This design comes from an exercise in tuning for small area, a short achievable clock period and few clock cycles on the open sky130 flow, not from production work.
Only simulation tests tie the RTL to the original design; equivalence was not proved.
Power is estimated from default activity; no workload was simulated.

`flow/config.mk`:
```
export PLATFORM = sky130hd
export DESIGN_NAME = sw_pe_array_sw_extend
export DESIGN_NICKNAME = sw_pe_array_sw_extend
export VERILOG_FILES = /design/flow/design.v
export SDC_FILE = /design/flow/constraint.sdc
export NUM_CORES = 4
export LEC_CHECK = 0
export CAP_MARGIN = 20
export CORE_MARGIN = 2
export CORE_UTILIZATION = 40
export SLEW_MARGIN = 20
```
`flow/design.v`:
```
`timescale 1ns/1ps
module sw_pe_array_mux_25to1_sel5_8_1 #(
parameter
    ID                = 0,
    NUM_STAGE         = 1,
    din1_WIDTH       = 32,
    din2_WIDTH       = 32,
    din3_WIDTH       = 32,
    din4_WIDTH       = 32,
    din5_WIDTH       = 32,
    din6_WIDTH       = 32,
    din7_WIDTH       = 32,
    din8_WIDTH       = 32,
    din9_WIDTH       = 32,
    din10_WIDTH       = 32,
    din11_WIDTH       = 32,
    din12_WIDTH       = 32,
    din13_WIDTH       = 32,
    din14_WIDTH       = 32,
    din15_WIDTH       = 32,
    din16_WIDTH       = 32,
    din17_WIDTH       = 32,
    din18_WIDTH       = 32,
    din19_WIDTH       = 32,
    din20_WIDTH       = 32,
    din21_WIDTH       = 32,
    din22_WIDTH       = 32,
    din23_WIDTH       = 32,
    din24_WIDTH       = 32,
    din25_WIDTH       = 32,
    din26_WIDTH         = 32,
    dout_WIDTH            = 32
)(
    input  [7 : 0]     din1,
    input  [7 : 0]     din2,
    input  [7 : 0]     din3,
    input  [7 : 0]     din4,
    input  [7 : 0]     din5,
    input  [7 : 0]     din6,
    input  [7 : 0]     din7,
    input  [7 : 0]     din8,
    input  [7 : 0]     din9,
    input  [7 : 0]     din10,
    input  [7 : 0]     din11,
    input  [7 : 0]     din12,
    input  [7 : 0]     din13,
    input  [7 : 0]     din14,
    input  [7 : 0]     din15,
    input  [7 : 0]     din16,
    input  [7 : 0]     din17,
    input  [7 : 0]     din18,
    input  [7 : 0]     din19,
    input  [7 : 0]     din20,
    input  [7 : 0]     din21,
    input  [7 : 0]     din22,
    input  [7 : 0]     din23,
    input  [7 : 0]     din24,
    input  [7 : 0]     din25,
    input  [4 : 0]    din26,
    output [7 : 0]   dout);
wire [4 : 0]     sel;
wire [7 : 0]         mux_1_0;
wire [7 : 0]         mux_1_1;
wire [7 : 0]         mux_1_2;
wire [7 : 0]         mux_1_3;
wire [7 : 0]         mux_1_4;
wire [7 : 0]         mux_1_5;
wire [7 : 0]         mux_1_6;
wire [7 : 0]         mux_1_7;
wire [7 : 0]         mux_1_8;
wire [7 : 0]         mux_1_9;
wire [7 : 0]         mux_1_10;
wire [7 : 0]         mux_1_11;
wire [7 : 0]         mux_1_12;
wire [7 : 0]         mux_2_0;
wire [7 : 0]         mux_2_1;
wire [7 : 0]         mux_2_2;
wire [7 : 0]         mux_2_3;
wire [7 : 0]         mux_2_4;
wire [7 : 0]         mux_2_5;
wire [7 : 0]         mux_2_6;
wire [7 : 0]         mux_3_0;
wire [7 : 0]         mux_3_1;
wire [7 : 0]         mux_3_2;
wire [7 : 0]         mux_3_3;
wire [7 : 0]         mux_4_0;
wire [7 : 0]         mux_4_1;
wire [7 : 0]         mux_5_0;
assign sel = din26;
assign mux_1_0 = (sel[0] == 0)? din1 : din2;
assign mux_1_1 = (sel[0] == 0)? din3 : din4;
assign mux_1_2 = (sel[0] == 0)? din5 : din6;
assign mux_1_3 = (sel[0] == 0)? din7 : din8;
assign mux_1_4 = (sel[0] == 0)? din9 : din10;
assign mux_1_5 = (sel[0] == 0)? din11 : din12;
assign mux_1_6 = (sel[0] == 0)? din13 : din14;
assign mux_1_7 = (sel[0] == 0)? din15 : din16;
assign mux_1_8 = (sel[0] == 0)? din17 : din18;
assign mux_1_9 = (sel[0] == 0)? din19 : din20;
assign mux_1_10 = (sel[0] == 0)? din21 : din22;
assign mux_1_11 = (sel[0] == 0)? din23 : din24;
assign mux_1_12 = din25;
assign mux_2_0 = (sel[1] == 0)? mux_1_0 : mux_1_1;
assign mux_2_1 = (sel[1] == 0)? mux_1_2 : mux_1_3;
assign mux_2_2 = (sel[1] == 0)? mux_1_4 : mux_1_5;
assign mux_2_3 = (sel[1] == 0)? mux_1_6 : mux_1_7;
assign mux_2_4 = (sel[1] == 0)? mux_1_8 : mux_1_9;
assign mux_2_5 = (sel[1] == 0)? mux_1_10 : mux_1_11;
assign mux_2_6 = mux_1_12;
assign mux_3_0 = (sel[2] == 0)? mux_2_0 : mux_2_1;
assign mux_3_1 = (sel[2] == 0)? mux_2_2 : mux_2_3;
assign mux_3_2 = (sel[2] == 0)? mux_2_4 : mux_2_5;
assign mux_3_3 = mux_2_6;
assign mux_4_0 = (sel[3] == 0)? mux_3_0 : mux_3_1;
assign mux_4_1 = (sel[3] == 0)? mux_3_2 : mux_3_3;
assign mux_5_0 = (sel[4] == 0)? mux_4_0 : mux_4_1;
assign dout = mux_5_0;
endmodule
`timescale 1 ns / 1 ps
module sw_pe_array_sw_extend_eh_arr_ram (clk, addr0, q0, addr1, d1, we1);
parameter DWIDTH = 16;
parameter AWIDTH = 8;
parameter MEM_SIZE = 64;
input[AWIDTH-1:0] addr0;
output reg[DWIDTH-1:0] q0;
input[AWIDTH-1:0] addr1;
input[DWIDTH-1:0] d1;
input we1;
input clk;
 reg [DWIDTH-1:0] ram[MEM_SIZE-1:0];
always @(posedge clk)  
begin 
   q0 <= ram[addr0[5:0]];
end
always @(posedge clk)  
begin 
    if (we1) 
    begin 
        ram[addr1[5:0]] <= d1; 
    end 
end
endmodule
`timescale 1 ns / 1 ps
module sw_pe_array_sw_extend_eh_arr(
    reset,
    clk,
    address0,
    ce0,
    q0,
    address1,
    ce1,
    we1,
    d1,
    q1);
parameter DataWidth = 32'd16;
parameter AddressRange = 32'd64;
parameter AddressWidth = 32'd8;
input reset;
input clk;
input[AddressWidth - 1:0] address0;
input ce0;
output[DataWidth - 1:0] q0;
input[AddressWidth - 1:0] address1;
input ce1;
input we1;
input[DataWidth - 1:0] d1;
output[DataWidth - 1:0] q1;
sw_pe_array_sw_extend_eh_arr_ram sw_pe_array_sw_extend_eh_arr_ram_U(
    .clk( clk ),
    .addr0( address0 ),
    .q0( q0 ),
    .addr1( address1 ),
    .d1( d1 ),
    .we1( we1 ));
endmodule
`timescale 1 ns / 1 ps 
module sw_pe_array_sw_extend (
        ap_clk,
        ap_rst,
        ap_start,
        ap_done,
        ap_idle,
        ap_ready,
        qs_baddr_V,
        qs_V_address0,
        qs_V_ce0,
        qs_V_q0,
        ts_baddr_V,
        qlen,
        tlen_V,
        o_ins,
        e_ins,
        o_del,
        e_del,
        w_in,
        h0,
        regScore_read,
        max_ins,
        max_del,
        qle_ret_read,
        tle_ret_read,
        gtle_ret_read,
        gscore_ret_read,
        maxoff_ret_read,
        ap_return_0,
        ap_return_1,
        ap_return_2,
        ap_return_3,
        ap_return_4,
        ap_return_5,
        ap_return_6
);
parameter    ap_const_logic_1 = 1'b1;
parameter    ap_const_logic_0 = 1'b0;
parameter    ap_ST_st1_fsm_0 = 9'b1;
parameter    ap_ST_st2_fsm_1 = 9'b10;
parameter    ap_ST_st3_fsm_2 = 9'b100;
parameter    ap_ST_st4_fsm_3 = 9'b1000;
parameter    ap_ST_st5_fsm_4 = 9'b10000;
parameter    ap_ST_pp0_stg0_fsm_5 = 9'b100000;
parameter    ap_ST_st11_fsm_6 = 9'b1000000;
parameter    ap_ST_st12_fsm_7 = 9'b10000000;
parameter    ap_ST_st13_fsm_8 = 9'b100000000;
parameter    ap_true = 1'b1;
parameter    ap_const_lv32_0 = 32'b00000000000000000000000000000000;
parameter    ap_const_lv1_1 = 1'b1;
parameter    ap_const_lv32_5 = 32'b101;
parameter    ap_const_lv32_1 = 32'b1;
parameter    ap_const_lv1_0 = 1'b0;
parameter    ap_const_lv32_2 = 32'b10;
parameter    ap_const_lv32_3 = 32'b11;
parameter    ap_const_lv32_4 = 32'b100;
parameter    ap_const_lv32_6 = 32'b110;
parameter    ap_const_lv32_7 = 32'b111;
parameter    ap_const_lv32_8 = 32'b1000;
parameter    ap_const_lv2_0 = 2'b00;
parameter    ap_const_lv12_FFF = 12'b111111111111;
parameter    ap_const_lv11_0 = 11'b00000000000;
parameter    ap_const_lv8_0 = 8'b00000000;
parameter    ap_const_lv8_1 = 8'b1;
parameter    ap_const_lv8_FF = 8'b11111111;
parameter    ap_const_lv12_0 = 12'b000000000000;
parameter    ap_const_lv7_0 = 7'b0000000;
parameter    ap_const_lv2_1 = 2'b1;
parameter    ap_const_lv9_1 = 9'b1;
parameter    ap_const_lv11_1 = 11'b1;
parameter    ap_const_lv32_F = 32'b1111;
parameter    ap_const_lv8_FC = 8'b11111100;
parameter    ap_const_lv9_2 = 9'b10;
parameter    ap_const_lv10_0 = 10'b0000000000;
parameter    ap_const_lv13_0 = 13'b0000000000000;
parameter    ap_const_lv8_2 = 8'b10;
parameter    ap_const_lv13_1 = 13'b1;
parameter    ap_const_lv16_0 = 16'b0000000000000000;
input   ap_clk;
input   ap_rst;
input   ap_start;
output   ap_done;
output   ap_idle;
output   ap_ready;
input  [8:0] qs_baddr_V;
output  [10:0] qs_V_address0;
output   qs_V_ce0;
input  [3:0] qs_V_q0;
input  [10:0] ts_baddr_V;
input  [7:0] qlen;
input  [10:0] tlen_V;
input  [7:0] o_ins;
input  [7:0] e_ins;
input  [7:0] o_del;
input  [7:0] e_del;
input  [7:0] w_in;
input  [7:0] h0;
input  [15:0] regScore_read;
input  [15:0] max_ins;
input  [15:0] max_del;
input  [15:0] qle_ret_read;
input  [15:0] tle_ret_read;
input  [15:0] gtle_ret_read;
input  [15:0] gscore_ret_read;
input  [15:0] maxoff_ret_read;
output  [15:0] ap_return_0;
output  [15:0] ap_return_1;
output  [15:0] ap_return_2;
output  [15:0] ap_return_3;
output  [15:0] ap_return_4;
output  [15:0] ap_return_5;
output  [15:0] ap_return_6;
reg ap_done;
reg ap_idle;
reg ap_ready;
reg[10:0] qs_V_address0;
reg qs_V_ce0;
reg[15:0] ap_return_0;
reg[15:0] ap_return_1;
reg[15:0] ap_return_2;
reg[15:0] ap_return_3;
reg[15:0] ap_return_4;
reg[15:0] ap_return_5;
reg[15:0] ap_return_6;
reg   [8:0] ap_CS_fsm;
reg    ap_sig_cseq_ST_st1_fsm_0;
reg    ap_sig_bdd_27;
reg   [7:0] mj_reg_499;
reg   [7:0] ap_reg_ppstg_mj_reg_499_pp0_it1;
reg    ap_sig_cseq_ST_pp0_stg0_fsm_5;
reg    ap_sig_bdd_71;
reg    ap_reg_ppiten_pp0_it0;
reg    ap_reg_ppiten_pp0_it1;
reg    ap_reg_ppiten_pp0_it2;
reg    ap_reg_ppiten_pp0_it3;
reg    ap_reg_ppiten_pp0_it4;
reg   [7:0] ap_reg_ppstg_mj_reg_499_pp0_it2;
reg   [7:0] ap_reg_ppstg_mj_reg_499_pp0_it3;
reg   [7:0] backw_tmp_reg_509;
reg   [7:0] backw_reg_reg_521;
reg   [7:0] forw_update_reg_533;
reg   [7:0] forw_tmp_reg_545;
reg   [7:0] h_reg_557;
reg   [7:0] f_reg_569;
reg   [7:0] h1_reg_reg_581;
reg   [7:0] max_1_reg_591;
reg   [7:0] max_j_1_reg_603;
wire   [7:0] oe_ins_fu_658_p2;
reg   [7:0] oe_ins_reg_2001;
wire   [7:0] tmp_123_fu_664_p1;
reg   [7:0] tmp_123_reg_2006;
wire   [7:0] tmp_124_fu_668_p1;
reg   [7:0] tmp_124_reg_2011;
wire   [7:0] tmp_eme_1_cast_fu_696_p1;
reg   [7:0] tmp_eme_1_cast_reg_2016;
wire   [7:0] h1_init_val_fu_700_p2;
reg   [7:0] h1_init_val_reg_2021;
wire   [9:0] lhs_V_2_cast_fu_706_p1;
reg   [9:0] lhs_V_2_cast_reg_2026;
wire   [7:0] sum_fu_710_p2;
reg   [7:0] sum_reg_2031;
wire   [1:0] k_V_fu_756_p2;
reg   [1:0] k_V_reg_2039;
reg    ap_sig_cseq_ST_st2_fsm_1;
reg    ap_sig_bdd_157;
wire   [9:0] prev_V_fu_762_p1;
reg   [9:0] prev_V_reg_2044;
wire   [0:0] tmp_7_fu_750_p2;
wire   [7:0] aw_tmp_fu_770_p2;
reg   [7:0] aw_tmp_reg_2049;
wire   [7:0] aw_tmp_2_fu_784_p3;
reg   [7:0] aw_tmp_2_reg_2056;
wire   [0:0] tmp_14_fu_795_p2;
reg   [0:0] tmp_14_reg_2061;
wire   [7:0] aw1_fu_846_p3;
reg   [7:0] aw1_reg_2066;
reg    ap_sig_cseq_ST_st3_fsm_2;
reg    ap_sig_bdd_179;
wire  signed [12:0] rhs_V_fu_851_p1;
reg  signed [12:0] rhs_V_reg_2072;
wire  signed [12:0] tmp_cast_fu_865_p1;
reg  signed [12:0] tmp_cast_reg_2077;
wire   [0:0] tmp_16_fu_869_p2;
reg   [0:0] tmp_16_reg_2082;
reg    ap_sig_cseq_ST_st4_fsm_3;
reg    ap_sig_bdd_192;
wire   [10:0] i_V_fu_874_p2;
reg   [10:0] i_V_reg_2086;
wire   [7:0] h1_init_val_2_fu_890_p2;
reg   [7:0] h1_init_val_2_reg_2096;
wire   [6:0] p_s_fu_907_p3;
reg   [6:0] p_s_reg_2101;
wire   [12:0] lhs_V_fu_919_p1;
reg   [12:0] lhs_V_reg_2106;
wire   [7:0] j_fu_943_p3;
reg   [7:0] j_reg_2111;
wire   [7:0] end_1_fu_977_p3;
reg   [7:0] end_1_reg_2118;
wire   [11:0] max_ie_V_cast_fu_985_p1;
reg   [11:0] max_ie_V_cast_reg_2124;
reg    ap_sig_cseq_ST_st5_fsm_4;
reg    ap_sig_bdd_218;
wire   [7:0] p_cast_fu_989_p1;
wire   [7:0] qlen_end_1_fu_996_p3;
reg   [7:0] qlen_end_1_reg_2135;
wire   [7:0] beg_1_fu_1007_p3;
reg   [7:0] beg_1_reg_2141;
wire   [0:0] tmp_31_fu_1014_p2;
reg   [0:0] tmp_31_reg_2147;
wire   [3:0] tmp_65_cast_fu_1024_p1;
reg   [3:0] tmp_65_cast_reg_2156;
wire   [4:0] p_shl_fu_1028_p3;
reg   [4:0] p_shl_reg_2161;
wire   [0:0] tmp_32_fu_1036_p2;
reg   [0:0] tmp_32_reg_2166;
reg   [0:0] ap_reg_ppstg_tmp_32_reg_2166_pp0_it1;
reg   [0:0] ap_reg_ppstg_tmp_32_reg_2166_pp0_it2;
reg   [0:0] ap_reg_ppstg_tmp_32_reg_2166_pp0_it3;
reg   [7:0] eh_arr_addr_reg_2175;
reg   [7:0] ap_reg_ppstg_eh_arr_addr_reg_2175_pp0_it1;
reg   [7:0] ap_reg_ppstg_eh_arr_addr_reg_2175_pp0_it2;
reg   [7:0] ap_reg_ppstg_eh_arr_addr_reg_2175_pp0_it3;
wire   [6:0] tmp_eme_5_fu_1087_p3;
reg   [6:0] tmp_eme_5_reg_2181;
wire   [0:0] or_cond_fu_1117_p2;
reg   [0:0] or_cond_reg_2186;
wire   [7:0] tmp_eme_4_fu_1130_p3;
reg   [7:0] tmp_eme_4_reg_2191;
wire   [7:0] newSel2_fu_1138_p3;
reg   [7:0] newSel2_reg_2196;
wire   [7:0] j_1_fu_1145_p2;
reg   [7:0] j_1_reg_2201;
wire   [7:0] newSel4_fu_1175_p3;
reg   [7:0] newSel4_reg_2206;
wire   [7:0] e_fu_1181_p3;
reg   [7:0] e_reg_2211;
wire   [4:0] tmp_69_fu_1205_p2;
reg   [4:0] tmp_69_reg_2218;
wire   [7:0] h_4_fu_1275_p3;
reg   [7:0] h_4_reg_2223;
wire   [7:0] e_1_fu_1282_p2;
reg   [7:0] e_1_reg_2229;
reg   [7:0] ap_reg_ppstg_e_1_reg_2229_pp0_it3;
wire   [7:0] m_fu_1291_p3;
reg   [7:0] m_reg_2235;
wire   [0:0] grp_fu_640_p2;
reg   [0:0] tmp_55_reg_2240;
wire   [7:0] backw_reg_0_backw_tmp_1_fu_1312_p3;
reg   [7:0] backw_reg_0_backw_tmp_1_reg_2246;
wire   [7:0] m_0_s_fu_1320_p3;
reg   [7:0] m_0_s_reg_2251;
wire   [7:0] mj_0_s_fu_1328_p3;
reg   [7:0] mj_0_s_reg_2256;
wire  signed [8:0] tmp_59_fu_1340_p2;
reg  signed [8:0] tmp_59_reg_2261;
wire   [6:0] t_1_fu_1361_p3;
reg   [6:0] t_1_reg_2266;
wire   [6:0] t_3_fu_1384_p3;
reg   [6:0] t_3_reg_2271;
wire   [7:0] phitmp_fu_1392_p2;
reg   [7:0] phitmp_reg_2276;
wire   [7:0] forw_update_3_fu_1449_p3;
wire   [7:0] forw_tmp_3_fu_1465_p3;
wire   [7:0] f_2_fu_1502_p3;
wire   [7:0] forw_tmp_5_fu_1589_p3;
reg   [7:0] forw_tmp_5_reg_2296;
reg    ap_sig_cseq_ST_st11_fsm_6;
reg    ap_sig_bdd_319;
wire   [11:0] p_0414_3_fu_1626_p3;
reg   [11:0] p_0414_3_reg_2301;
wire   [11:0] p_0408_3_fu_1634_p3;
reg   [11:0] p_0408_3_reg_2307;
wire   [0:0] tmp_73_fu_1648_p2;
reg   [0:0] tmp_73_reg_2316;
wire   [0:0] tmp_51_fu_1642_p2;
wire   [9:0] abs_mj_m_i_V_fu_1679_p3;
reg   [9:0] abs_mj_m_i_V_reg_2322;
wire  signed [15:0] maxoff_ret_fu_1712_p1;
reg  signed [15:0] maxoff_ret_reg_2327;
wire  signed [15:0] tmp_66_fu_1716_p1;
reg  signed [15:0] tmp_66_reg_2332;
wire   [0:0] phitmp1_fu_1777_p2;
reg   [0:0] phitmp1_reg_2337;
wire   [7:0] beg_2_fu_1820_p2;
reg    ap_sig_cseq_ST_st12_fsm_7;
reg    ap_sig_bdd_352;
wire   [7:0] end_3_fu_1831_p2;
wire  signed [15:0] qle_ret_cast_fu_1857_p1;
reg    ap_sig_cseq_ST_st13_fsm_8;
reg    ap_sig_bdd_363;
wire  signed [15:0] tle_ret_cast_fu_1871_p1;
wire  signed [15:0] gtle_ret_cast_fu_1885_p1;
wire  signed [15:0] gscore_ret_fu_1889_p1;
wire   [7:0] eh_arr_address0;
reg    eh_arr_ce0;
wire   [15:0] eh_arr_q0;
reg   [7:0] eh_arr_address1;
reg    eh_arr_ce1;
reg    eh_arr_we1;
reg   [15:0] eh_arr_d1;
wire   [15:0] eh_arr_q1;
reg   [15:0] tle_ret_write_assign_reg_315;
reg   [15:0] gtle_ret_write_assign_reg_324;
reg   [15:0] qle_ret_write_assign_reg_333;
reg   [15:0] gscore_ret_write_assign_reg_342;
reg   [15:0] maxoff_ret_write_assign_reg_351;
reg   [15:0] val_assign_reg_360;
reg   [1:0] p_1_reg_369;
reg   [11:0] p_3_reg_380;
reg   [11:0] p_5_reg_392;
reg   [0:0] isBreak_reg_404;
reg   [7:0] aw_tmp_s_reg_415;
reg   [10:0] max_ie_V_reg_426;
reg   [11:0] p_0414_1_reg_438;
reg   [11:0] p_0408_1_reg_449;
reg   [7:0] beg_reg_460;
reg   [7:0] end_reg_471;
reg   [7:0] tmp_eme3_reg_480;
reg   [7:0] h1_init_val1_reg_490;
reg   [7:0] mj_phi_fu_502_p4;
reg   [7:0] backw_tmp_phi_fu_513_p4;
reg   [7:0] backw_reg_phi_fu_525_p4;
reg   [7:0] h_phi_fu_561_p4;
reg   [7:0] f_phi_fu_573_p4;
reg   [7:0] h1_reg_phi_fu_584_p4;
reg   [7:0] max_1_phi_fu_595_p4;
reg   [7:0] max_j_1_phi_fu_607_p4;
reg   [11:0] p_0414_4_reg_615;
reg   [11:0] p_0408_4_reg_627;
wire   [63:0] tmp_18_fu_885_p1;
wire   [63:0] tmp_34_fu_1050_p1;
wire   [63:0] tmp_35_fu_1055_p1;
wire   [63:0] tmp_36_fu_1519_p1;
reg   [7:0] max_fu_146;
wire   [7:0] max_2_fu_1694_p3;
reg   [7:0] max_j_fu_150;
wire   [7:0] i_op_assign_3_fu_1807_p3;
reg   [11:0] max_off_V_3_fu_154;
wire   [11:0] max_off_V_2_fu_1800_p3;
reg   [11:0] p_2_fu_158;
wire   [11:0] p_0420_2_fu_1687_p3;
wire   [15:0] eh_h_addr68_part_set_fu_1510_p3;
wire   [15:0] eh_e_addr_11516_part_set_fu_1523_p3;
reg   [7:0] grp_fu_640_p0;
wire   [7:0] tmp_eme_fu_672_p2;
wire   [0:0] tmp_6_fu_682_p2;
wire   [6:0] tmp_125_fu_678_p1;
wire   [6:0] tmp_eme_1_fu_688_p3;
wire   [0:0] tmp_126_fu_736_p3;
wire   [0:0] rev_fu_744_p2;
wire   [7:0] tmp_8_cast_fu_766_p1;
wire  signed [15:0] tmp_11_cast_fu_775_p1;
wire   [0:0] tmp_12_fu_779_p2;
wire  signed [15:0] tmp_13_cast_fu_791_p1;
wire  signed [15:0] w_ret_write_assign_fu_800_p1;
wire  signed [8:0] rhs_V_cast_fu_855_p1;
wire  signed [8:0] tmp_fu_859_p2;
wire   [10:0] ts_baddr_t_V_fu_880_p2;
wire   [0:0] tmp_129_fu_899_p3;
wire   [6:0] tmp_128_fu_895_p1;
wire   [12:0] tmp_20_cast_fu_915_p1;
wire  signed [12:0] r_V_fu_923_p2;
wire   [7:0] tmp_130_fu_934_p1;
wire   [0:0] tmp_22_fu_928_p2;
wire   [7:0] tmp_24_fu_938_p2;
wire   [12:0] tmp_25_cast_fu_951_p1;
wire  signed [12:0] r_V_2_fu_955_p2;
wire   [7:0] tmp33_fu_966_p2;
wire   [0:0] tmp_27_fu_960_p2;
wire   [7:0] end_2_fu_972_p2;
wire   [0:0] tmp_29_fu_992_p2;
wire   [0:0] tmp_30_fu_1002_p2;
wire   [2:0] tmp_131_fu_1020_p1;
wire   [9:0] rhs_V_1_cast_fu_1041_p1;
wire   [9:0] r_V_3_fu_1045_p2;
wire   [7:0] tmp_eme_2_fu_1072_p2;
wire   [0:0] tmp_47_fu_1081_p2;
wire   [6:0] tmp_133_fu_1077_p1;
wire   [0:0] tmp_39_fu_1060_p2;
wire   [0:0] tmp_45_fu_1066_p2;
wire   [0:0] sel_tmp4_fu_1100_p2;
wire   [0:0] tmp34_fu_1106_p2;
wire   [0:0] sel_tmp6_fu_1112_p2;
wire   [0:0] sel_tmp2_fu_1095_p2;
wire   [7:0] newSel_fu_1123_p3;
wire   [7:0] tmp_eme_5_cast_fu_1165_p1;
wire   [7:0] h_6_fu_1151_p1;
wire   [7:0] newSel3_fu_1168_p3;
wire   [7:0] e_4_fu_1155_p4;
wire   [2:0] tmp_134_fu_1188_p1;
wire   [3:0] tmp_68_cast_fu_1192_p1;
wire   [3:0] tmp41_fu_1196_p2;
wire   [4:0] tmp49_cast_fu_1201_p1;
wire   [7:0] tmp_48_fu_1210_p1;
wire  signed [7:0] tmp_48_fu_1210_p2;
wire  signed [7:0] tmp_48_fu_1210_p3;
wire  signed [7:0] tmp_48_fu_1210_p4;
wire  signed [7:0] tmp_48_fu_1210_p5;
wire  signed [7:0] tmp_48_fu_1210_p6;
wire   [7:0] tmp_48_fu_1210_p7;
wire  signed [7:0] tmp_48_fu_1210_p8;
wire  signed [7:0] tmp_48_fu_1210_p9;
wire  signed [7:0] tmp_48_fu_1210_p10;
wire  signed [7:0] tmp_48_fu_1210_p11;
wire  signed [7:0] tmp_48_fu_1210_p12;
wire   [7:0] tmp_48_fu_1210_p13;
wire  signed [7:0] tmp_48_fu_1210_p14;
wire  signed [7:0] tmp_48_fu_1210_p15;
wire  signed [7:0] tmp_48_fu_1210_p16;
wire  signed [7:0] tmp_48_fu_1210_p17;
wire  signed [7:0] tmp_48_fu_1210_p18;
wire   [7:0] tmp_48_fu_1210_p19;
wire  signed [7:0] tmp_48_fu_1210_p20;
wire  signed [7:0] tmp_48_fu_1210_p21;
wire  signed [7:0] tmp_48_fu_1210_p22;
wire  signed [7:0] tmp_48_fu_1210_p23;
wire  signed [7:0] tmp_48_fu_1210_p24;
wire  signed [7:0] tmp_48_fu_1210_p25;
wire   [4:0] tmp_48_fu_1210_p26;
wire   [7:0] tmp_48_fu_1210_p27;
wire   [7:0] h_3_fu_1265_p2;
wire   [0:0] tmp_52_fu_1270_p2;
wire   [0:0] tmp_54_fu_1286_p2;
wire   [0:0] tmp_56_fu_1306_p2;
wire   [7:0] backw_reg_2_fu_1298_p3;
wire  signed [8:0] tmp_58_cast_fu_1336_p1;
wire   [7:0] t_fu_1346_p2;
wire   [0:0] tmp_s_fu_1355_p2;
wire   [6:0] tmp_135_fu_1351_p1;
wire   [7:0] t_2_fu_1369_p2;
wire   [0:0] tmp_86_fu_1378_p2;
wire   [6:0] tmp_136_fu_1374_p1;
wire   [8:0] tmp_57_cast_fu_1398_p1;
wire   [7:0] forw_tmp_6_fu_1413_p2;
wire   [0:0] tmp_60_fu_1402_p2;
wire   [0:0] tmp_74_fu_1407_p2;
wire   [0:0] sel_tmp1_fu_1429_p2;
wire   [0:0] sel_tmp3_fu_1435_p2;
wire   [7:0] forw_update_1_fu_1419_p1;
wire   [7:0] sel_tmp5_fu_1441_p3;
wire   [7:0] forw_tmp_1_fu_1422_p3;
wire   [7:0] sel_tmp7_fu_1457_p3;
wire   [7:0] t_1_cast_fu_1473_p1;
wire   [0:0] tmp_85_fu_1476_p2;
wire   [7:0] f_1_fu_1491_p2;
wire   [7:0] t_3_cast_fu_1488_p1;
wire   [0:0] tmp_87_fu_1496_p2;
wire   [7:0] e_2_fu_1481_p3;
wire   [0:0] tmp_37_fu_1532_p2;
wire  signed [8:0] tmp_41_cast_fu_1547_p1;
wire   [8:0] tmp_40_cast_fu_1544_p1;
wire  signed [8:0] tmp_42_fu_1551_p2;
wire   [0:0] tmp_43_fu_1557_p2;
wire   [0:0] tmp_44_fu_1563_p2;
wire   [0:0] or_cond1_fu_1569_p2;
wire   [7:0] forw_tmp_2_fu_1575_p2;
wire   [0:0] or_cond_80_fu_1538_p2;
wire   [7:0] forw_tmp_4_fu_1581_p3;
wire  signed [11:0] gscore_V_fu_1601_p1;
wire   [0:0] tmp_50_fu_1605_p2;
wire   [0:0] tmp_46_fu_1597_p2;
wire   [11:0] p_0414_1_s_fu_1611_p3;
wire   [11:0] p_0408_1_s_fu_1618_p3;
wire  signed [12:0] lhs_V_1_fu_1654_p1;
wire  signed [12:0] r_V_4_fu_1658_p2;
wire   [9:0] tmp_137_fu_1663_p1;
wire   [0:0] abscond_fu_1673_p2;
wire   [9:0] neg_fu_1667_p2;
wire   [6:0] tmp_88_fu_1724_p4;
wire   [5:0] tmp_89_fu_1737_p4;
wire  signed [7:0] tmp_75_cast_fu_1733_p1;
wire  signed [7:0] tmp_76_cast_fu_1746_p1;
wire  signed [7:0] op2_assign_fu_1750_p2;
wire  signed [9:0] tmp_70_cast_fu_1720_p1;
wire  signed [11:0] op2_assign_cast_fu_1756_p1;
wire   [0:0] slt_fu_1765_p2;
wire   [0:0] rev1_fu_1771_p2;
wire   [0:0] notlhs_fu_1760_p2;
wire  signed [11:0] max_off_V_fu_1783_p1;
wire   [0:0] tmp_83_fu_1786_p2;
wire   [11:0] max_off_V_1_fu_1792_p3;
wire   [7:0] tmp_84_fu_1814_p2;
wire   [7:0] tmp42_fu_1826_p2;
wire  signed [8:0] tmp_61_cast_fu_1847_p1;
wire  signed [8:0] qle_ret_fu_1851_p2;
wire  signed [12:0] tmp_62_cast_fu_1861_p1;
wire  signed [12:0] tle_ret_fu_1865_p2;
wire  signed [12:0] tmp_64_cast_fu_1875_p1;
wire  signed [12:0] gtle_ret_fu_1879_p2;
reg   [15:0] ap_return_0_preg;
reg   [15:0] ap_return_1_preg;
reg   [15:0] ap_return_2_preg;
reg   [15:0] ap_return_3_preg;
reg   [15:0] ap_return_4_preg;
reg   [15:0] ap_return_5_preg;
reg   [15:0] ap_return_6_preg;
reg   [8:0] ap_NS_fsm;
sw_pe_array_sw_extend_eh_arr #(
    .DataWidth( 16 ),
    .AddressRange( 64 ),
    .AddressWidth( 8 ))
eh_arr_U(
    .clk( ap_clk ),
    .reset( ap_rst ),
    .address0( eh_arr_address0 ),
    .ce0( eh_arr_ce0 ),
    .q0( eh_arr_q0 ),
    .address1( eh_arr_address1 ),
    .ce1( eh_arr_ce1 ),
    .we1( eh_arr_we1 ),
    .d1( eh_arr_d1 ),
    .q1( eh_arr_q1 )
);
sw_pe_array_mux_25to1_sel5_8_1 #(
    .ID( 1 ),
    .NUM_STAGE( 1 ),
    .din1_WIDTH( 8 ),
    .din2_WIDTH( 8 ),
    .din3_WIDTH( 8 ),
    .din4_WIDTH( 8 ),
    .din5_WIDTH( 8 ),
    .din6_WIDTH( 8 ),
    .din7_WIDTH( 8 ),
    .din8_WIDTH( 8 ),
    .din9_WIDTH( 8 ),
    .din10_WIDTH( 8 ),
    .din11_WIDTH( 8 ),
    .din12_WIDTH( 8 ),
    .din13_WIDTH( 8 ),
    .din14_WIDTH( 8 ),
    .din15_WIDTH( 8 ),
    .din16_WIDTH( 8 ),
    .din17_WIDTH( 8 ),
    .din18_WIDTH( 8 ),
    .din19_WIDTH( 8 ),
    .din20_WIDTH( 8 ),
    .din21_WIDTH( 8 ),
    .din22_WIDTH( 8 ),
    .din23_WIDTH( 8 ),
    .din24_WIDTH( 8 ),
    .din25_WIDTH( 8 ),
    .din26_WIDTH( 5 ),
    .dout_WIDTH( 8 ))
sw_pe_array_mux_25to1_sel5_8_1_U41(
    .din1( tmp_48_fu_1210_p1 ),
    .din2( tmp_48_fu_1210_p2 ),
    .din3( tmp_48_fu_1210_p3 ),
    .din4( tmp_48_fu_1210_p4 ),
    .din5( tmp_48_fu_1210_p5 ),
    .din6( tmp_48_fu_1210_p6 ),
    .din7( tmp_48_fu_1210_p7 ),
    .din8( tmp_48_fu_1210_p8 ),
    .din9( tmp_48_fu_1210_p9 ),
    .din10( tmp_48_fu_1210_p10 ),
    .din11( tmp_48_fu_1210_p11 ),
    .din12( tmp_48_fu_1210_p12 ),
    .din13( tmp_48_fu_1210_p13 ),
    .din14( tmp_48_fu_1210_p14 ),
    .din15( tmp_48_fu_1210_p15 ),
    .din16( tmp_48_fu_1210_p16 ),
    .din17( tmp_48_fu_1210_p17 ),
    .din18( tmp_48_fu_1210_p18 ),
    .din19( tmp_48_fu_1210_p19 ),
    .din20( tmp_48_fu_1210_p20 ),
    .din21( tmp_48_fu_1210_p21 ),
    .din22( tmp_48_fu_1210_p22 ),
    .din23( tmp_48_fu_1210_p23 ),
    .din24( tmp_48_fu_1210_p24 ),
    .din25( tmp_48_fu_1210_p25 ),
    .din26( tmp_48_fu_1210_p26 ),
    .dout( tmp_48_fu_1210_p27 )
);
always @ (posedge ap_clk)
begin : ap_ret_ap_CS_fsm
    if (ap_rst == 1'b1) begin
        ap_CS_fsm <= ap_ST_st1_fsm_0;
    end else begin
        ap_CS_fsm <= ap_NS_fsm;
    end
end
always @ (posedge ap_clk)
begin : ap_ret_ap_reg_ppiten_pp0_it0
    if (ap_rst == 1'b1) begin
        ap_reg_ppiten_pp0_it0 <= ap_const_logic_0;
    end else begin
        if (((ap_const_logic_1 == ap_sig_cseq_ST_pp0_stg0_fsm_5) & (ap_const_lv1_0 == tmp_32_fu_1036_p2))) begin
            ap_reg_ppiten_pp0_it0 <= ap_const_logic_0;
        end else if ((ap_const_logic_1 == ap_sig_cseq_ST_st5_fsm_4)) begin
            ap_reg_ppiten_pp0_it0 <= ap_const_logic_1;
        end
    end
end
always @ (posedge ap_clk)
begin : ap_ret_ap_reg_ppiten_pp0_it1
    if (ap_rst == 1'b1) begin
        ap_reg_ppiten_pp0_it1 <= ap_const_logic_0;
    end else begin
        if (((ap_const_logic_1 == ap_sig_cseq_ST_pp0_stg0_fsm_5) & ~(ap_const_lv1_0 == tmp_32_fu_1036_p2))) begin
            ap_reg_ppiten_pp0_it1 <= ap_const_logic_1;
        end else if (((ap_const_logic_1 == ap_sig_cseq_ST_st5_fsm_4) | ((ap_const_logic_1 == ap_sig_cseq_ST_pp0_stg0_fsm_5) & (ap_const_lv1_0 == tmp_32_fu_1036_p2)))) begin
            ap_reg_ppiten_pp0_it1 <= ap_const_logic_0;
        end
    end
end
always @ (posedge ap_clk)
begin : ap_ret_ap_reg_ppiten_pp0_it2
    if (ap_rst == 1'b1) begin
        ap_reg_ppiten_pp0_it2 <= ap_const_logic_0;
    end else begin
        ap_reg_ppiten_pp0_it2 <= ap_reg_ppiten_pp0_it1;
    end
end
always @ (posedge ap_clk)
begin : ap_ret_ap_reg_ppiten_pp0_it3
    if (ap_rst == 1'b1) begin
        ap_reg_ppiten_pp0_it3 <= ap_const_logic_0;
    end else begin
        ap_reg_ppiten_pp0_it3 <= ap_reg_ppiten_pp0_it2;
    end
end
always @ (posedge ap_clk)
begin : ap_ret_ap_reg_ppiten_pp0_it4
    if (ap_rst == 1'b1) begin
        ap_reg_ppiten_pp0_it4 <= ap_const_logic_0;
    end else begin
        ap_reg_ppiten_pp0_it4 <= ap_reg_ppiten_pp0_it3;
    end
end
always @ (posedge ap_clk)
begin : ap_ret_ap_return_0_preg
    if (ap_rst == 1'b1) begin
        ap_return_0_preg <= ap_const_lv16_0;
    end else begin
        if (((ap_const_logic_1 == ap_sig_cseq_ST_st2_fsm_1) & (tmp_7_fu_750_p2 == ap_const_lv1_0))) begin
            ap_return_0_preg <= val_assign_reg_360;
        end
    end
end
always @ (posedge ap_clk)
begin : ap_ret_ap_return_1_preg
    if (ap_rst == 1'b1) begin
        ap_return_1_preg <= ap_const_lv16_0;
    end else begin
        if (((ap_const_logic_1 == ap_sig_cseq_ST_st2_fsm_1) & (tmp_7_fu_750_p2 == ap_const_lv1_0))) begin
            ap_return_1_preg <= w_ret_write_assign_fu_800_p1;
        end
    end
end
always @ (posedge ap_clk)
begin : ap_ret_ap_return_2_preg
    if (ap_rst == 1'b1) begin
        ap_return_2_preg <= ap_const_lv16_0;
    end else begin
        if (((ap_const_logic_1 == ap_sig_cseq_ST_st2_fsm_1) & (tmp_7_fu_750_p2 == ap_const_lv1_0))) begin
            ap_return_2_preg <= qle_ret_write_assign_reg_333;
        end
    end
end
always @ (posedge ap_clk)
begin : ap_ret_ap_return_3_preg
    if (ap_rst == 1'b1) begin
        ap_return_3_preg <= ap_const_lv16_0;
    end else begin
        if (((ap_const_logic_1 == ap_sig_cseq_ST_st2_fsm_1) & (tmp_7_fu_750_p2 == ap_const_lv1_0))) begin
            ap_return_3_preg <= tle_ret_write_assign_reg_315;
        end
    end
end
always @ (posedge ap_clk)
begin : ap_ret_ap_return_4_preg
    if (ap_rst == 1'b1) begin
        ap_return_4_preg <= ap_const_lv16_0;
    end else begin
        if (((ap_const_logic_1 == ap_sig_cseq_ST_st2_fsm_1) & (tmp_7_fu_750_p2 == ap_const_lv1_0))) begin
            ap_return_4_preg <= gtle_ret_write_assign_reg_324;
        end
    end
end
always @ (posedge ap_clk)
begin : ap_ret_ap_return_5_preg
    if (ap_rst == 1'b1) begin
        ap_return_5_preg <= ap_const_lv16_0;
    end else begin
        if (((ap_const_logic_1 == ap_sig_cseq_ST_st2_fsm_1) & (tmp_7_fu_750_p2 == ap_const_lv1_0))) begin
            ap_return_5_preg <= gscore_ret_write_assign_reg_342;
        end
    end
end
always @ (posedge ap_clk)
begin : ap_ret_ap_return_6_preg
    if (ap_rst == 1'b1) begin
        ap_return_6_preg <= ap_const_lv16_0;
    end else begin
        if (((ap_const_logic_1 == ap_sig_cseq_ST_st2_fsm_1) & (tmp_7_fu_750_p2 == ap_const_lv1_0))) begin
            ap_return_6_preg <= maxoff_ret_write_assign_reg_351;
        end
    end
end
always @(posedge ap_clk)
begin
    if (((ap_const_logic_1 == ap_reg_ppiten_pp0_it4) & ~(ap_const_lv1_0 == ap_reg_ppstg_tmp_32_reg_2166_pp0_it3))) begin
        backw_reg_reg_521 <= backw_reg_0_backw_tmp_1_reg_2246;
    end else if ((ap_const_logic_1 == ap_sig_cseq_ST_st5_fsm_4)) begin
        backw_reg_reg_521 <= ap_const_lv8_0;
    end
end
always @(posedge ap_clk)
begin
    if (((ap_const_logic_1 == ap_reg_ppiten_pp0_it4) & ~(ap_const_lv1_0 == ap_reg_ppstg_tmp_32_reg_2166_pp0_it3))) begin
        backw_tmp_reg_509 <= phitmp_reg_2276;
    end else if ((ap_const_logic_1 == ap_sig_cseq_ST_st5_fsm_4)) begin
        backw_tmp_reg_509 <= ap_const_lv8_1;
    end
end
always @(posedge ap_clk)
begin
    if ((ap_const_logic_1 == ap_sig_cseq_ST_st12_fsm_7)) begin
        beg_reg_460 <= beg_2_fu_1820_p2;
    end else if ((ap_const_logic_1 == ap_sig_cseq_ST_st3_fsm_2)) begin
        beg_reg_460 <= ap_const_lv8_0;
    end
end
always @(posedge ap_clk)
begin
    if ((ap_const_logic_1 == ap_sig_cseq_ST_st12_fsm_7)) begin
        end_reg_471 <= end_3_fu_1831_p2;
    end else if ((ap_const_logic_1 == ap_sig_cseq_ST_st3_fsm_2)) begin
        end_reg_471 <= qlen;
    end
end
always @(posedge ap_clk)
begin
    if (((ap_const_logic_1 == ap_reg_ppiten_pp0_it4) & ~(ap_const_lv1_0 == ap_reg_ppstg_tmp_32_reg_2166_pp0_it3))) begin
        f_reg_569 <= f_2_fu_1502_p3;
    end else if ((ap_const_logic_1 == ap_sig_cseq_ST_st5_fsm_4)) begin
        f_reg_569 <= ap_const_lv8_0;
    end
end
always @(posedge ap_clk)
begin
    if (((ap_const_logic_1 == ap_reg_ppiten_pp0_it4) & ~(ap_const_lv1_0 == ap_reg_ppstg_tmp_32_reg_2166_pp0_it3))) begin
        forw_tmp_reg_545 <= forw_tmp_3_fu_1465_p3;
    end else if ((ap_const_logic_1 == ap_sig_cseq_ST_st5_fsm_4)) begin
        forw_tmp_reg_545 <= ap_const_lv8_0;
    end
end
always @(posedge ap_clk)
begin
    if (((ap_const_logic_1 == ap_reg_ppiten_pp0_it4) & ~(ap_const_lv1_0 == ap_reg_ppstg_tmp_32_reg_2166_pp0_it3))) begin
        forw_update_reg_533 <= forw_update_3_fu_1449_p3;
    end else if ((ap_const_logic_1 == ap_sig_cseq_ST_st5_fsm_4)) begin
        forw_update_reg_533 <= ap_const_lv8_0;
    end
end
always @(posedge ap_clk)
begin
    if ((ap_const_logic_1 == ap_sig_cseq_ST_st13_fsm_8)) begin
        gscore_ret_write_assign_reg_342 <= gscore_ret_fu_1889_p1;
    end else if (((ap_const_logic_1 == ap_sig_cseq_ST_st1_fsm_0) & ~(ap_start == ap_const_logic_0))) begin
        gscore_ret_write_assign_reg_342 <= gscore_ret_read;
    end
end
always @(posedge ap_clk)
begin
    if ((ap_const_logic_1 == ap_sig_cseq_ST_st13_fsm_8)) begin
        gtle_ret_write_assign_reg_324 <= gtle_ret_cast_fu_1885_p1;
    end else if (((ap_const_logic_1 == ap_sig_cseq_ST_st1_fsm_0) & ~(ap_start == ap_const_logic_0))) begin
        gtle_ret_write_assign_reg_324 <= gtle_ret_read;
    end
end
always @(posedge ap_clk)
begin
    if ((ap_const_logic_1 == ap_sig_cseq_ST_st12_fsm_7)) begin
        h1_init_val1_reg_490 <= h1_init_val_2_reg_2096;
    end else if ((ap_const_logic_1 == ap_sig_cseq_ST_st3_fsm_2)) begin
        h1_init_val1_reg_490 <= h1_init_val_reg_2021;
    end
end
always @(posedge ap_clk)
begin
    if (((ap_const_logic_1 == ap_reg_ppiten_pp0_it4) & ~(ap_const_lv1_0 == ap_reg_ppstg_tmp_32_reg_2166_pp0_it3))) begin
        h1_reg_reg_581 <= m_reg_2235;
    end else if ((ap_const_logic_1 == ap_sig_cseq_ST_st5_fsm_4)) begin
        h1_reg_reg_581 <= p_cast_fu_989_p1;
    end
end
always @(posedge ap_clk)
begin
    if (((ap_const_logic_1 == ap_sig_cseq_ST_pp0_stg0_fsm_5) & (ap_const_logic_1 == ap_reg_ppiten_pp0_it1) & ~(ap_const_lv1_0 == tmp_32_reg_2166))) begin
        h_reg_557 <= tmp_eme_4_reg_2191;
    end else if ((ap_const_logic_1 == ap_sig_cseq_ST_st5_fsm_4)) begin
        h_reg_557 <= tmp_eme3_reg_480;
    end
end
always @(posedge ap_clk)
begin
    if ((ap_const_logic_1 == ap_sig_cseq_ST_st13_fsm_8)) begin
        isBreak_reg_404 <= phitmp1_reg_2337;
    end else if (((ap_const_logic_1 == ap_sig_cseq_ST_st1_fsm_0) & ~(ap_start == ap_const_logic_0))) begin
        isBreak_reg_404 <= ap_const_lv1_1;
    end
end
always @(posedge ap_clk)
begin
    if (((ap_const_logic_1 == ap_reg_ppiten_pp0_it4) & ~(ap_const_lv1_0 == ap_reg_ppstg_tmp_32_reg_2166_pp0_it3))) begin
        max_1_reg_591 <= m_0_s_reg_2251;
    end else if ((ap_const_logic_1 == ap_sig_cseq_ST_st5_fsm_4)) begin
        max_1_reg_591 <= ap_const_lv8_0;
    end
end
always @(posedge ap_clk)
begin
    if (((ap_const_logic_1 == ap_sig_cseq_ST_st11_fsm_6) & ~(ap_const_lv1_0 == tmp_16_reg_2082) & (ap_const_lv1_0 == tmp_51_fu_1642_p2))) begin
        max_fu_146 <= max_2_fu_1694_p3;
    end else if (((ap_const_logic_1 == ap_sig_cseq_ST_st1_fsm_0) & ~(ap_start == ap_const_logic_0))) begin
        max_fu_146 <= h0;
    end
end
always @(posedge ap_clk)
begin
    if ((ap_const_logic_1 == ap_sig_cseq_ST_st12_fsm_7)) begin
        max_ie_V_reg_426 <= i_V_reg_2086;
    end else if ((ap_const_logic_1 == ap_sig_cseq_ST_st3_fsm_2)) begin
        max_ie_V_reg_426 <= ap_const_lv11_0;
    end
end
always @(posedge ap_clk)
begin
    if (((ap_const_logic_1 == ap_reg_ppiten_pp0_it4) & ~(ap_const_lv1_0 == ap_reg_ppstg_tmp_32_reg_2166_pp0_it3))) begin
        max_j_1_reg_603 <= mj_0_s_reg_2256;
    end else if ((ap_const_logic_1 == ap_sig_cseq_ST_st5_fsm_4)) begin
        max_j_1_reg_603 <= ap_const_lv8_FF;
    end
end
always @(posedge ap_clk)
begin
    if ((ap_const_logic_1 == ap_sig_cseq_ST_st12_fsm_7)) begin
        max_j_fu_150 <= i_op_assign_3_fu_1807_p3;
    end else if (((ap_const_logic_1 == ap_sig_cseq_ST_st1_fsm_0) & ~(ap_start == ap_const_logic_0))) begin
        max_j_fu_150 <= ap_const_lv8_FF;
    end
end
always @(posedge ap_clk)
begin
    if ((ap_const_logic_1 == ap_sig_cseq_ST_st12_fsm_7)) begin
        max_off_V_3_fu_154 <= max_off_V_2_fu_1800_p3;
    end else if (((ap_const_logic_1 == ap_sig_cseq_ST_st1_fsm_0) & ~(ap_start == ap_const_logic_0))) begin
        max_off_V_3_fu_154 <= ap_const_lv12_0;
    end
end
always @(posedge ap_clk)
begin
    if ((ap_const_logic_1 == ap_sig_cseq_ST_st13_fsm_8)) begin
        maxoff_ret_write_assign_reg_351 <= maxoff_ret_reg_2327;
    end else if (((ap_const_logic_1 == ap_sig_cseq_ST_st1_fsm_0) & ~(ap_start == ap_const_logic_0))) begin
        maxoff_ret_write_assign_reg_351 <= maxoff_ret_read;
    end
end
always @(posedge ap_clk)
begin
    if (((ap_const_logic_1 == ap_sig_cseq_ST_pp0_stg0_fsm_5) & (ap_const_logic_1 == ap_reg_ppiten_pp0_it1) & ~(ap_const_lv1_0 == tmp_32_reg_2166))) begin
        mj_reg_499 <= j_1_reg_2201;
    end else if ((ap_const_logic_1 == ap_sig_cseq_ST_st5_fsm_4)) begin
        mj_reg_499 <= j_reg_2111;
    end
end
always @(posedge ap_clk)
begin
    if ((ap_const_logic_1 == ap_sig_cseq_ST_st12_fsm_7)) begin
        p_0408_1_reg_449 <= p_0408_3_reg_2307;
    end else if ((ap_const_logic_1 == ap_sig_cseq_ST_st3_fsm_2)) begin
        p_0408_1_reg_449 <= p_5_reg_392;
    end
end
always @(posedge ap_clk)
begin
    if (((ap_const_logic_1 == ap_sig_cseq_ST_st11_fsm_6) & ~(ap_const_lv1_0 == tmp_16_reg_2082) & ~(ap_const_lv1_0 == tmp_51_fu_1642_p2))) begin
        p_0408_4_reg_627 <= p_0408_3_fu_1634_p3;
    end else if (((ap_const_logic_1 == ap_sig_cseq_ST_st4_fsm_3) & (ap_const_lv1_0 == tmp_16_fu_869_p2))) begin
        p_0408_4_reg_627 <= p_0408_1_reg_449;
    end
end
always @(posedge ap_clk)
begin
    if ((ap_const_logic_1 == ap_sig_cseq_ST_st12_fsm_7)) begin
        p_0414_1_reg_438 <= p_0414_3_reg_2301;
    end else if ((ap_const_logic_1 == ap_sig_cseq_ST_st3_fsm_2)) begin
        p_0414_1_reg_438 <= p_3_reg_380;
    end
end
always @(posedge ap_clk)
begin
    if (((ap_const_logic_1 == ap_sig_cseq_ST_st11_fsm_6) & ~(ap_const_lv1_0 == tmp_16_reg_2082) & ~(ap_const_lv1_0 == tmp_51_fu_1642_p2))) begin
        p_0414_4_reg_615 <= p_0414_3_fu_1626_p3;
    end else if (((ap_const_logic_1 == ap_sig_cseq_ST_st4_fsm_3) & (ap_const_lv1_0 == tmp_16_fu_869_p2))) begin
        p_0414_4_reg_615 <= p_0414_1_reg_438;
    end
end
always @(posedge ap_clk)
begin
    if ((ap_const_logic_1 == ap_sig_cseq_ST_st13_fsm_8)) begin
        p_1_reg_369 <= k_V_reg_2039;
    end else if (((ap_const_logic_1 == ap_sig_cseq_ST_st1_fsm_0) & ~(ap_start == ap_const_logic_0))) begin
        p_1_reg_369 <= ap_const_lv2_0;
    end
end
always @(posedge ap_clk)
begin
    if (((ap_const_logic_1 == ap_sig_cseq_ST_st11_fsm_6) & ~(ap_const_lv1_0 == tmp_16_reg_2082) & (ap_const_lv1_0 == tmp_51_fu_1642_p2))) begin
        p_2_fu_158 <= p_0420_2_fu_1687_p3;
    end else if (((ap_const_logic_1 == ap_sig_cseq_ST_st1_fsm_0) & ~(ap_start == ap_const_logic_0))) begin
        p_2_fu_158 <= ap_const_lv12_FFF;
    end
end
always @(posedge ap_clk)
begin
    if ((ap_const_logic_1 == ap_sig_cseq_ST_st13_fsm_8)) begin
        p_3_reg_380 <= p_0414_4_reg_615;
    end else if (((ap_const_logic_1 == ap_sig_cseq_ST_st1_fsm_0) & ~(ap_start == ap_const_logic_0))) begin
        p_3_reg_380 <= ap_const_lv12_FFF;
    end
end
always @(posedge ap_clk)
begin
    if ((ap_const_logic_1 == ap_sig_cseq_ST_st13_fsm_8)) begin
        p_5_reg_392 <= p_0408_4_reg_627;
    end else if (((ap_const_logic_1 == ap_sig_cseq_ST_st1_fsm_0) & ~(ap_start == ap_const_logic_0))) begin
        p_5_reg_392 <= ap_const_lv12_FFF;
    end
end
always @(posedge ap_clk)
begin
    if ((ap_const_logic_1 == ap_sig_cseq_ST_st13_fsm_8)) begin
        qle_ret_write_assign_reg_333 <= qle_ret_cast_fu_1857_p1;
    end else if (((ap_const_logic_1 == ap_sig_cseq_ST_st1_fsm_0) & ~(ap_start == ap_const_logic_0))) begin
        qle_ret_write_assign_reg_333 <= qle_ret_read;
    end
end
always @(posedge ap_clk)
begin
    if ((ap_const_logic_1 == ap_sig_cseq_ST_st13_fsm_8)) begin
        tle_ret_write_assign_reg_315 <= tle_ret_cast_fu_1871_p1;
    end else if (((ap_const_logic_1 == ap_sig_cseq_ST_st1_fsm_0) & ~(ap_start == ap_const_logic_0))) begin
        tle_ret_write_assign_reg_315 <= tle_ret_read;
    end
end
always @(posedge ap_clk)
begin
    if ((ap_const_logic_1 == ap_sig_cseq_ST_st12_fsm_7)) begin
        tmp_eme3_reg_480 <= h_reg_557;
    end else if ((ap_const_logic_1 == ap_sig_cseq_ST_st3_fsm_2)) begin
        tmp_eme3_reg_480 <= tmp_eme_1_cast_reg_2016;
    end
end
always @(posedge ap_clk)
begin
    if ((ap_const_logic_1 == ap_sig_cseq_ST_st13_fsm_8)) begin
        val_assign_reg_360 <= tmp_66_reg_2332;
    end else if (((ap_const_logic_1 == ap_sig_cseq_ST_st1_fsm_0) & ~(ap_start == ap_const_logic_0))) begin
        val_assign_reg_360 <= regScore_read;
    end
end
always @(posedge ap_clk)
begin
    if (((ap_const_logic_1 == ap_sig_cseq_ST_st11_fsm_6) & ~(ap_const_lv1_0 == tmp_16_reg_2082) & (ap_const_lv1_0 == tmp_51_fu_1642_p2))) begin
        abs_mj_m_i_V_reg_2322 <= abs_mj_m_i_V_fu_1679_p3;
        tmp_73_reg_2316 <= tmp_73_fu_1648_p2;
    end
end
always @(posedge ap_clk)
begin
    if ((ap_true == ap_true)) begin
        ap_reg_ppstg_e_1_reg_2229_pp0_it3 <= e_1_reg_2229;
        ap_reg_ppstg_eh_arr_addr_reg_2175_pp0_it2 <= ap_reg_ppstg_eh_arr_addr_reg_2175_pp0_it1;
        ap_reg_ppstg_eh_arr_addr_reg_2175_pp0_it3 <= ap_reg_ppstg_eh_arr_addr_reg_2175_pp0_it2;
        ap_reg_ppstg_mj_reg_499_pp0_it2 <= ap_reg_ppstg_mj_reg_499_pp0_it1;
        ap_reg_ppstg_mj_reg_499_pp0_it3 <= ap_reg_ppstg_mj_reg_499_pp0_it2;
        ap_reg_ppstg_tmp_32_reg_2166_pp0_it2 <= ap_reg_ppstg_tmp_32_reg_2166_pp0_it1;
        ap_reg_ppstg_tmp_32_reg_2166_pp0_it3 <= ap_reg_ppstg_tmp_32_reg_2166_pp0_it2;
    end
end
always @(posedge ap_clk)
begin
    if ((ap_const_logic_1 == ap_sig_cseq_ST_pp0_stg0_fsm_5)) begin
        ap_reg_ppstg_eh_arr_addr_reg_2175_pp0_it1 <= eh_arr_addr_reg_2175;
        ap_reg_ppstg_mj_reg_499_pp0_it1 <= mj_reg_499;
        ap_reg_ppstg_tmp_32_reg_2166_pp0_it1 <= tmp_32_reg_2166;
        tmp_32_reg_2166 <= tmp_32_fu_1036_p2;
    end
end
always @(posedge ap_clk)
begin
    if ((ap_const_logic_1 == ap_sig_cseq_ST_st3_fsm_2)) begin
        aw1_reg_2066 <= aw1_fu_846_p3;
        rhs_V_reg_2072 <= rhs_V_fu_851_p1;
        tmp_cast_reg_2077 <= tmp_cast_fu_865_p1;
    end
end
always @(posedge ap_clk)
begin
    if (((ap_const_logic_1 == ap_sig_cseq_ST_st2_fsm_1) & ~(tmp_7_fu_750_p2 == ap_const_lv1_0))) begin
        aw_tmp_2_reg_2056 <= aw_tmp_2_fu_784_p3;
        aw_tmp_reg_2049 <= aw_tmp_fu_770_p2;
        prev_V_reg_2044 <= prev_V_fu_762_p1;
        tmp_14_reg_2061 <= tmp_14_fu_795_p2;
    end
end
always @(posedge ap_clk)
begin
    if ((ap_const_logic_1 == ap_sig_cseq_ST_st13_fsm_8)) begin
        aw_tmp_s_reg_415 <= aw_tmp_reg_2049;
    end
end
always @(posedge ap_clk)
begin
    if (((ap_const_logic_1 == ap_reg_ppiten_pp0_it3) & ~(ap_const_lv1_0 == ap_reg_ppstg_tmp_32_reg_2166_pp0_it2))) begin
        backw_reg_0_backw_tmp_1_reg_2246 <= backw_reg_0_backw_tmp_1_fu_1312_p3;
        m_0_s_reg_2251 <= m_0_s_fu_1320_p3;
        m_reg_2235 <= m_fu_1291_p3;
        mj_0_s_reg_2256 <= mj_0_s_fu_1328_p3;
        phitmp_reg_2276 <= phitmp_fu_1392_p2;
    end
end
always @(posedge ap_clk)
begin
    if ((ap_const_logic_1 == ap_sig_cseq_ST_st5_fsm_4)) begin
        beg_1_reg_2141 <= beg_1_fu_1007_p3;
        max_ie_V_cast_reg_2124[10 : 0] <= max_ie_V_cast_fu_985_p1[10 : 0];
        p_shl_reg_2161[4 : 2] <= p_shl_fu_1028_p3[4 : 2];
        qlen_end_1_reg_2135 <= qlen_end_1_fu_996_p3;
        tmp_31_reg_2147 <= tmp_31_fu_1014_p2;
        tmp_65_cast_reg_2156[2 : 0] <= tmp_65_cast_fu_1024_p1[2 : 0];
    end
end
always @(posedge ap_clk)
begin
    if (~(ap_const_lv1_0 == ap_reg_ppstg_tmp_32_reg_2166_pp0_it1)) begin
        e_1_reg_2229 <= e_1_fu_1282_p2;
        h_4_reg_2223 <= h_4_fu_1275_p3;
    end
end
always @(posedge ap_clk)
begin
    if (((ap_const_logic_1 == ap_sig_cseq_ST_pp0_stg0_fsm_5) & ~(ap_const_lv1_0 == tmp_32_reg_2166))) begin
        e_reg_2211 <= e_fu_1181_p3;
        newSel4_reg_2206 <= newSel4_fu_1175_p3;
        tmp_69_reg_2218 <= tmp_69_fu_1205_p2;
    end
end
always @(posedge ap_clk)
begin
    if (((ap_const_logic_1 == ap_sig_cseq_ST_pp0_stg0_fsm_5) & ~(ap_const_lv1_0 == tmp_32_fu_1036_p2))) begin
        eh_arr_addr_reg_2175 <= tmp_35_fu_1055_p1;
        newSel2_reg_2196 <= newSel2_fu_1138_p3;
        or_cond_reg_2186 <= or_cond_fu_1117_p2;
    end
end
always @(posedge ap_clk)
begin
    if (((ap_const_logic_1 == ap_sig_cseq_ST_st4_fsm_3) & ~(ap_const_lv1_0 == tmp_16_fu_869_p2))) begin
        end_1_reg_2118 <= end_1_fu_977_p3;
        h1_init_val_2_reg_2096 <= h1_init_val_2_fu_890_p2;
        j_reg_2111 <= j_fu_943_p3;
        lhs_V_reg_2106[10 : 0] <= lhs_V_fu_919_p1[10 : 0];
        p_s_reg_2101 <= p_s_fu_907_p3;
    end
end
always @(posedge ap_clk)
begin
    if (((ap_const_logic_1 == ap_sig_cseq_ST_st11_fsm_6) & ~(ap_const_lv1_0 == tmp_16_reg_2082))) begin
        forw_tmp_5_reg_2296 <= forw_tmp_5_fu_1589_p3;
        p_0408_3_reg_2307 <= p_0408_3_fu_1634_p3;
        p_0414_3_reg_2301 <= p_0414_3_fu_1626_p3;
    end
end
always @(posedge ap_clk)
begin
    if (((ap_const_logic_1 == ap_sig_cseq_ST_st1_fsm_0) & ~(ap_start == ap_const_logic_0))) begin
        h1_init_val_reg_2021 <= h1_init_val_fu_700_p2;
        lhs_V_2_cast_reg_2026[8 : 0] <= lhs_V_2_cast_fu_706_p1[8 : 0];
        oe_ins_reg_2001 <= oe_ins_fu_658_p2;
        sum_reg_2031 <= sum_fu_710_p2;
        tmp_123_reg_2006 <= tmp_123_fu_664_p1;
        tmp_124_reg_2011 <= tmp_124_fu_668_p1;
        tmp_eme_1_cast_reg_2016[6 : 0] <= tmp_eme_1_cast_fu_696_p1[6 : 0];
    end
end
always @(posedge ap_clk)
begin
    if ((ap_const_logic_1 == ap_sig_cseq_ST_st4_fsm_3)) begin
        i_V_reg_2086 <= i_V_fu_874_p2;
        tmp_16_reg_2082 <= tmp_16_fu_869_p2;
    end
end
always @(posedge ap_clk)
begin
    if (((ap_const_logic_1 == ap_sig_cseq_ST_pp0_stg0_fsm_5) & (ap_const_logic_1 == ap_reg_ppiten_pp0_it0) & ~(ap_const_lv1_0 == tmp_32_fu_1036_p2))) begin
        j_1_reg_2201 <= j_1_fu_1145_p2;
        tmp_eme_4_reg_2191 <= tmp_eme_4_fu_1130_p3;
    end
end
always @(posedge ap_clk)
begin
    if ((ap_const_logic_1 == ap_sig_cseq_ST_st2_fsm_1)) begin
        k_V_reg_2039 <= k_V_fu_756_p2;
    end
end
always @(posedge ap_clk)
begin
    if (((ap_const_logic_1 == ap_sig_cseq_ST_st11_fsm_6) & ((ap_const_lv1_0 == tmp_16_reg_2082) | ~(ap_const_lv1_0 == tmp_51_fu_1642_p2)))) begin
        maxoff_ret_reg_2327 <= maxoff_ret_fu_1712_p1;
        phitmp1_reg_2337 <= phitmp1_fu_1777_p2;
        tmp_66_reg_2332 <= tmp_66_fu_1716_p1;
    end
end
always @(posedge ap_clk)
begin
    if (~(ap_const_lv1_0 == ap_reg_ppstg_tmp_32_reg_2166_pp0_it2)) begin
        t_1_reg_2266 <= t_1_fu_1361_p3;
        t_3_reg_2271 <= t_3_fu_1384_p3;
        tmp_55_reg_2240 <= grp_fu_640_p2;
        tmp_59_reg_2261 <= tmp_59_fu_1340_p2;
    end
end
always @(posedge ap_clk)
begin
    if (((ap_const_logic_1 == ap_sig_cseq_ST_pp0_stg0_fsm_5) & ~(ap_const_lv1_0 == tmp_32_fu_1036_p2) & ~(ap_const_lv1_0 == tmp_31_reg_2147))) begin
        tmp_eme_5_reg_2181 <= tmp_eme_5_fu_1087_p3;
    end
end
always @ (ap_start or ap_sig_cseq_ST_st1_fsm_0 or ap_sig_cseq_ST_st2_fsm_1 or tmp_7_fu_750_p2)
begin
    if (((~(ap_const_logic_1 == ap_start) & (ap_const_logic_1 == ap_sig_cseq_ST_st1_fsm_0)) | ((ap_const_logic_1 == ap_sig_cseq_ST_st2_fsm_1) & (tmp_7_fu_750_p2 == ap_const_lv1_0)))) begin
        ap_done = ap_const_logic_1;
    end else begin
        ap_done = ap_const_logic_0;
    end
end
always @ (ap_start or ap_sig_cseq_ST_st1_fsm_0)
begin
    if ((~(ap_const_logic_1 == ap_start) & (ap_const_logic_1 == ap_sig_cseq_ST_st1_fsm_0))) begin
        ap_idle = ap_const_logic_1;
    end else begin
        ap_idle = ap_const_logic_0;
    end
end
always @ (ap_sig_cseq_ST_st2_fsm_1 or tmp_7_fu_750_p2)
begin
    if (((ap_const_logic_1 == ap_sig_cseq_ST_st2_fsm_1) & (tmp_7_fu_750_p2 == ap_const_lv1_0))) begin
        ap_ready = ap_const_logic_1;
    end else begin
        ap_ready = ap_const_logic_0;
    end
end
always @ (ap_sig_cseq_ST_st2_fsm_1 or tmp_7_fu_750_p2 or val_assign_reg_360 or ap_return_0_preg)
begin
    if (((ap_const_logic_1 == ap_sig_cseq_ST_st2_fsm_1) & (tmp_7_fu_750_p2 == ap_const_lv1_0))) begin
        ap_return_0 = val_assign_reg_360;
    end else begin
        ap_return_0 = ap_return_0_preg;
    end
end
always @ (ap_sig_cseq_ST_st2_fsm_1 or tmp_7_fu_750_p2 or w_ret_write_assign_fu_800_p1 or ap_return_1_preg)
begin
    if (((ap_const_logic_1 == ap_sig_cseq_ST_st2_fsm_1) & (tmp_7_fu_750_p2 == ap_const_lv1_0))) begin
        ap_return_1 = w_ret_write_assign_fu_800_p1;
    end else begin
        ap_return_1 = ap_return_1_preg;
    end
end
always @ (ap_sig_cseq_ST_st2_fsm_1 or tmp_7_fu_750_p2 or qle_ret_write_assign_reg_333 or ap_return_2_preg)
begin
    if (((ap_const_logic_1 == ap_sig_cseq_ST_st2_fsm_1) & (tmp_7_fu_750_p2 == ap_const_lv1_0))) begin
        ap_return_2 = qle_ret_write_assign_reg_333;
    end else begin
        ap_return_2 = ap_return_2_preg;
    end
end
always @ (ap_sig_cseq_ST_st2_fsm_1 or tmp_7_fu_750_p2 or tle_ret_write_assign_reg_315 or ap_return_3_preg)
begin
    if (((ap_const_logic_1 == ap_sig_cseq_ST_st2_fsm_1) & (tmp_7_fu_750_p2 == ap_const_lv1_0))) begin
        ap_return_3 = tle_ret_write_assign_reg_315;
    end else begin
        ap_return_3 = ap_return_3_preg;
    end
end
always @ (ap_sig_cseq_ST_st2_fsm_1 or tmp_7_fu_750_p2 or gtle_ret_write_assign_reg_324 or ap_return_4_preg)
begin
    if (((ap_const_logic_1 == ap_sig_cseq_ST_st2_fsm_1) & (tmp_7_fu_750_p2 == ap_const_lv1_0))) begin
        ap_return_4 = gtle_ret_write_assign_reg_324;
    end else begin
        ap_return_4 = ap_return_4_preg;
    end
end
always @ (ap_sig_cseq_ST_st2_fsm_1 or tmp_7_fu_750_p2 or gscore_ret_write_assign_reg_342 or ap_return_5_preg)
begin
    if (((ap_const_logic_1 == ap_sig_cseq_ST_st2_fsm_1) & (tmp_7_fu_750_p2 == ap_const_lv1_0))) begin
        ap_return_5 = gscore_ret_write_assign_reg_342;
    end else begin
        ap_return_5 = ap_return_5_preg;
    end
end
always @ (ap_sig_cseq_ST_st2_fsm_1 or tmp_7_fu_750_p2 or maxoff_ret_write_assign_reg_351 or ap_return_6_preg)
begin
    if (((ap_const_logic_1 == ap_sig_cseq_ST_st2_fsm_1) & (tmp_7_fu_750_p2 == ap_const_lv1_0))) begin
        ap_return_6 = maxoff_ret_write_assign_reg_351;
    end else begin
        ap_return_6 = ap_return_6_preg;
    end
end
always @ (ap_sig_bdd_71)
begin
    if (ap_sig_bdd_71) begin
        ap_sig_cseq_ST_pp0_stg0_fsm_5 = ap_const_logic_1;
    end else begin
        ap_sig_cseq_ST_pp0_stg0_fsm_5 = ap_const_logic_0;
    end
end
always @ (ap_sig_bdd_319)
begin
    if (ap_sig_bdd_319) begin
        ap_sig_cseq_ST_st11_fsm_6 = ap_const_logic_1;
    end else begin
        ap_sig_cseq_ST_st11_fsm_6 = ap_const_logic_0;
    end
end
always @ (ap_sig_bdd_352)
begin
    if (ap_sig_bdd_352) begin
        ap_sig_cseq_ST_st12_fsm_7 = ap_const_logic_1;
    end else begin
        ap_sig_cseq_ST_st12_fsm_7 = ap_const_logic_0;
    end
end
always @ (ap_sig_bdd_363)
begin
    if (ap_sig_bdd_363) begin
        ap_sig_cseq_ST_st13_fsm_8 = ap_const_logic_1;
    end else begin
        ap_sig_cseq_ST_st13_fsm_8 = ap_const_logic_0;
    end
end
always @ (ap_sig_bdd_27)
begin
    if (ap_sig_bdd_27) begin
        ap_sig_cseq_ST_st1_fsm_0 = ap_const_logic_1;
    end else begin
        ap_sig_cseq_ST_st1_fsm_0 = ap_const_logic_0;
    end
end
always @ (ap_sig_bdd_157)
begin
    if (ap_sig_bdd_157) begin
        ap_sig_cseq_ST_st2_fsm_1 = ap_const_logic_1;
    end else begin
        ap_sig_cseq_ST_st2_fsm_1 = ap_const_logic_0;
    end
end
always @ (ap_sig_bdd_179)
begin
    if (ap_sig_bdd_179) begin
        ap_sig_cseq_ST_st3_fsm_2 = ap_const_logic_1;
    end else begin
        ap_sig_cseq_ST_st3_fsm_2 = ap_const_logic_0;
    end
end
always @ (ap_sig_bdd_192)
begin
    if (ap_sig_bdd_192) begin
        ap_sig_cseq_ST_st4_fsm_3 = ap_const_logic_1;
    end else begin
        ap_sig_cseq_ST_st4_fsm_3 = ap_const_logic_0;
    end
end
always @ (ap_sig_bdd_218)
begin
    if (ap_sig_bdd_218) begin
        ap_sig_cseq_ST_st5_fsm_4 = ap_const_logic_1;
    end else begin
        ap_sig_cseq_ST_st5_fsm_4 = ap_const_logic_0;
    end
end
always @ (ap_reg_ppiten_pp0_it4 or backw_reg_reg_521 or ap_reg_ppstg_tmp_32_reg_2166_pp0_it3 or backw_reg_0_backw_tmp_1_reg_2246)
begin
    if (((ap_const_logic_1 == ap_reg_ppiten_pp0_it4) & ~(ap_const_lv1_0 == ap_reg_ppstg_tmp_32_reg_2166_pp0_it3))) begin
        backw_reg_phi_fu_525_p4 = backw_reg_0_backw_tmp_1_reg_2246;
    end else begin
        backw_reg_phi_fu_525_p4 = backw_reg_reg_521;
    end
end
always @ (ap_reg_ppiten_pp0_it4 or backw_tmp_reg_509 or ap_reg_ppstg_tmp_32_reg_2166_pp0_it3 or phitmp_reg_2276)
begin
    if (((ap_const_logic_1 == ap_reg_ppiten_pp0_it4) & ~(ap_const_lv1_0 == ap_reg_ppstg_tmp_32_reg_2166_pp0_it3))) begin
        backw_tmp_phi_fu_513_p4 = phitmp_reg_2276;
    end else begin
        backw_tmp_phi_fu_513_p4 = backw_tmp_reg_509;
    end
end
always @ (ap_reg_ppiten_pp0_it4 or ap_reg_ppstg_eh_arr_addr_reg_2175_pp0_it3 or ap_sig_cseq_ST_st11_fsm_6 or tmp_36_fu_1519_p1)
begin
    if ((ap_const_logic_1 == ap_sig_cseq_ST_st11_fsm_6)) begin
        eh_arr_address1 = tmp_36_fu_1519_p1;
    end else if ((ap_const_logic_1 == ap_reg_ppiten_pp0_it4)) begin
        eh_arr_address1 = ap_reg_ppstg_eh_arr_addr_reg_2175_pp0_it3;
    end else begin
        eh_arr_address1 = 'bx;
    end
end
always @ (ap_sig_cseq_ST_pp0_stg0_fsm_5 or ap_reg_ppiten_pp0_it0)
begin
    if (((ap_const_logic_1 == ap_sig_cseq_ST_pp0_stg0_fsm_5) & (ap_const_logic_1 == ap_reg_ppiten_pp0_it0))) begin
        eh_arr_ce0 = ap_const_logic_1;
    end else begin
        eh_arr_ce0 = ap_const_logic_0;
    end
end
always @ (ap_reg_ppiten_pp0_it4 or ap_sig_cseq_ST_st11_fsm_6)
begin
    if (((ap_const_logic_1 == ap_reg_ppiten_pp0_it4) | (ap_const_logic_1 == ap_sig_cseq_ST_st11_fsm_6))) begin
        eh_arr_ce1 = ap_const_logic_1;
    end else begin
        eh_arr_ce1 = ap_const_logic_0;
    end
end
always @ (ap_reg_ppiten_pp0_it4 or ap_sig_cseq_ST_st11_fsm_6 or eh_h_addr68_part_set_fu_1510_p3 or eh_e_addr_11516_part_set_fu_1523_p3)
begin
    if ((ap_const_logic_1 == ap_sig_cseq_ST_st11_fsm_6)) begin
        eh_arr_d1 = eh_e_addr_11516_part_set_fu_1523_p3;
    end else if ((ap_const_logic_1 == ap_reg_ppiten_pp0_it4)) begin
        eh_arr_d1 = eh_h_addr68_part_set_fu_1510_p3;
    end else begin
        eh_arr_d1 = 'bx;
    end
end
always @ (ap_reg_ppiten_pp0_it4 or tmp_16_reg_2082 or ap_reg_ppstg_tmp_32_reg_2166_pp0_it3 or ap_sig_cseq_ST_st11_fsm_6)
begin
    if ((((ap_const_logic_1 == ap_reg_ppiten_pp0_it4) & ~(ap_const_lv1_0 == ap_reg_ppstg_tmp_32_reg_2166_pp0_it3)) | ((ap_const_logic_1 == ap_sig_cseq_ST_st11_fsm_6) & ~(ap_const_lv1_0 == tmp_16_reg_2082)))) begin
        eh_arr_we1 = ap_const_logic_1;
    end else begin
        eh_arr_we1 = ap_const_logic_0;
    end
end
always @ (ap_reg_ppiten_pp0_it4 or f_reg_569 or ap_reg_ppstg_tmp_32_reg_2166_pp0_it3 or f_2_fu_1502_p3)
begin
    if (((ap_const_logic_1 == ap_reg_ppiten_pp0_it4) & ~(ap_const_lv1_0 == ap_reg_ppstg_tmp_32_reg_2166_pp0_it3))) begin
        f_phi_fu_573_p4 = f_2_fu_1502_p3;
    end else begin
        f_phi_fu_573_p4 = f_reg_569;
    end
end
always @ (ap_reg_ppiten_pp0_it3 or h1_reg_reg_581 or ap_sig_cseq_ST_st11_fsm_6 or h1_reg_phi_fu_584_p4)
begin
    if ((ap_const_logic_1 == ap_sig_cseq_ST_st11_fsm_6)) begin
        grp_fu_640_p0 = h1_reg_reg_581;
    end else if ((ap_const_logic_1 == ap_reg_ppiten_pp0_it3)) begin
        grp_fu_640_p0 = h1_reg_phi_fu_584_p4;
    end else begin
        grp_fu_640_p0 = 'bx;
    end
end
always @ (ap_reg_ppiten_pp0_it4 or h1_reg_reg_581 or ap_reg_ppstg_tmp_32_reg_2166_pp0_it3 or m_reg_2235)
begin
    if (((ap_const_logic_1 == ap_reg_ppiten_pp0_it4) & ~(ap_const_lv1_0 == ap_reg_ppstg_tmp_32_reg_2166_pp0_it3))) begin
        h1_reg_phi_fu_584_p4 = m_reg_2235;
    end else begin
        h1_reg_phi_fu_584_p4 = h1_reg_reg_581;
    end
end
always @ (ap_sig_cseq_ST_pp0_stg0_fsm_5 or ap_reg_ppiten_pp0_it1 or h_reg_557 or tmp_32_reg_2166 or tmp_eme_4_reg_2191)
begin
    if (((ap_const_logic_1 == ap_sig_cseq_ST_pp0_stg0_fsm_5) & (ap_const_logic_1 == ap_reg_ppiten_pp0_it1) & ~(ap_const_lv1_0 == tmp_32_reg_2166))) begin
        h_phi_fu_561_p4 = tmp_eme_4_reg_2191;
    end else begin
        h_phi_fu_561_p4 = h_reg_557;
    end
end
always @ (ap_reg_ppiten_pp0_it4 or max_1_reg_591 or ap_reg_ppstg_tmp_32_reg_2166_pp0_it3 or m_0_s_reg_2251)
begin
    if (((ap_const_logic_1 == ap_reg_ppiten_pp0_it4) & ~(ap_const_lv1_0 == ap_reg_ppstg_tmp_32_reg_2166_pp0_it3))) begin
        max_1_phi_fu_595_p4 = m_0_s_reg_2251;
    end else begin
        max_1_phi_fu_595_p4 = max_1_reg_591;
    end
end
always @ (ap_reg_ppiten_pp0_it4 or max_j_1_reg_603 or ap_reg_ppstg_tmp_32_reg_2166_pp0_it3 or mj_0_s_reg_2256)
begin
    if (((ap_const_logic_1 == ap_reg_ppiten_pp0_it4) & ~(ap_const_lv1_0 == ap_reg_ppstg_tmp_32_reg_2166_pp0_it3))) begin
        max_j_1_phi_fu_607_p4 = mj_0_s_reg_2256;
    end else begin
        max_j_1_phi_fu_607_p4 = max_j_1_reg_603;
    end
end
always @ (mj_reg_499 or ap_sig_cseq_ST_pp0_stg0_fsm_5 or ap_reg_ppiten_pp0_it1 or tmp_32_reg_2166 or j_1_reg_2201)
begin
    if (((ap_const_logic_1 == ap_sig_cseq_ST_pp0_stg0_fsm_5) & (ap_const_logic_1 == ap_reg_ppiten_pp0_it1) & ~(ap_const_lv1_0 == tmp_32_reg_2166))) begin
        mj_phi_fu_502_p4 = j_1_reg_2201;
    end else begin
        mj_phi_fu_502_p4 = mj_reg_499;
    end
end
always @ (ap_sig_cseq_ST_pp0_stg0_fsm_5 or ap_reg_ppiten_pp0_it0 or ap_sig_cseq_ST_st4_fsm_3 or tmp_18_fu_885_p1 or tmp_34_fu_1050_p1)
begin
    if (((ap_const_logic_1 == ap_sig_cseq_ST_pp0_stg0_fsm_5) & (ap_const_logic_1 == ap_reg_ppiten_pp0_it0))) begin
        qs_V_address0 = tmp_34_fu_1050_p1;
    end else if ((ap_const_logic_1 == ap_sig_cseq_ST_st4_fsm_3)) begin
        qs_V_address0 = tmp_18_fu_885_p1;
    end else begin
        qs_V_address0 = 'bx;
    end
end
always @ (ap_sig_cseq_ST_pp0_stg0_fsm_5 or ap_reg_ppiten_pp0_it0 or ap_sig_cseq_ST_st4_fsm_3)
begin
    if (((ap_const_logic_1 == ap_sig_cseq_ST_st4_fsm_3) | ((ap_const_logic_1 == ap_sig_cseq_ST_pp0_stg0_fsm_5) & (ap_const_logic_1 == ap_reg_ppiten_pp0_it0)))) begin
        qs_V_ce0 = ap_const_logic_1;
    end else begin
        qs_V_ce0 = ap_const_logic_0;
    end
end
always @ (ap_start or ap_CS_fsm or ap_reg_ppiten_pp0_it0 or ap_reg_ppiten_pp0_it1 or ap_reg_ppiten_pp0_it3 or ap_reg_ppiten_pp0_it4 or tmp_7_fu_750_p2 or tmp_16_fu_869_p2 or tmp_16_reg_2082 or tmp_32_fu_1036_p2 or tmp_51_fu_1642_p2)
begin
    case (ap_CS_fsm)
        ap_ST_st1_fsm_0 : 
        begin
            if (~(ap_start == ap_const_logic_0)) begin
                ap_NS_fsm = ap_ST_st2_fsm_1;
            end else begin
                ap_NS_fsm = ap_ST_st1_fsm_0;
            end
        end
        ap_ST_st2_fsm_1 : 
        begin
            if ((tmp_7_fu_750_p2 == ap_const_lv1_0)) begin
                ap_NS_fsm = ap_ST_st1_fsm_0;
            end else begin
                ap_NS_fsm = ap_ST_st3_fsm_2;
            end
        end
        ap_ST_st3_fsm_2 : 
        begin
            ap_NS_fsm = ap_ST_st4_fsm_3;
        end
        ap_ST_st4_fsm_3 : 
        begin
            if ((ap_const_lv1_0 == tmp_16_fu_869_p2)) begin
                ap_NS_fsm = ap_ST_st11_fsm_6;
            end else begin
                ap_NS_fsm = ap_ST_st5_fsm_4;
            end
        end
        ap_ST_st5_fsm_4 : 
        begin
            ap_NS_fsm = ap_ST_pp0_stg0_fsm_5;
        end
        ap_ST_pp0_stg0_fsm_5 : 
        begin
            if ((~((ap_const_logic_1 == ap_reg_ppiten_pp0_it4) & ~(ap_const_logic_1 == ap_reg_ppiten_pp0_it3)) & ~((ap_const_logic_1 == ap_reg_ppiten_pp0_it0) & (ap_const_lv1_0 == tmp_32_fu_1036_p2) & ~(ap_const_logic_1 == ap_reg_ppiten_pp0_it1)))) begin
                ap_NS_fsm = ap_ST_pp0_stg0_fsm_5;
            end else if (((ap_const_logic_1 == ap_reg_ppiten_pp0_it0) & (ap_const_lv1_0 == tmp_32_fu_1036_p2) & ~(ap_const_logic_1 == ap_reg_ppiten_pp0_it1))) begin
                ap_NS_fsm = ap_ST_st11_fsm_6;
            end else begin
                ap_NS_fsm = ap_ST_st11_fsm_6;
            end
        end
        ap_ST_st11_fsm_6 : 
        begin
            if (((ap_const_lv1_0 == tmp_16_reg_2082) | ~(ap_const_lv1_0 == tmp_51_fu_1642_p2))) begin
                ap_NS_fsm = ap_ST_st13_fsm_8;
            end else begin
                ap_NS_fsm = ap_ST_st12_fsm_7;
            end
        end
        ap_ST_st12_fsm_7 : 
        begin
            ap_NS_fsm = ap_ST_st4_fsm_3;
        end
        ap_ST_st13_fsm_8 : 
        begin
            ap_NS_fsm = ap_ST_st2_fsm_1;
        end
        default : 
        begin
            ap_NS_fsm = 'bx;
        end
    endcase
end
assign abs_mj_m_i_V_fu_1679_p3 = ((abscond_fu_1673_p2[0:0]===1'b1)? tmp_137_fu_1663_p1: neg_fu_1667_p2);
assign abscond_fu_1673_p2 = ($signed(r_V_4_fu_1658_p2) > $signed(13'b0000000000000)? 1'b1: 1'b0);
always @ (ap_CS_fsm)
begin
    ap_sig_bdd_157 = (ap_const_lv1_1 == ap_CS_fsm[ap_const_lv32_1]);
end
always @ (ap_CS_fsm)
begin
    ap_sig_bdd_179 = (ap_const_lv1_1 == ap_CS_fsm[ap_const_lv32_2]);
end
always @ (ap_CS_fsm)
begin
    ap_sig_bdd_192 = (ap_const_lv1_1 == ap_CS_fsm[ap_const_lv32_3]);
end
always @ (ap_CS_fsm)
begin
    ap_sig_bdd_218 = (ap_const_lv1_1 == ap_CS_fsm[ap_const_lv32_4]);
end
always @ (ap_CS_fsm)
begin
    ap_sig_bdd_27 = (ap_CS_fsm[ap_const_lv32_0] == ap_const_lv1_1);
end
always @ (ap_CS_fsm)
begin
    ap_sig_bdd_319 = (ap_const_lv1_1 == ap_CS_fsm[ap_const_lv32_6]);
end
always @ (ap_CS_fsm)
begin
    ap_sig_bdd_352 = (ap_const_lv1_1 == ap_CS_fsm[ap_const_lv32_7]);
end
always @ (ap_CS_fsm)
begin
    ap_sig_bdd_363 = (ap_const_lv1_1 == ap_CS_fsm[ap_const_lv32_8]);
end
always @ (ap_CS_fsm)
begin
    ap_sig_bdd_71 = (ap_const_lv1_1 == ap_CS_fsm[ap_const_lv32_5]);
end
assign aw1_fu_846_p3 = ((tmp_14_reg_2061[0:0]===1'b1)? aw_tmp_2_reg_2056: tmp_124_reg_2011);
assign aw_tmp_2_fu_784_p3 = ((tmp_12_fu_779_p2[0:0]===1'b1)? aw_tmp_fu_770_p2: tmp_123_reg_2006);
assign aw_tmp_fu_770_p2 = w_in << tmp_8_cast_fu_766_p1;
assign backw_reg_0_backw_tmp_1_fu_1312_p3 = ((tmp_56_fu_1306_p2[0:0]===1'b1)? backw_reg_phi_fu_525_p4: backw_reg_2_fu_1298_p3);
assign backw_reg_2_fu_1298_p3 = ((grp_fu_640_p2[0:0]===1'b1)? ap_const_lv8_0: backw_tmp_phi_fu_513_p4);
assign beg_1_fu_1007_p3 = ((tmp_30_fu_1002_p2[0:0]===1'b1)? j_reg_2111: qlen_end_1_fu_996_p3);
assign beg_2_fu_1820_p2 = (tmp_84_fu_1814_p2 - backw_reg_reg_521);
assign e_1_fu_1282_p2 = (e_reg_2211 - e_del);
assign e_2_fu_1481_p3 = ((tmp_85_fu_1476_p2[0:0]===1'b1)? ap_reg_ppstg_e_1_reg_2229_pp0_it3: t_1_cast_fu_1473_p1);
assign e_4_fu_1155_p4 = {{eh_arr_q0[ap_const_lv32_F : ap_const_lv32_8]}};
assign e_fu_1181_p3 = ((tmp_31_reg_2147[0:0]===1'b1)? ap_const_lv8_0: e_4_fu_1155_p4);
assign eh_arr_address0 = tmp_35_fu_1055_p1;
assign eh_e_addr_11516_part_set_fu_1523_p3 = {{ap_const_lv8_0}, {h1_reg_reg_581}};
assign eh_h_addr68_part_set_fu_1510_p3 = {{e_2_fu_1481_p3}, {h1_reg_reg_581}};
assign end_1_fu_977_p3 = ((tmp_27_fu_960_p2[0:0]===1'b1)? end_2_fu_972_p2: end_reg_471);
assign end_2_fu_972_p2 = (tmp33_fu_966_p2 + aw1_reg_2066);
assign end_3_fu_1831_p2 = (tmp42_fu_1826_p2 + max_j_1_reg_603);
assign f_1_fu_1491_p2 = (f_reg_569 - e_ins);
assign f_2_fu_1502_p3 = ((tmp_87_fu_1496_p2[0:0]===1'b1)? f_1_fu_1491_p2: t_3_cast_fu_1488_p1);
assign forw_tmp_1_fu_1422_p3 = ((tmp_55_reg_2240[0:0]===1'b1)? forw_tmp_reg_545: forw_tmp_6_fu_1413_p2);
assign forw_tmp_2_fu_1575_p2 = (forw_tmp_reg_545 + ap_const_lv8_1);
assign forw_tmp_3_fu_1465_p3 = ((tmp_60_fu_1402_p2[0:0]===1'b1)? ap_const_lv8_0: sel_tmp7_fu_1457_p3);
assign forw_tmp_4_fu_1581_p3 = ((or_cond1_fu_1569_p2[0:0]===1'b1)? forw_tmp_reg_545: forw_tmp_2_fu_1575_p2);
assign forw_tmp_5_fu_1589_p3 = ((or_cond_80_fu_1538_p2[0:0]===1'b1)? forw_tmp_reg_545: forw_tmp_4_fu_1581_p3);
assign forw_tmp_6_fu_1413_p2 = (ap_const_lv8_1 + forw_tmp_reg_545);
assign forw_update_1_fu_1419_p1 = tmp_55_reg_2240;
assign forw_update_3_fu_1449_p3 = ((tmp_60_fu_1402_p2[0:0]===1'b1)? ap_const_lv8_0: sel_tmp5_fu_1441_p3);
assign grp_fu_640_p2 = (grp_fu_640_p0 == ap_const_lv8_0? 1'b1: 1'b0);
assign gscore_V_fu_1601_p1 = $signed(h1_reg_reg_581);
assign gscore_ret_fu_1889_p1 = $signed(p_0408_4_reg_627);
assign gtle_ret_cast_fu_1885_p1 = gtle_ret_fu_1879_p2;
assign gtle_ret_fu_1879_p2 = ($signed(tmp_64_cast_fu_1875_p1) + $signed(ap_const_lv13_1));
assign h1_init_val_2_fu_890_p2 = (h1_init_val1_reg_490 - e_del);
assign h1_init_val_fu_700_p2 = (h0 - o_del);
assign h_3_fu_1265_p2 = (tmp_48_fu_1210_p27 + newSel4_reg_2206);
assign h_4_fu_1275_p3 = ((tmp_52_fu_1270_p2[0:0]===1'b1)? h_3_fu_1265_p2: e_reg_2211);
assign h_6_fu_1151_p1 = eh_arr_q0[7:0];
assign i_V_fu_874_p2 = (max_ie_V_reg_426 + ap_const_lv11_1);
assign i_op_assign_3_fu_1807_p3 = ((tmp_73_reg_2316[0:0]===1'b1)? max_j_1_reg_603: max_j_fu_150);
assign j_1_fu_1145_p2 = (ap_const_lv8_1 + mj_phi_fu_502_p4);
assign j_fu_943_p3 = ((tmp_22_fu_928_p2[0:0]===1'b1)? tmp_24_fu_938_p2: beg_reg_460);
assign k_V_fu_756_p2 = (p_1_reg_369 + ap_const_lv2_1);
assign lhs_V_1_fu_1654_p1 = $signed(max_j_1_reg_603);
assign lhs_V_2_cast_fu_706_p1 = qs_baddr_V;
assign lhs_V_fu_919_p1 = max_ie_V_reg_426;
assign m_0_s_fu_1320_p3 = ((tmp_56_fu_1306_p2[0:0]===1'b1)? max_1_phi_fu_595_p4: m_fu_1291_p3);
assign m_fu_1291_p3 = ((tmp_54_fu_1286_p2[0:0]===1'b1)? h_4_reg_2223: f_phi_fu_573_p4);
assign max_2_fu_1694_p3 = ((tmp_73_fu_1648_p2[0:0]===1'b1)? max_1_reg_591: max_fu_146);
assign max_ie_V_cast_fu_985_p1 = max_ie_V_reg_426;
assign max_off_V_1_fu_1792_p3 = ((tmp_83_fu_1786_p2[0:0]===1'b1)? max_off_V_fu_1783_p1: max_off_V_3_fu_154);
assign max_off_V_2_fu_1800_p3 = ((tmp_73_reg_2316[0:0]===1'b1)? max_off_V_1_fu_1792_p3: max_off_V_3_fu_154);
assign max_off_V_fu_1783_p1 = $signed(abs_mj_m_i_V_reg_2322);
assign maxoff_ret_fu_1712_p1 = $signed(max_off_V_3_fu_154);
assign mj_0_s_fu_1328_p3 = ((tmp_56_fu_1306_p2[0:0]===1'b1)? max_j_1_phi_fu_607_p4: ap_reg_ppstg_mj_reg_499_pp0_it2);
assign neg_fu_1667_p2 = (ap_const_lv10_0 - tmp_137_fu_1663_p1);
assign newSel2_fu_1138_p3 = ((sel_tmp6_fu_1112_p2[0:0]===1'b1)? h_phi_fu_561_p4: h0);
assign newSel3_fu_1168_p3 = ((tmp_31_reg_2147[0:0]===1'b1)? tmp_eme_5_cast_fu_1165_p1: h_6_fu_1151_p1);
assign newSel4_fu_1175_p3 = ((or_cond_reg_2186[0:0]===1'b1)? newSel2_reg_2196: newSel3_fu_1168_p3);
assign newSel_fu_1123_p3 = ((tmp_31_reg_2147[0:0]===1'b1)? tmp_eme_2_fu_1072_p2: h_phi_fu_561_p4);
assign notlhs_fu_1760_p2 = (tmp_70_cast_fu_1720_p1 != prev_V_reg_2044? 1'b1: 1'b0);
assign oe_ins_fu_658_p2 = (e_ins + o_ins);
assign op2_assign_cast_fu_1756_p1 = op2_assign_fu_1750_p2;
assign op2_assign_fu_1750_p2 = ($signed(tmp_75_cast_fu_1733_p1) + $signed(tmp_76_cast_fu_1746_p1));
assign or_cond1_fu_1569_p2 = (tmp_43_fu_1557_p2 & tmp_44_fu_1563_p2);
assign or_cond_80_fu_1538_p2 = (tmp_37_fu_1532_p2 | grp_fu_640_p2);
assign or_cond_fu_1117_p2 = (sel_tmp6_fu_1112_p2 | sel_tmp2_fu_1095_p2);
assign p_0408_1_s_fu_1618_p3 = ((tmp_50_fu_1605_p2[0:0]===1'b1)? p_0408_1_reg_449: gscore_V_fu_1601_p1);
assign p_0408_3_fu_1634_p3 = ((tmp_46_fu_1597_p2[0:0]===1'b1)? p_0408_1_s_fu_1618_p3: p_0408_1_reg_449);
assign p_0414_1_s_fu_1611_p3 = ((tmp_50_fu_1605_p2[0:0]===1'b1)? p_0414_1_reg_438: max_ie_V_cast_reg_2124);
assign p_0414_3_fu_1626_p3 = ((tmp_46_fu_1597_p2[0:0]===1'b1)? p_0414_1_s_fu_1611_p3: p_0414_1_reg_438);
assign p_0420_2_fu_1687_p3 = ((tmp_73_fu_1648_p2[0:0]===1'b1)? max_ie_V_cast_reg_2124: p_2_fu_158);
assign p_cast_fu_989_p1 = p_s_reg_2101;
assign p_s_fu_907_p3 = ((tmp_129_fu_899_p3[0:0]===1'b1)? ap_const_lv7_0: tmp_128_fu_895_p1);
assign p_shl_fu_1028_p3 = {{tmp_131_fu_1020_p1}, {ap_const_lv2_0}};
assign phitmp1_fu_1777_p2 = (rev1_fu_1771_p2 & notlhs_fu_1760_p2);
assign phitmp_fu_1392_p2 = (ap_const_lv8_1 + backw_reg_2_fu_1298_p3);
assign prev_V_fu_762_p1 = val_assign_reg_360[9:0];
assign qle_ret_cast_fu_1857_p1 = qle_ret_fu_1851_p2;
assign qle_ret_fu_1851_p2 = ($signed(tmp_61_cast_fu_1847_p1) + $signed(ap_const_lv9_1));
assign qlen_end_1_fu_996_p3 = ((tmp_29_fu_992_p2[0:0]===1'b1)? qlen: end_1_reg_2118);
assign r_V_2_fu_955_p2 = ($signed(tmp_cast_reg_2077) + $signed(lhs_V_fu_919_p1));
assign r_V_3_fu_1045_p2 = (rhs_V_1_cast_fu_1041_p1 + lhs_V_2_cast_reg_2026);
assign r_V_4_fu_1658_p2 = ($signed(lhs_V_1_fu_1654_p1) - $signed(lhs_V_reg_2106));
assign r_V_fu_923_p2 = ($signed(lhs_V_fu_919_p1) - $signed(rhs_V_reg_2072));
assign rev1_fu_1771_p2 = (slt_fu_1765_p2 ^ ap_const_lv1_1);
assign rev_fu_744_p2 = (tmp_126_fu_736_p3 ^ ap_const_lv1_1);
assign rhs_V_1_cast_fu_1041_p1 = mj_phi_fu_502_p4;
assign rhs_V_cast_fu_855_p1 = $signed(aw1_fu_846_p3);
assign rhs_V_fu_851_p1 = $signed(aw1_fu_846_p3);
assign sel_tmp1_fu_1429_p2 = (tmp_60_fu_1402_p2 ^ ap_const_lv1_1);
assign sel_tmp2_fu_1095_p2 = (tmp_31_reg_2147 & tmp_39_fu_1060_p2);
assign sel_tmp3_fu_1435_p2 = (tmp_74_fu_1407_p2 & sel_tmp1_fu_1429_p2);
assign sel_tmp4_fu_1100_p2 = (tmp_39_fu_1060_p2 ^ ap_const_lv1_1);
assign sel_tmp5_fu_1441_p3 = ((sel_tmp3_fu_1435_p2[0:0]===1'b1)? forw_update_1_fu_1419_p1: forw_update_reg_533);
assign sel_tmp6_fu_1112_p2 = (tmp34_fu_1106_p2 & tmp_31_reg_2147);
assign sel_tmp7_fu_1457_p3 = ((sel_tmp3_fu_1435_p2[0:0]===1'b1)? forw_tmp_1_fu_1422_p3: forw_tmp_reg_545);
assign slt_fu_1765_p2 = ($signed(max_off_V_3_fu_154) < $signed(op2_assign_cast_fu_1756_p1)? 1'b1: 1'b0);
assign sum_fu_710_p2 = (o_del + e_del);
assign t_1_cast_fu_1473_p1 = t_1_reg_2266;
assign t_1_fu_1361_p3 = ((tmp_s_fu_1355_p2[0:0]===1'b1)? tmp_135_fu_1351_p1: ap_const_lv7_0);
assign t_2_fu_1369_p2 = (m_fu_1291_p3 - oe_ins_reg_2001);
assign t_3_cast_fu_1488_p1 = t_3_reg_2271;
assign t_3_fu_1384_p3 = ((tmp_86_fu_1378_p2[0:0]===1'b1)? tmp_136_fu_1374_p1: ap_const_lv7_0);
assign t_fu_1346_p2 = (m_fu_1291_p3 - sum_reg_2031);
assign tle_ret_cast_fu_1871_p1 = tle_ret_fu_1865_p2;
assign tle_ret_fu_1865_p2 = ($signed(tmp_62_cast_fu_1861_p1) + $signed(ap_const_lv13_1));
assign tmp33_fu_966_p2 = (ap_const_lv8_1 + tmp_130_fu_934_p1);
assign tmp34_fu_1106_p2 = (tmp_45_fu_1066_p2 & sel_tmp4_fu_1100_p2);
assign tmp41_fu_1196_p2 = (tmp_68_cast_fu_1192_p1 + tmp_65_cast_reg_2156);
assign tmp42_fu_1826_p2 = (ap_const_lv8_2 + forw_tmp_5_reg_2296);
assign tmp49_cast_fu_1201_p1 = tmp41_fu_1196_p2;
assign tmp_11_cast_fu_775_p1 = $signed(aw_tmp_fu_770_p2);
assign tmp_123_fu_664_p1 = max_ins[7:0];
assign tmp_124_fu_668_p1 = max_del[7:0];
assign tmp_125_fu_678_p1 = tmp_eme_fu_672_p2[6:0];
assign tmp_126_fu_736_p3 = p_1_reg_369[ap_const_lv32_1];
assign tmp_128_fu_895_p1 = h1_init_val_2_fu_890_p2[6:0];
assign tmp_129_fu_899_p3 = h1_init_val_2_fu_890_p2[ap_const_lv32_7];
assign tmp_12_fu_779_p2 = ($signed(tmp_11_cast_fu_775_p1) < $signed(max_ins)? 1'b1: 1'b0);
assign tmp_130_fu_934_p1 = max_ie_V_reg_426[7:0];
assign tmp_131_fu_1020_p1 = qs_V_q0[2:0];
assign tmp_133_fu_1077_p1 = tmp_eme_2_fu_1072_p2[6:0];
assign tmp_134_fu_1188_p1 = qs_V_q0[2:0];
assign tmp_135_fu_1351_p1 = t_fu_1346_p2[6:0];
assign tmp_136_fu_1374_p1 = t_2_fu_1369_p2[6:0];
assign tmp_137_fu_1663_p1 = r_V_4_fu_1658_p2[9:0];
assign tmp_13_cast_fu_791_p1 = $signed(aw_tmp_2_fu_784_p3);
assign tmp_14_fu_795_p2 = ($signed(tmp_13_cast_fu_791_p1) < $signed(max_del)? 1'b1: 1'b0);
assign tmp_16_fu_869_p2 = (max_ie_V_reg_426 < tlen_V? 1'b1: 1'b0);
assign tmp_18_fu_885_p1 = ts_baddr_t_V_fu_880_p2;
assign tmp_20_cast_fu_915_p1 = beg_reg_460;
assign tmp_22_fu_928_p2 = ($signed(tmp_20_cast_fu_915_p1) < $signed(r_V_fu_923_p2)? 1'b1: 1'b0);
assign tmp_24_fu_938_p2 = (tmp_130_fu_934_p1 - aw1_reg_2066);
assign tmp_25_cast_fu_951_p1 = end_reg_471;
assign tmp_27_fu_960_p2 = ($signed(tmp_25_cast_fu_951_p1) > $signed(r_V_2_fu_955_p2)? 1'b1: 1'b0);
assign tmp_29_fu_992_p2 = (end_1_reg_2118 > qlen? 1'b1: 1'b0);
assign tmp_30_fu_1002_p2 = (j_reg_2111 > qlen_end_1_fu_996_p3? 1'b1: 1'b0);
assign tmp_31_fu_1014_p2 = (max_ie_V_reg_426 == ap_const_lv11_0? 1'b1: 1'b0);
assign tmp_32_fu_1036_p2 = (mj_phi_fu_502_p4 < qlen_end_1_reg_2135? 1'b1: 1'b0);
assign tmp_34_fu_1050_p1 = r_V_3_fu_1045_p2;
assign tmp_35_fu_1055_p1 = mj_phi_fu_502_p4;
assign tmp_36_fu_1519_p1 = qlen_end_1_reg_2135;
assign tmp_37_fu_1532_p2 = (forw_update_reg_533 != ap_const_lv8_0? 1'b1: 1'b0);
assign tmp_39_fu_1060_p2 = (mj_phi_fu_502_p4 == ap_const_lv8_0? 1'b1: 1'b0);
assign tmp_40_cast_fu_1544_p1 = beg_1_reg_2141;
assign tmp_41_cast_fu_1547_p1 = $signed(max_j_1_reg_603);
assign tmp_42_fu_1551_p2 = ($signed(tmp_41_cast_fu_1547_p1) + $signed(ap_const_lv9_2));
assign tmp_43_fu_1557_p2 = ($signed(tmp_40_cast_fu_1544_p1) < $signed(tmp_42_fu_1551_p2)? 1'b1: 1'b0);
assign tmp_44_fu_1563_p2 = (forw_tmp_reg_545 == ap_const_lv8_0? 1'b1: 1'b0);
assign tmp_45_fu_1066_p2 = (mj_phi_fu_502_p4 == ap_const_lv8_1? 1'b1: 1'b0);
assign tmp_46_fu_1597_p2 = (beg_1_reg_2141 == qlen? 1'b1: 1'b0);
assign tmp_47_fu_1081_p2 = ($signed(tmp_eme_2_fu_1072_p2) > $signed(8'b00000000)? 1'b1: 1'b0);
assign tmp_48_fu_1210_p1 = ap_const_lv8_1;
assign tmp_48_fu_1210_p10 = ap_const_lv8_FF;
assign tmp_48_fu_1210_p11 = ap_const_lv8_FC;
assign tmp_48_fu_1210_p12 = ap_const_lv8_FC;
assign tmp_48_fu_1210_p13 = ap_const_lv8_1;
assign tmp_48_fu_1210_p14 = ap_const_lv8_FC;
assign tmp_48_fu_1210_p15 = ap_const_lv8_FF;
assign tmp_48_fu_1210_p16 = ap_const_lv8_FC;
assign tmp_48_fu_1210_p17 = ap_const_lv8_FC;
assign tmp_48_fu_1210_p18 = ap_const_lv8_FC;
assign tmp_48_fu_1210_p19 = ap_const_lv8_1;
assign tmp_48_fu_1210_p2 = ap_const_lv8_FC;
assign tmp_48_fu_1210_p20 = ap_const_lv8_FF;
assign tmp_48_fu_1210_p21 = ap_const_lv8_FF;
assign tmp_48_fu_1210_p22 = ap_const_lv8_FF;
assign tmp_48_fu_1210_p23 = ap_const_lv8_FF;
assign tmp_48_fu_1210_p24 = ap_const_lv8_FF;
assign tmp_48_fu_1210_p25 = ap_const_lv8_FF;
assign tmp_48_fu_1210_p26 = tmp_69_reg_2218;
assign tmp_48_fu_1210_p3 = ap_const_lv8_FC;
assign tmp_48_fu_1210_p4 = ap_const_lv8_FC;
assign tmp_48_fu_1210_p5 = ap_const_lv8_FF;
assign tmp_48_fu_1210_p6 = ap_const_lv8_FC;
assign tmp_48_fu_1210_p7 = ap_const_lv8_1;
assign tmp_48_fu_1210_p8 = ap_const_lv8_FC;
assign tmp_48_fu_1210_p9 = ap_const_lv8_FC;
assign tmp_50_fu_1605_p2 = ($signed(p_0408_1_reg_449) > $signed(gscore_V_fu_1601_p1)? 1'b1: 1'b0);
assign tmp_51_fu_1642_p2 = (max_1_reg_591 == ap_const_lv8_0? 1'b1: 1'b0);
assign tmp_52_fu_1270_p2 = ($signed(h_3_fu_1265_p2) > $signed(e_reg_2211)? 1'b1: 1'b0);
assign tmp_54_fu_1286_p2 = ($signed(h_4_reg_2223) > $signed(f_phi_fu_573_p4)? 1'b1: 1'b0);
assign tmp_56_fu_1306_p2 = ($signed(max_1_phi_fu_595_p4) > $signed(m_fu_1291_p3)? 1'b1: 1'b0);
assign tmp_57_cast_fu_1398_p1 = ap_reg_ppstg_mj_reg_499_pp0_it3;
assign tmp_58_cast_fu_1336_p1 = $signed(mj_0_s_fu_1328_p3);
assign tmp_59_fu_1340_p2 = ($signed(ap_const_lv9_2) + $signed(tmp_58_cast_fu_1336_p1));
assign tmp_60_fu_1402_p2 = ($signed(tmp_57_cast_fu_1398_p1) < $signed(tmp_59_reg_2261)? 1'b1: 1'b0);
assign tmp_61_cast_fu_1847_p1 = $signed(max_j_fu_150);
assign tmp_62_cast_fu_1861_p1 = $signed(p_2_fu_158);
assign tmp_64_cast_fu_1875_p1 = $signed(p_0414_4_reg_615);
assign tmp_65_cast_fu_1024_p1 = tmp_131_fu_1020_p1;
assign tmp_66_fu_1716_p1 = $signed(max_fu_146);
assign tmp_68_cast_fu_1192_p1 = tmp_134_fu_1188_p1;
assign tmp_69_fu_1205_p2 = (p_shl_reg_2161 + tmp49_cast_fu_1201_p1);
assign tmp_6_fu_682_p2 = ($signed(tmp_eme_fu_672_p2) > $signed(8'b00000000)? 1'b1: 1'b0);
assign tmp_70_cast_fu_1720_p1 = $signed(max_fu_146);
assign tmp_73_fu_1648_p2 = ($signed(max_1_reg_591) > $signed(max_fu_146)? 1'b1: 1'b0);
assign tmp_74_fu_1407_p2 = (forw_update_reg_533 == ap_const_lv8_0? 1'b1: 1'b0);
assign tmp_75_cast_fu_1733_p1 = $signed(tmp_88_fu_1724_p4);
assign tmp_76_cast_fu_1746_p1 = $signed(tmp_89_fu_1737_p4);
assign tmp_7_fu_750_p2 = (isBreak_reg_404 & rev_fu_744_p2);
assign tmp_83_fu_1786_p2 = ($signed(max_off_V_3_fu_154) < $signed(max_off_V_fu_1783_p1)? 1'b1: 1'b0);
assign tmp_84_fu_1814_p2 = (ap_const_lv8_1 + max_j_1_reg_603);
assign tmp_85_fu_1476_p2 = ($signed(ap_reg_ppstg_e_1_reg_2229_pp0_it3) > $signed(t_1_cast_fu_1473_p1)? 1'b1: 1'b0);
assign tmp_86_fu_1378_p2 = ($signed(t_2_fu_1369_p2) > $signed(8'b00000000)? 1'b1: 1'b0);
assign tmp_87_fu_1496_p2 = ($signed(f_1_fu_1491_p2) > $signed(t_3_cast_fu_1488_p1)? 1'b1: 1'b0);
assign tmp_88_fu_1724_p4 = {{aw_tmp_reg_2049[ap_const_lv32_7 : ap_const_lv32_1]}};
assign tmp_89_fu_1737_p4 = {{aw_tmp_reg_2049[ap_const_lv32_7 : ap_const_lv32_2]}};
assign tmp_8_cast_fu_766_p1 = p_1_reg_369;
assign tmp_cast_fu_865_p1 = tmp_fu_859_p2;
assign tmp_eme_1_cast_fu_696_p1 = tmp_eme_1_fu_688_p3;
assign tmp_eme_1_fu_688_p3 = ((tmp_6_fu_682_p2[0:0]===1'b1)? tmp_125_fu_678_p1: ap_const_lv7_0);
assign tmp_eme_2_fu_1072_p2 = (h_phi_fu_561_p4 - e_ins);
assign tmp_eme_4_fu_1130_p3 = ((or_cond_fu_1117_p2[0:0]===1'b1)? h_phi_fu_561_p4: newSel_fu_1123_p3);
assign tmp_eme_5_cast_fu_1165_p1 = tmp_eme_5_reg_2181;
assign tmp_eme_5_fu_1087_p3 = ((tmp_47_fu_1081_p2[0:0]===1'b1)? tmp_133_fu_1077_p1: ap_const_lv7_0);
assign tmp_eme_fu_672_p2 = (h0 - oe_ins_fu_658_p2);
assign tmp_fu_859_p2 = ($signed(ap_const_lv9_1) + $signed(rhs_V_cast_fu_855_p1));
assign tmp_s_fu_1355_p2 = ($signed(t_fu_1346_p2) > $signed(8'b00000000)? 1'b1: 1'b0);
assign ts_baddr_t_V_fu_880_p2 = (ts_baddr_V + max_ie_V_reg_426);
assign w_ret_write_assign_fu_800_p1 = $signed(aw_tmp_s_reg_415);
always @ (posedge ap_clk)
begin
    tmp_eme_1_cast_reg_2016[7] <= 1'b0;
    lhs_V_2_cast_reg_2026[9] <= 1'b0;
    lhs_V_reg_2106[12:11] <= 2'b00;
    max_ie_V_cast_reg_2124[11] <= 1'b0;
    tmp_65_cast_reg_2156[3] <= 1'b0;
    p_shl_reg_2161[1:0] <= 2'b00;
end
endmodule  
```
`flow/constraint.sdc`:
```
create_clock -name core_clock -period 10.0 [get_ports {ap_clk}]
set_input_delay 2.0000 -clock core_clock [delete_from_list [all_inputs] [get_ports {ap_clk}]]
set_output_delay 2.0000 -clock core_clock [all_outputs]
set_load 0.01 [all_outputs]
```
`flow/run.sh`:
```
#!/bin/bash
# synth_recipe.tcl (not shown) runs the flow's synth.tcl, then flattens the netlist and writes it again
# the make line also repeats each setting of config.mk as NAME=value (left out here)
make -C /OpenROAD-flow-scripts/flow DESIGN_CONFIG=/design/flow/config.mk WORK_HOME=/design/flow/orfs CLKGATE_MAP_FILE= SYNTH_SCRIPT=/design/flow/synth_recipe.tcl finish
```
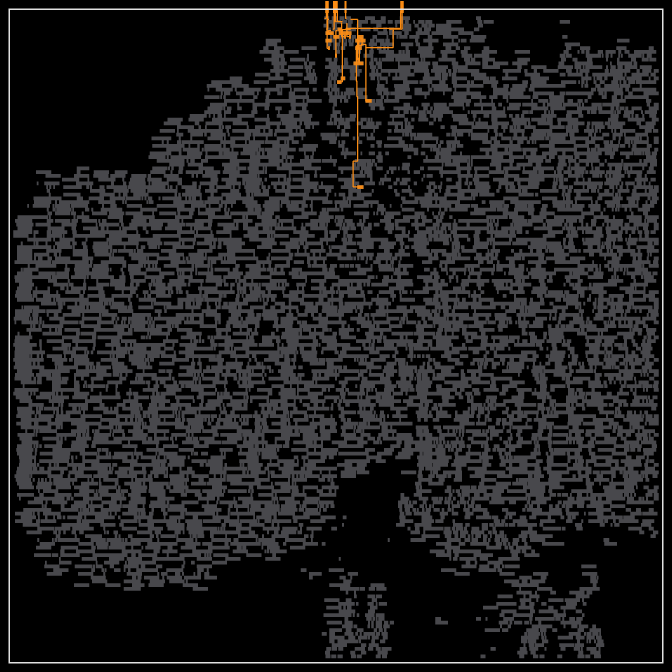
Fig. 1. Wires at chosen ports, followed through buffers.
orange -> e_ins  # bits 8, direction input, edge north, end cells 20, wire 523 um
number of primary I/O pins: 349
PortBufs: 347

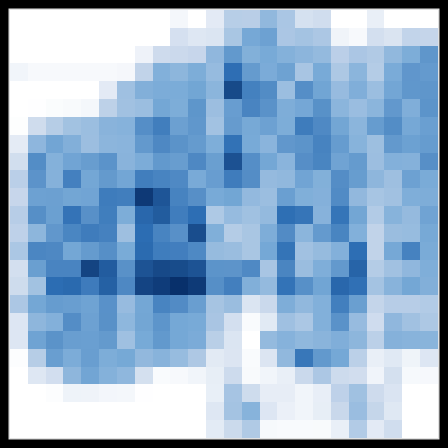
Fig. 2. Wire density map.
24 x 24 tiles, from white (low) to dark blue (high), scaled to the fullest tile. Values are wire area over tile area, all layers added.
tiles over half the peak = 36%
fullest tile = 0.45
mean over tiles = 0.17

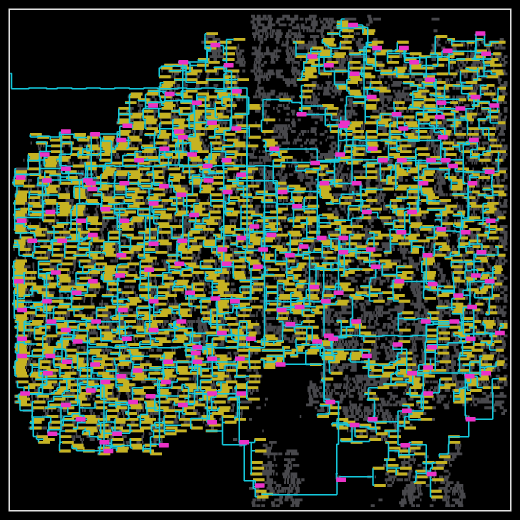
Fig. 3. Routed clock nets over the placement.
cyan -> clock wires  # length 23.9 mm
magenta -> cells driving clock nets  # count 201
yellow -> flip-flops  # count 1,941
routed clock nets = 202

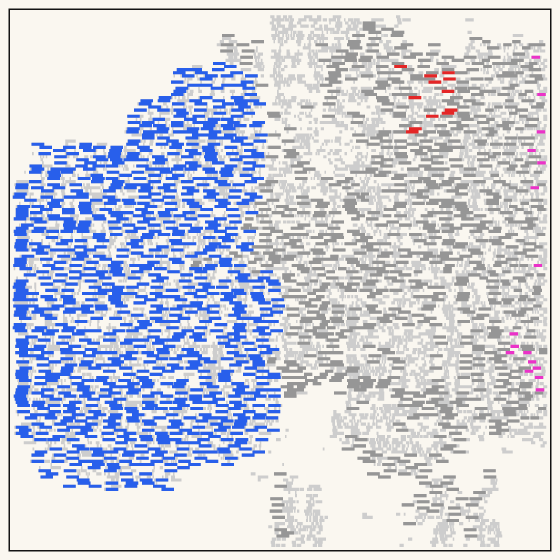
Fig. 4. Sequential cells grouped by signal name.
blue -> eh_arr_U.sw_pe_array_sw_extend_eh_arr_ram_U.ram  # placed flops 1,024
magenta -> ap_return_6_preg  # placed flops 16
red -> p_0408_3_reg_2307  # placed flops 12, where north-east
Storage cell area: 56,500 sq um
fin util: 0.468
fraction of standard cell area that is sequential: 0.555

==> impl_metrics.xml <==
<?xml version="1.0" encoding="UTF-8"?>
<metrics>
  <group name="routing">
    <metric name="top_layer" unit="">met5</metric>
    <metric name="ant_nets" unit="">0</metric>
    <metric name="post_drt_wl_per_cell" unit="um">22.1</metric>
    <metric name="drt-initial-drc-count" unit="">4498</metric>
  </group>
  <group name="pwr">
    <metric name="power_per_cell_area" unit="nW/um^2">171</metric>
    <metric name="fin_total_pwr" unit="mW">17.4</metric>
  </group>
  <group name="sta">
    <metric name="achievable-frequency" unit="GHz">0.110</metric>
    <metric name="layout_worst_path_cycle_share" unit="">0.909</metric>
    <metric name="grt_setup_unrepaired" unit="">no</metric>
    <metric name="finalClockSkew" unit="ps">53.6</metric>
    <metric name="max-slew-margin-rel" unit="">0.171</metric>
    <metric name="slew_viol_final" unit="">0</metric>
    <metric name="post-route-min-period" unit="ps">9090</metric>
  </group>
  <group name="global_route">
    <metric name="first_global_vias" unit="">56100</metric>
    <metric name="grt_use_total" unit="">0.210</metric>
    <metric name="grt_util_met3" unit="">0.0330</metric>
    <metric name="grt_start_max_net_pins" unit="">172</metric>
  </group>
  <group name="critical_path">
    <metric name="critical-path-top-cell-by-count" unit="">a21oi_1</metric>
    <metric name="cp_max_fo" unit="">13</metric>
    <metric name="arrival" unit="ps">9660</metric>
    <metric name="r2r-end" unit="">tmp_59_reg_2261[7]$_DFFE_PP_</metric>
  </group>
  <group name="clock_network">
    <metric name="cts_max_level" unit="">4</metric>
    <metric name="worst_skew_pair.late_latency" unit="ps">870</metric>
    <metric name="clk_pin_slew" unit="ps">60</metric>
  </group>
  <group name="die">
    <metric name="core" unit="sq um">218000</metric>
    <metric name="initial_utilization" unit="">0.403</metric>
  </group>
  <group name="flow_run">
    <metric name="timing.max_cap.violations" unit="">0</metric>
  </group>
  <group name="logic_synthesis">
    <metric name="synth_ff_type" unit="">edfxtp_1</metric>
    <metric name="post_synthesis_cell_area" unit="sq um">87800</metric>
    <metric name="postSynthAreaPerCell" unit="sq um">11.9</metric>
    <metric name="synth.distinct_cells" unit="">83</metric>
    <metric name="synthMostInstantiatedCell" unit="">edfxtp_1</metric>
    <metric name="synth_adder_area_share" unit="">0.0550</metric>
  </group>
  <group name="status">
    <metric name="status" unit="">complete, no violations</metric>
  </group>
  <group name="layout">
    <metric name="multi_input_cells" unit="">4777</metric>
    <metric name="portion_of_the_layout_cell_area_used_by_non_clock_buffers" unit="">0.0461</metric>
    <metric name="top_area_cell_class" unit="">registers</metric>
  </group>
  <group name="hold_path">
    <metric name="classification_of_the_worst_slack_hold_path" unit="">flop to flop</metric>
    <metric name="worst_hold_startpoint" unit="">ap_reg_ppstg_eh_arr_addr_reg_2175_pp0_it2[5]$_DFF_P_</metric>
  </group>
  <group name="place">
    <metric name="dp.final_hpwl" unit="um">153000</metric>
  </group>
</metrics>
Testbench counts, summed over its fixed seeds: cycles 520,015.
where the power goes:
group | internal, mW | switching (mW)
Combinational | 0.357 | 0.530
Sequential | 8.96 | 0.0416
Clock | 4.19 | 3.29
Total | 13.5 | 3.86
cells in the final DEF (no fill, tap or decap), drive strengths merged, types with 12 or more instances in the layout:
| cell | n |
|---|---|
| a31oi | 35 |
| dfxtp | 180 |
| nand2 | 1602 |
| xnor2 | 160 |
| edfxtp | 1761 |
| a311oi | 182 |
| nor3 | 39 |
| nor4 | 16 |
| clkinv | 88 |
| inv | 372 |
| or2 | 19 |
| xor2 | 79 |
| o21ai | 176 |
| mux2i | 47 |
| o21bai | 28 |
| nand2b | 81 |
| o211ai | 19 |
| bufinv | 12 |
| clkbuf | 259 |
| and3 | 112 |
| buf | 157 |
| conb | 65 |
| nor2 | 265 |
| nor2b | 181 |
| clkdlybuf4s50 | 346 |
| a21o | 96 |
| a21boi | 14 |
| a21oi | 221 |
| o21a | 33 |
| and2 | 53 |
| ha | 352 |
| nand4 | 29 |
| mux2 | 155 |
| fa | 20 |
| nand3 | 592 |

==> port drivers added, routing unchanged <==
The results above use ideal ports. As a check the final layout listed here was re-extracted and re-timed, cells and wires unchanged.
Step 1 assumes that a clkbuf_16 drives the clock port and a buf_2 every other input.
Step 2 also shifts input and output timing later by t, the mid clock arrival at the registers, as if the neighbouring blocks saw the same clock.
Slacks: no drivers / after step 1 / after step 2; pairs: no drivers / after step 1.
t (ns): 0.933
slack for setup (ns): 0.910 / 0.958 / 0.025
hold slack, ns: 0.327 / 0.327 / 0.327
After both steps this run still meets setup and hold. For this run, drivers alone change the setup slack by +0.048 ns; drivers and shift together by -0.885 ns.
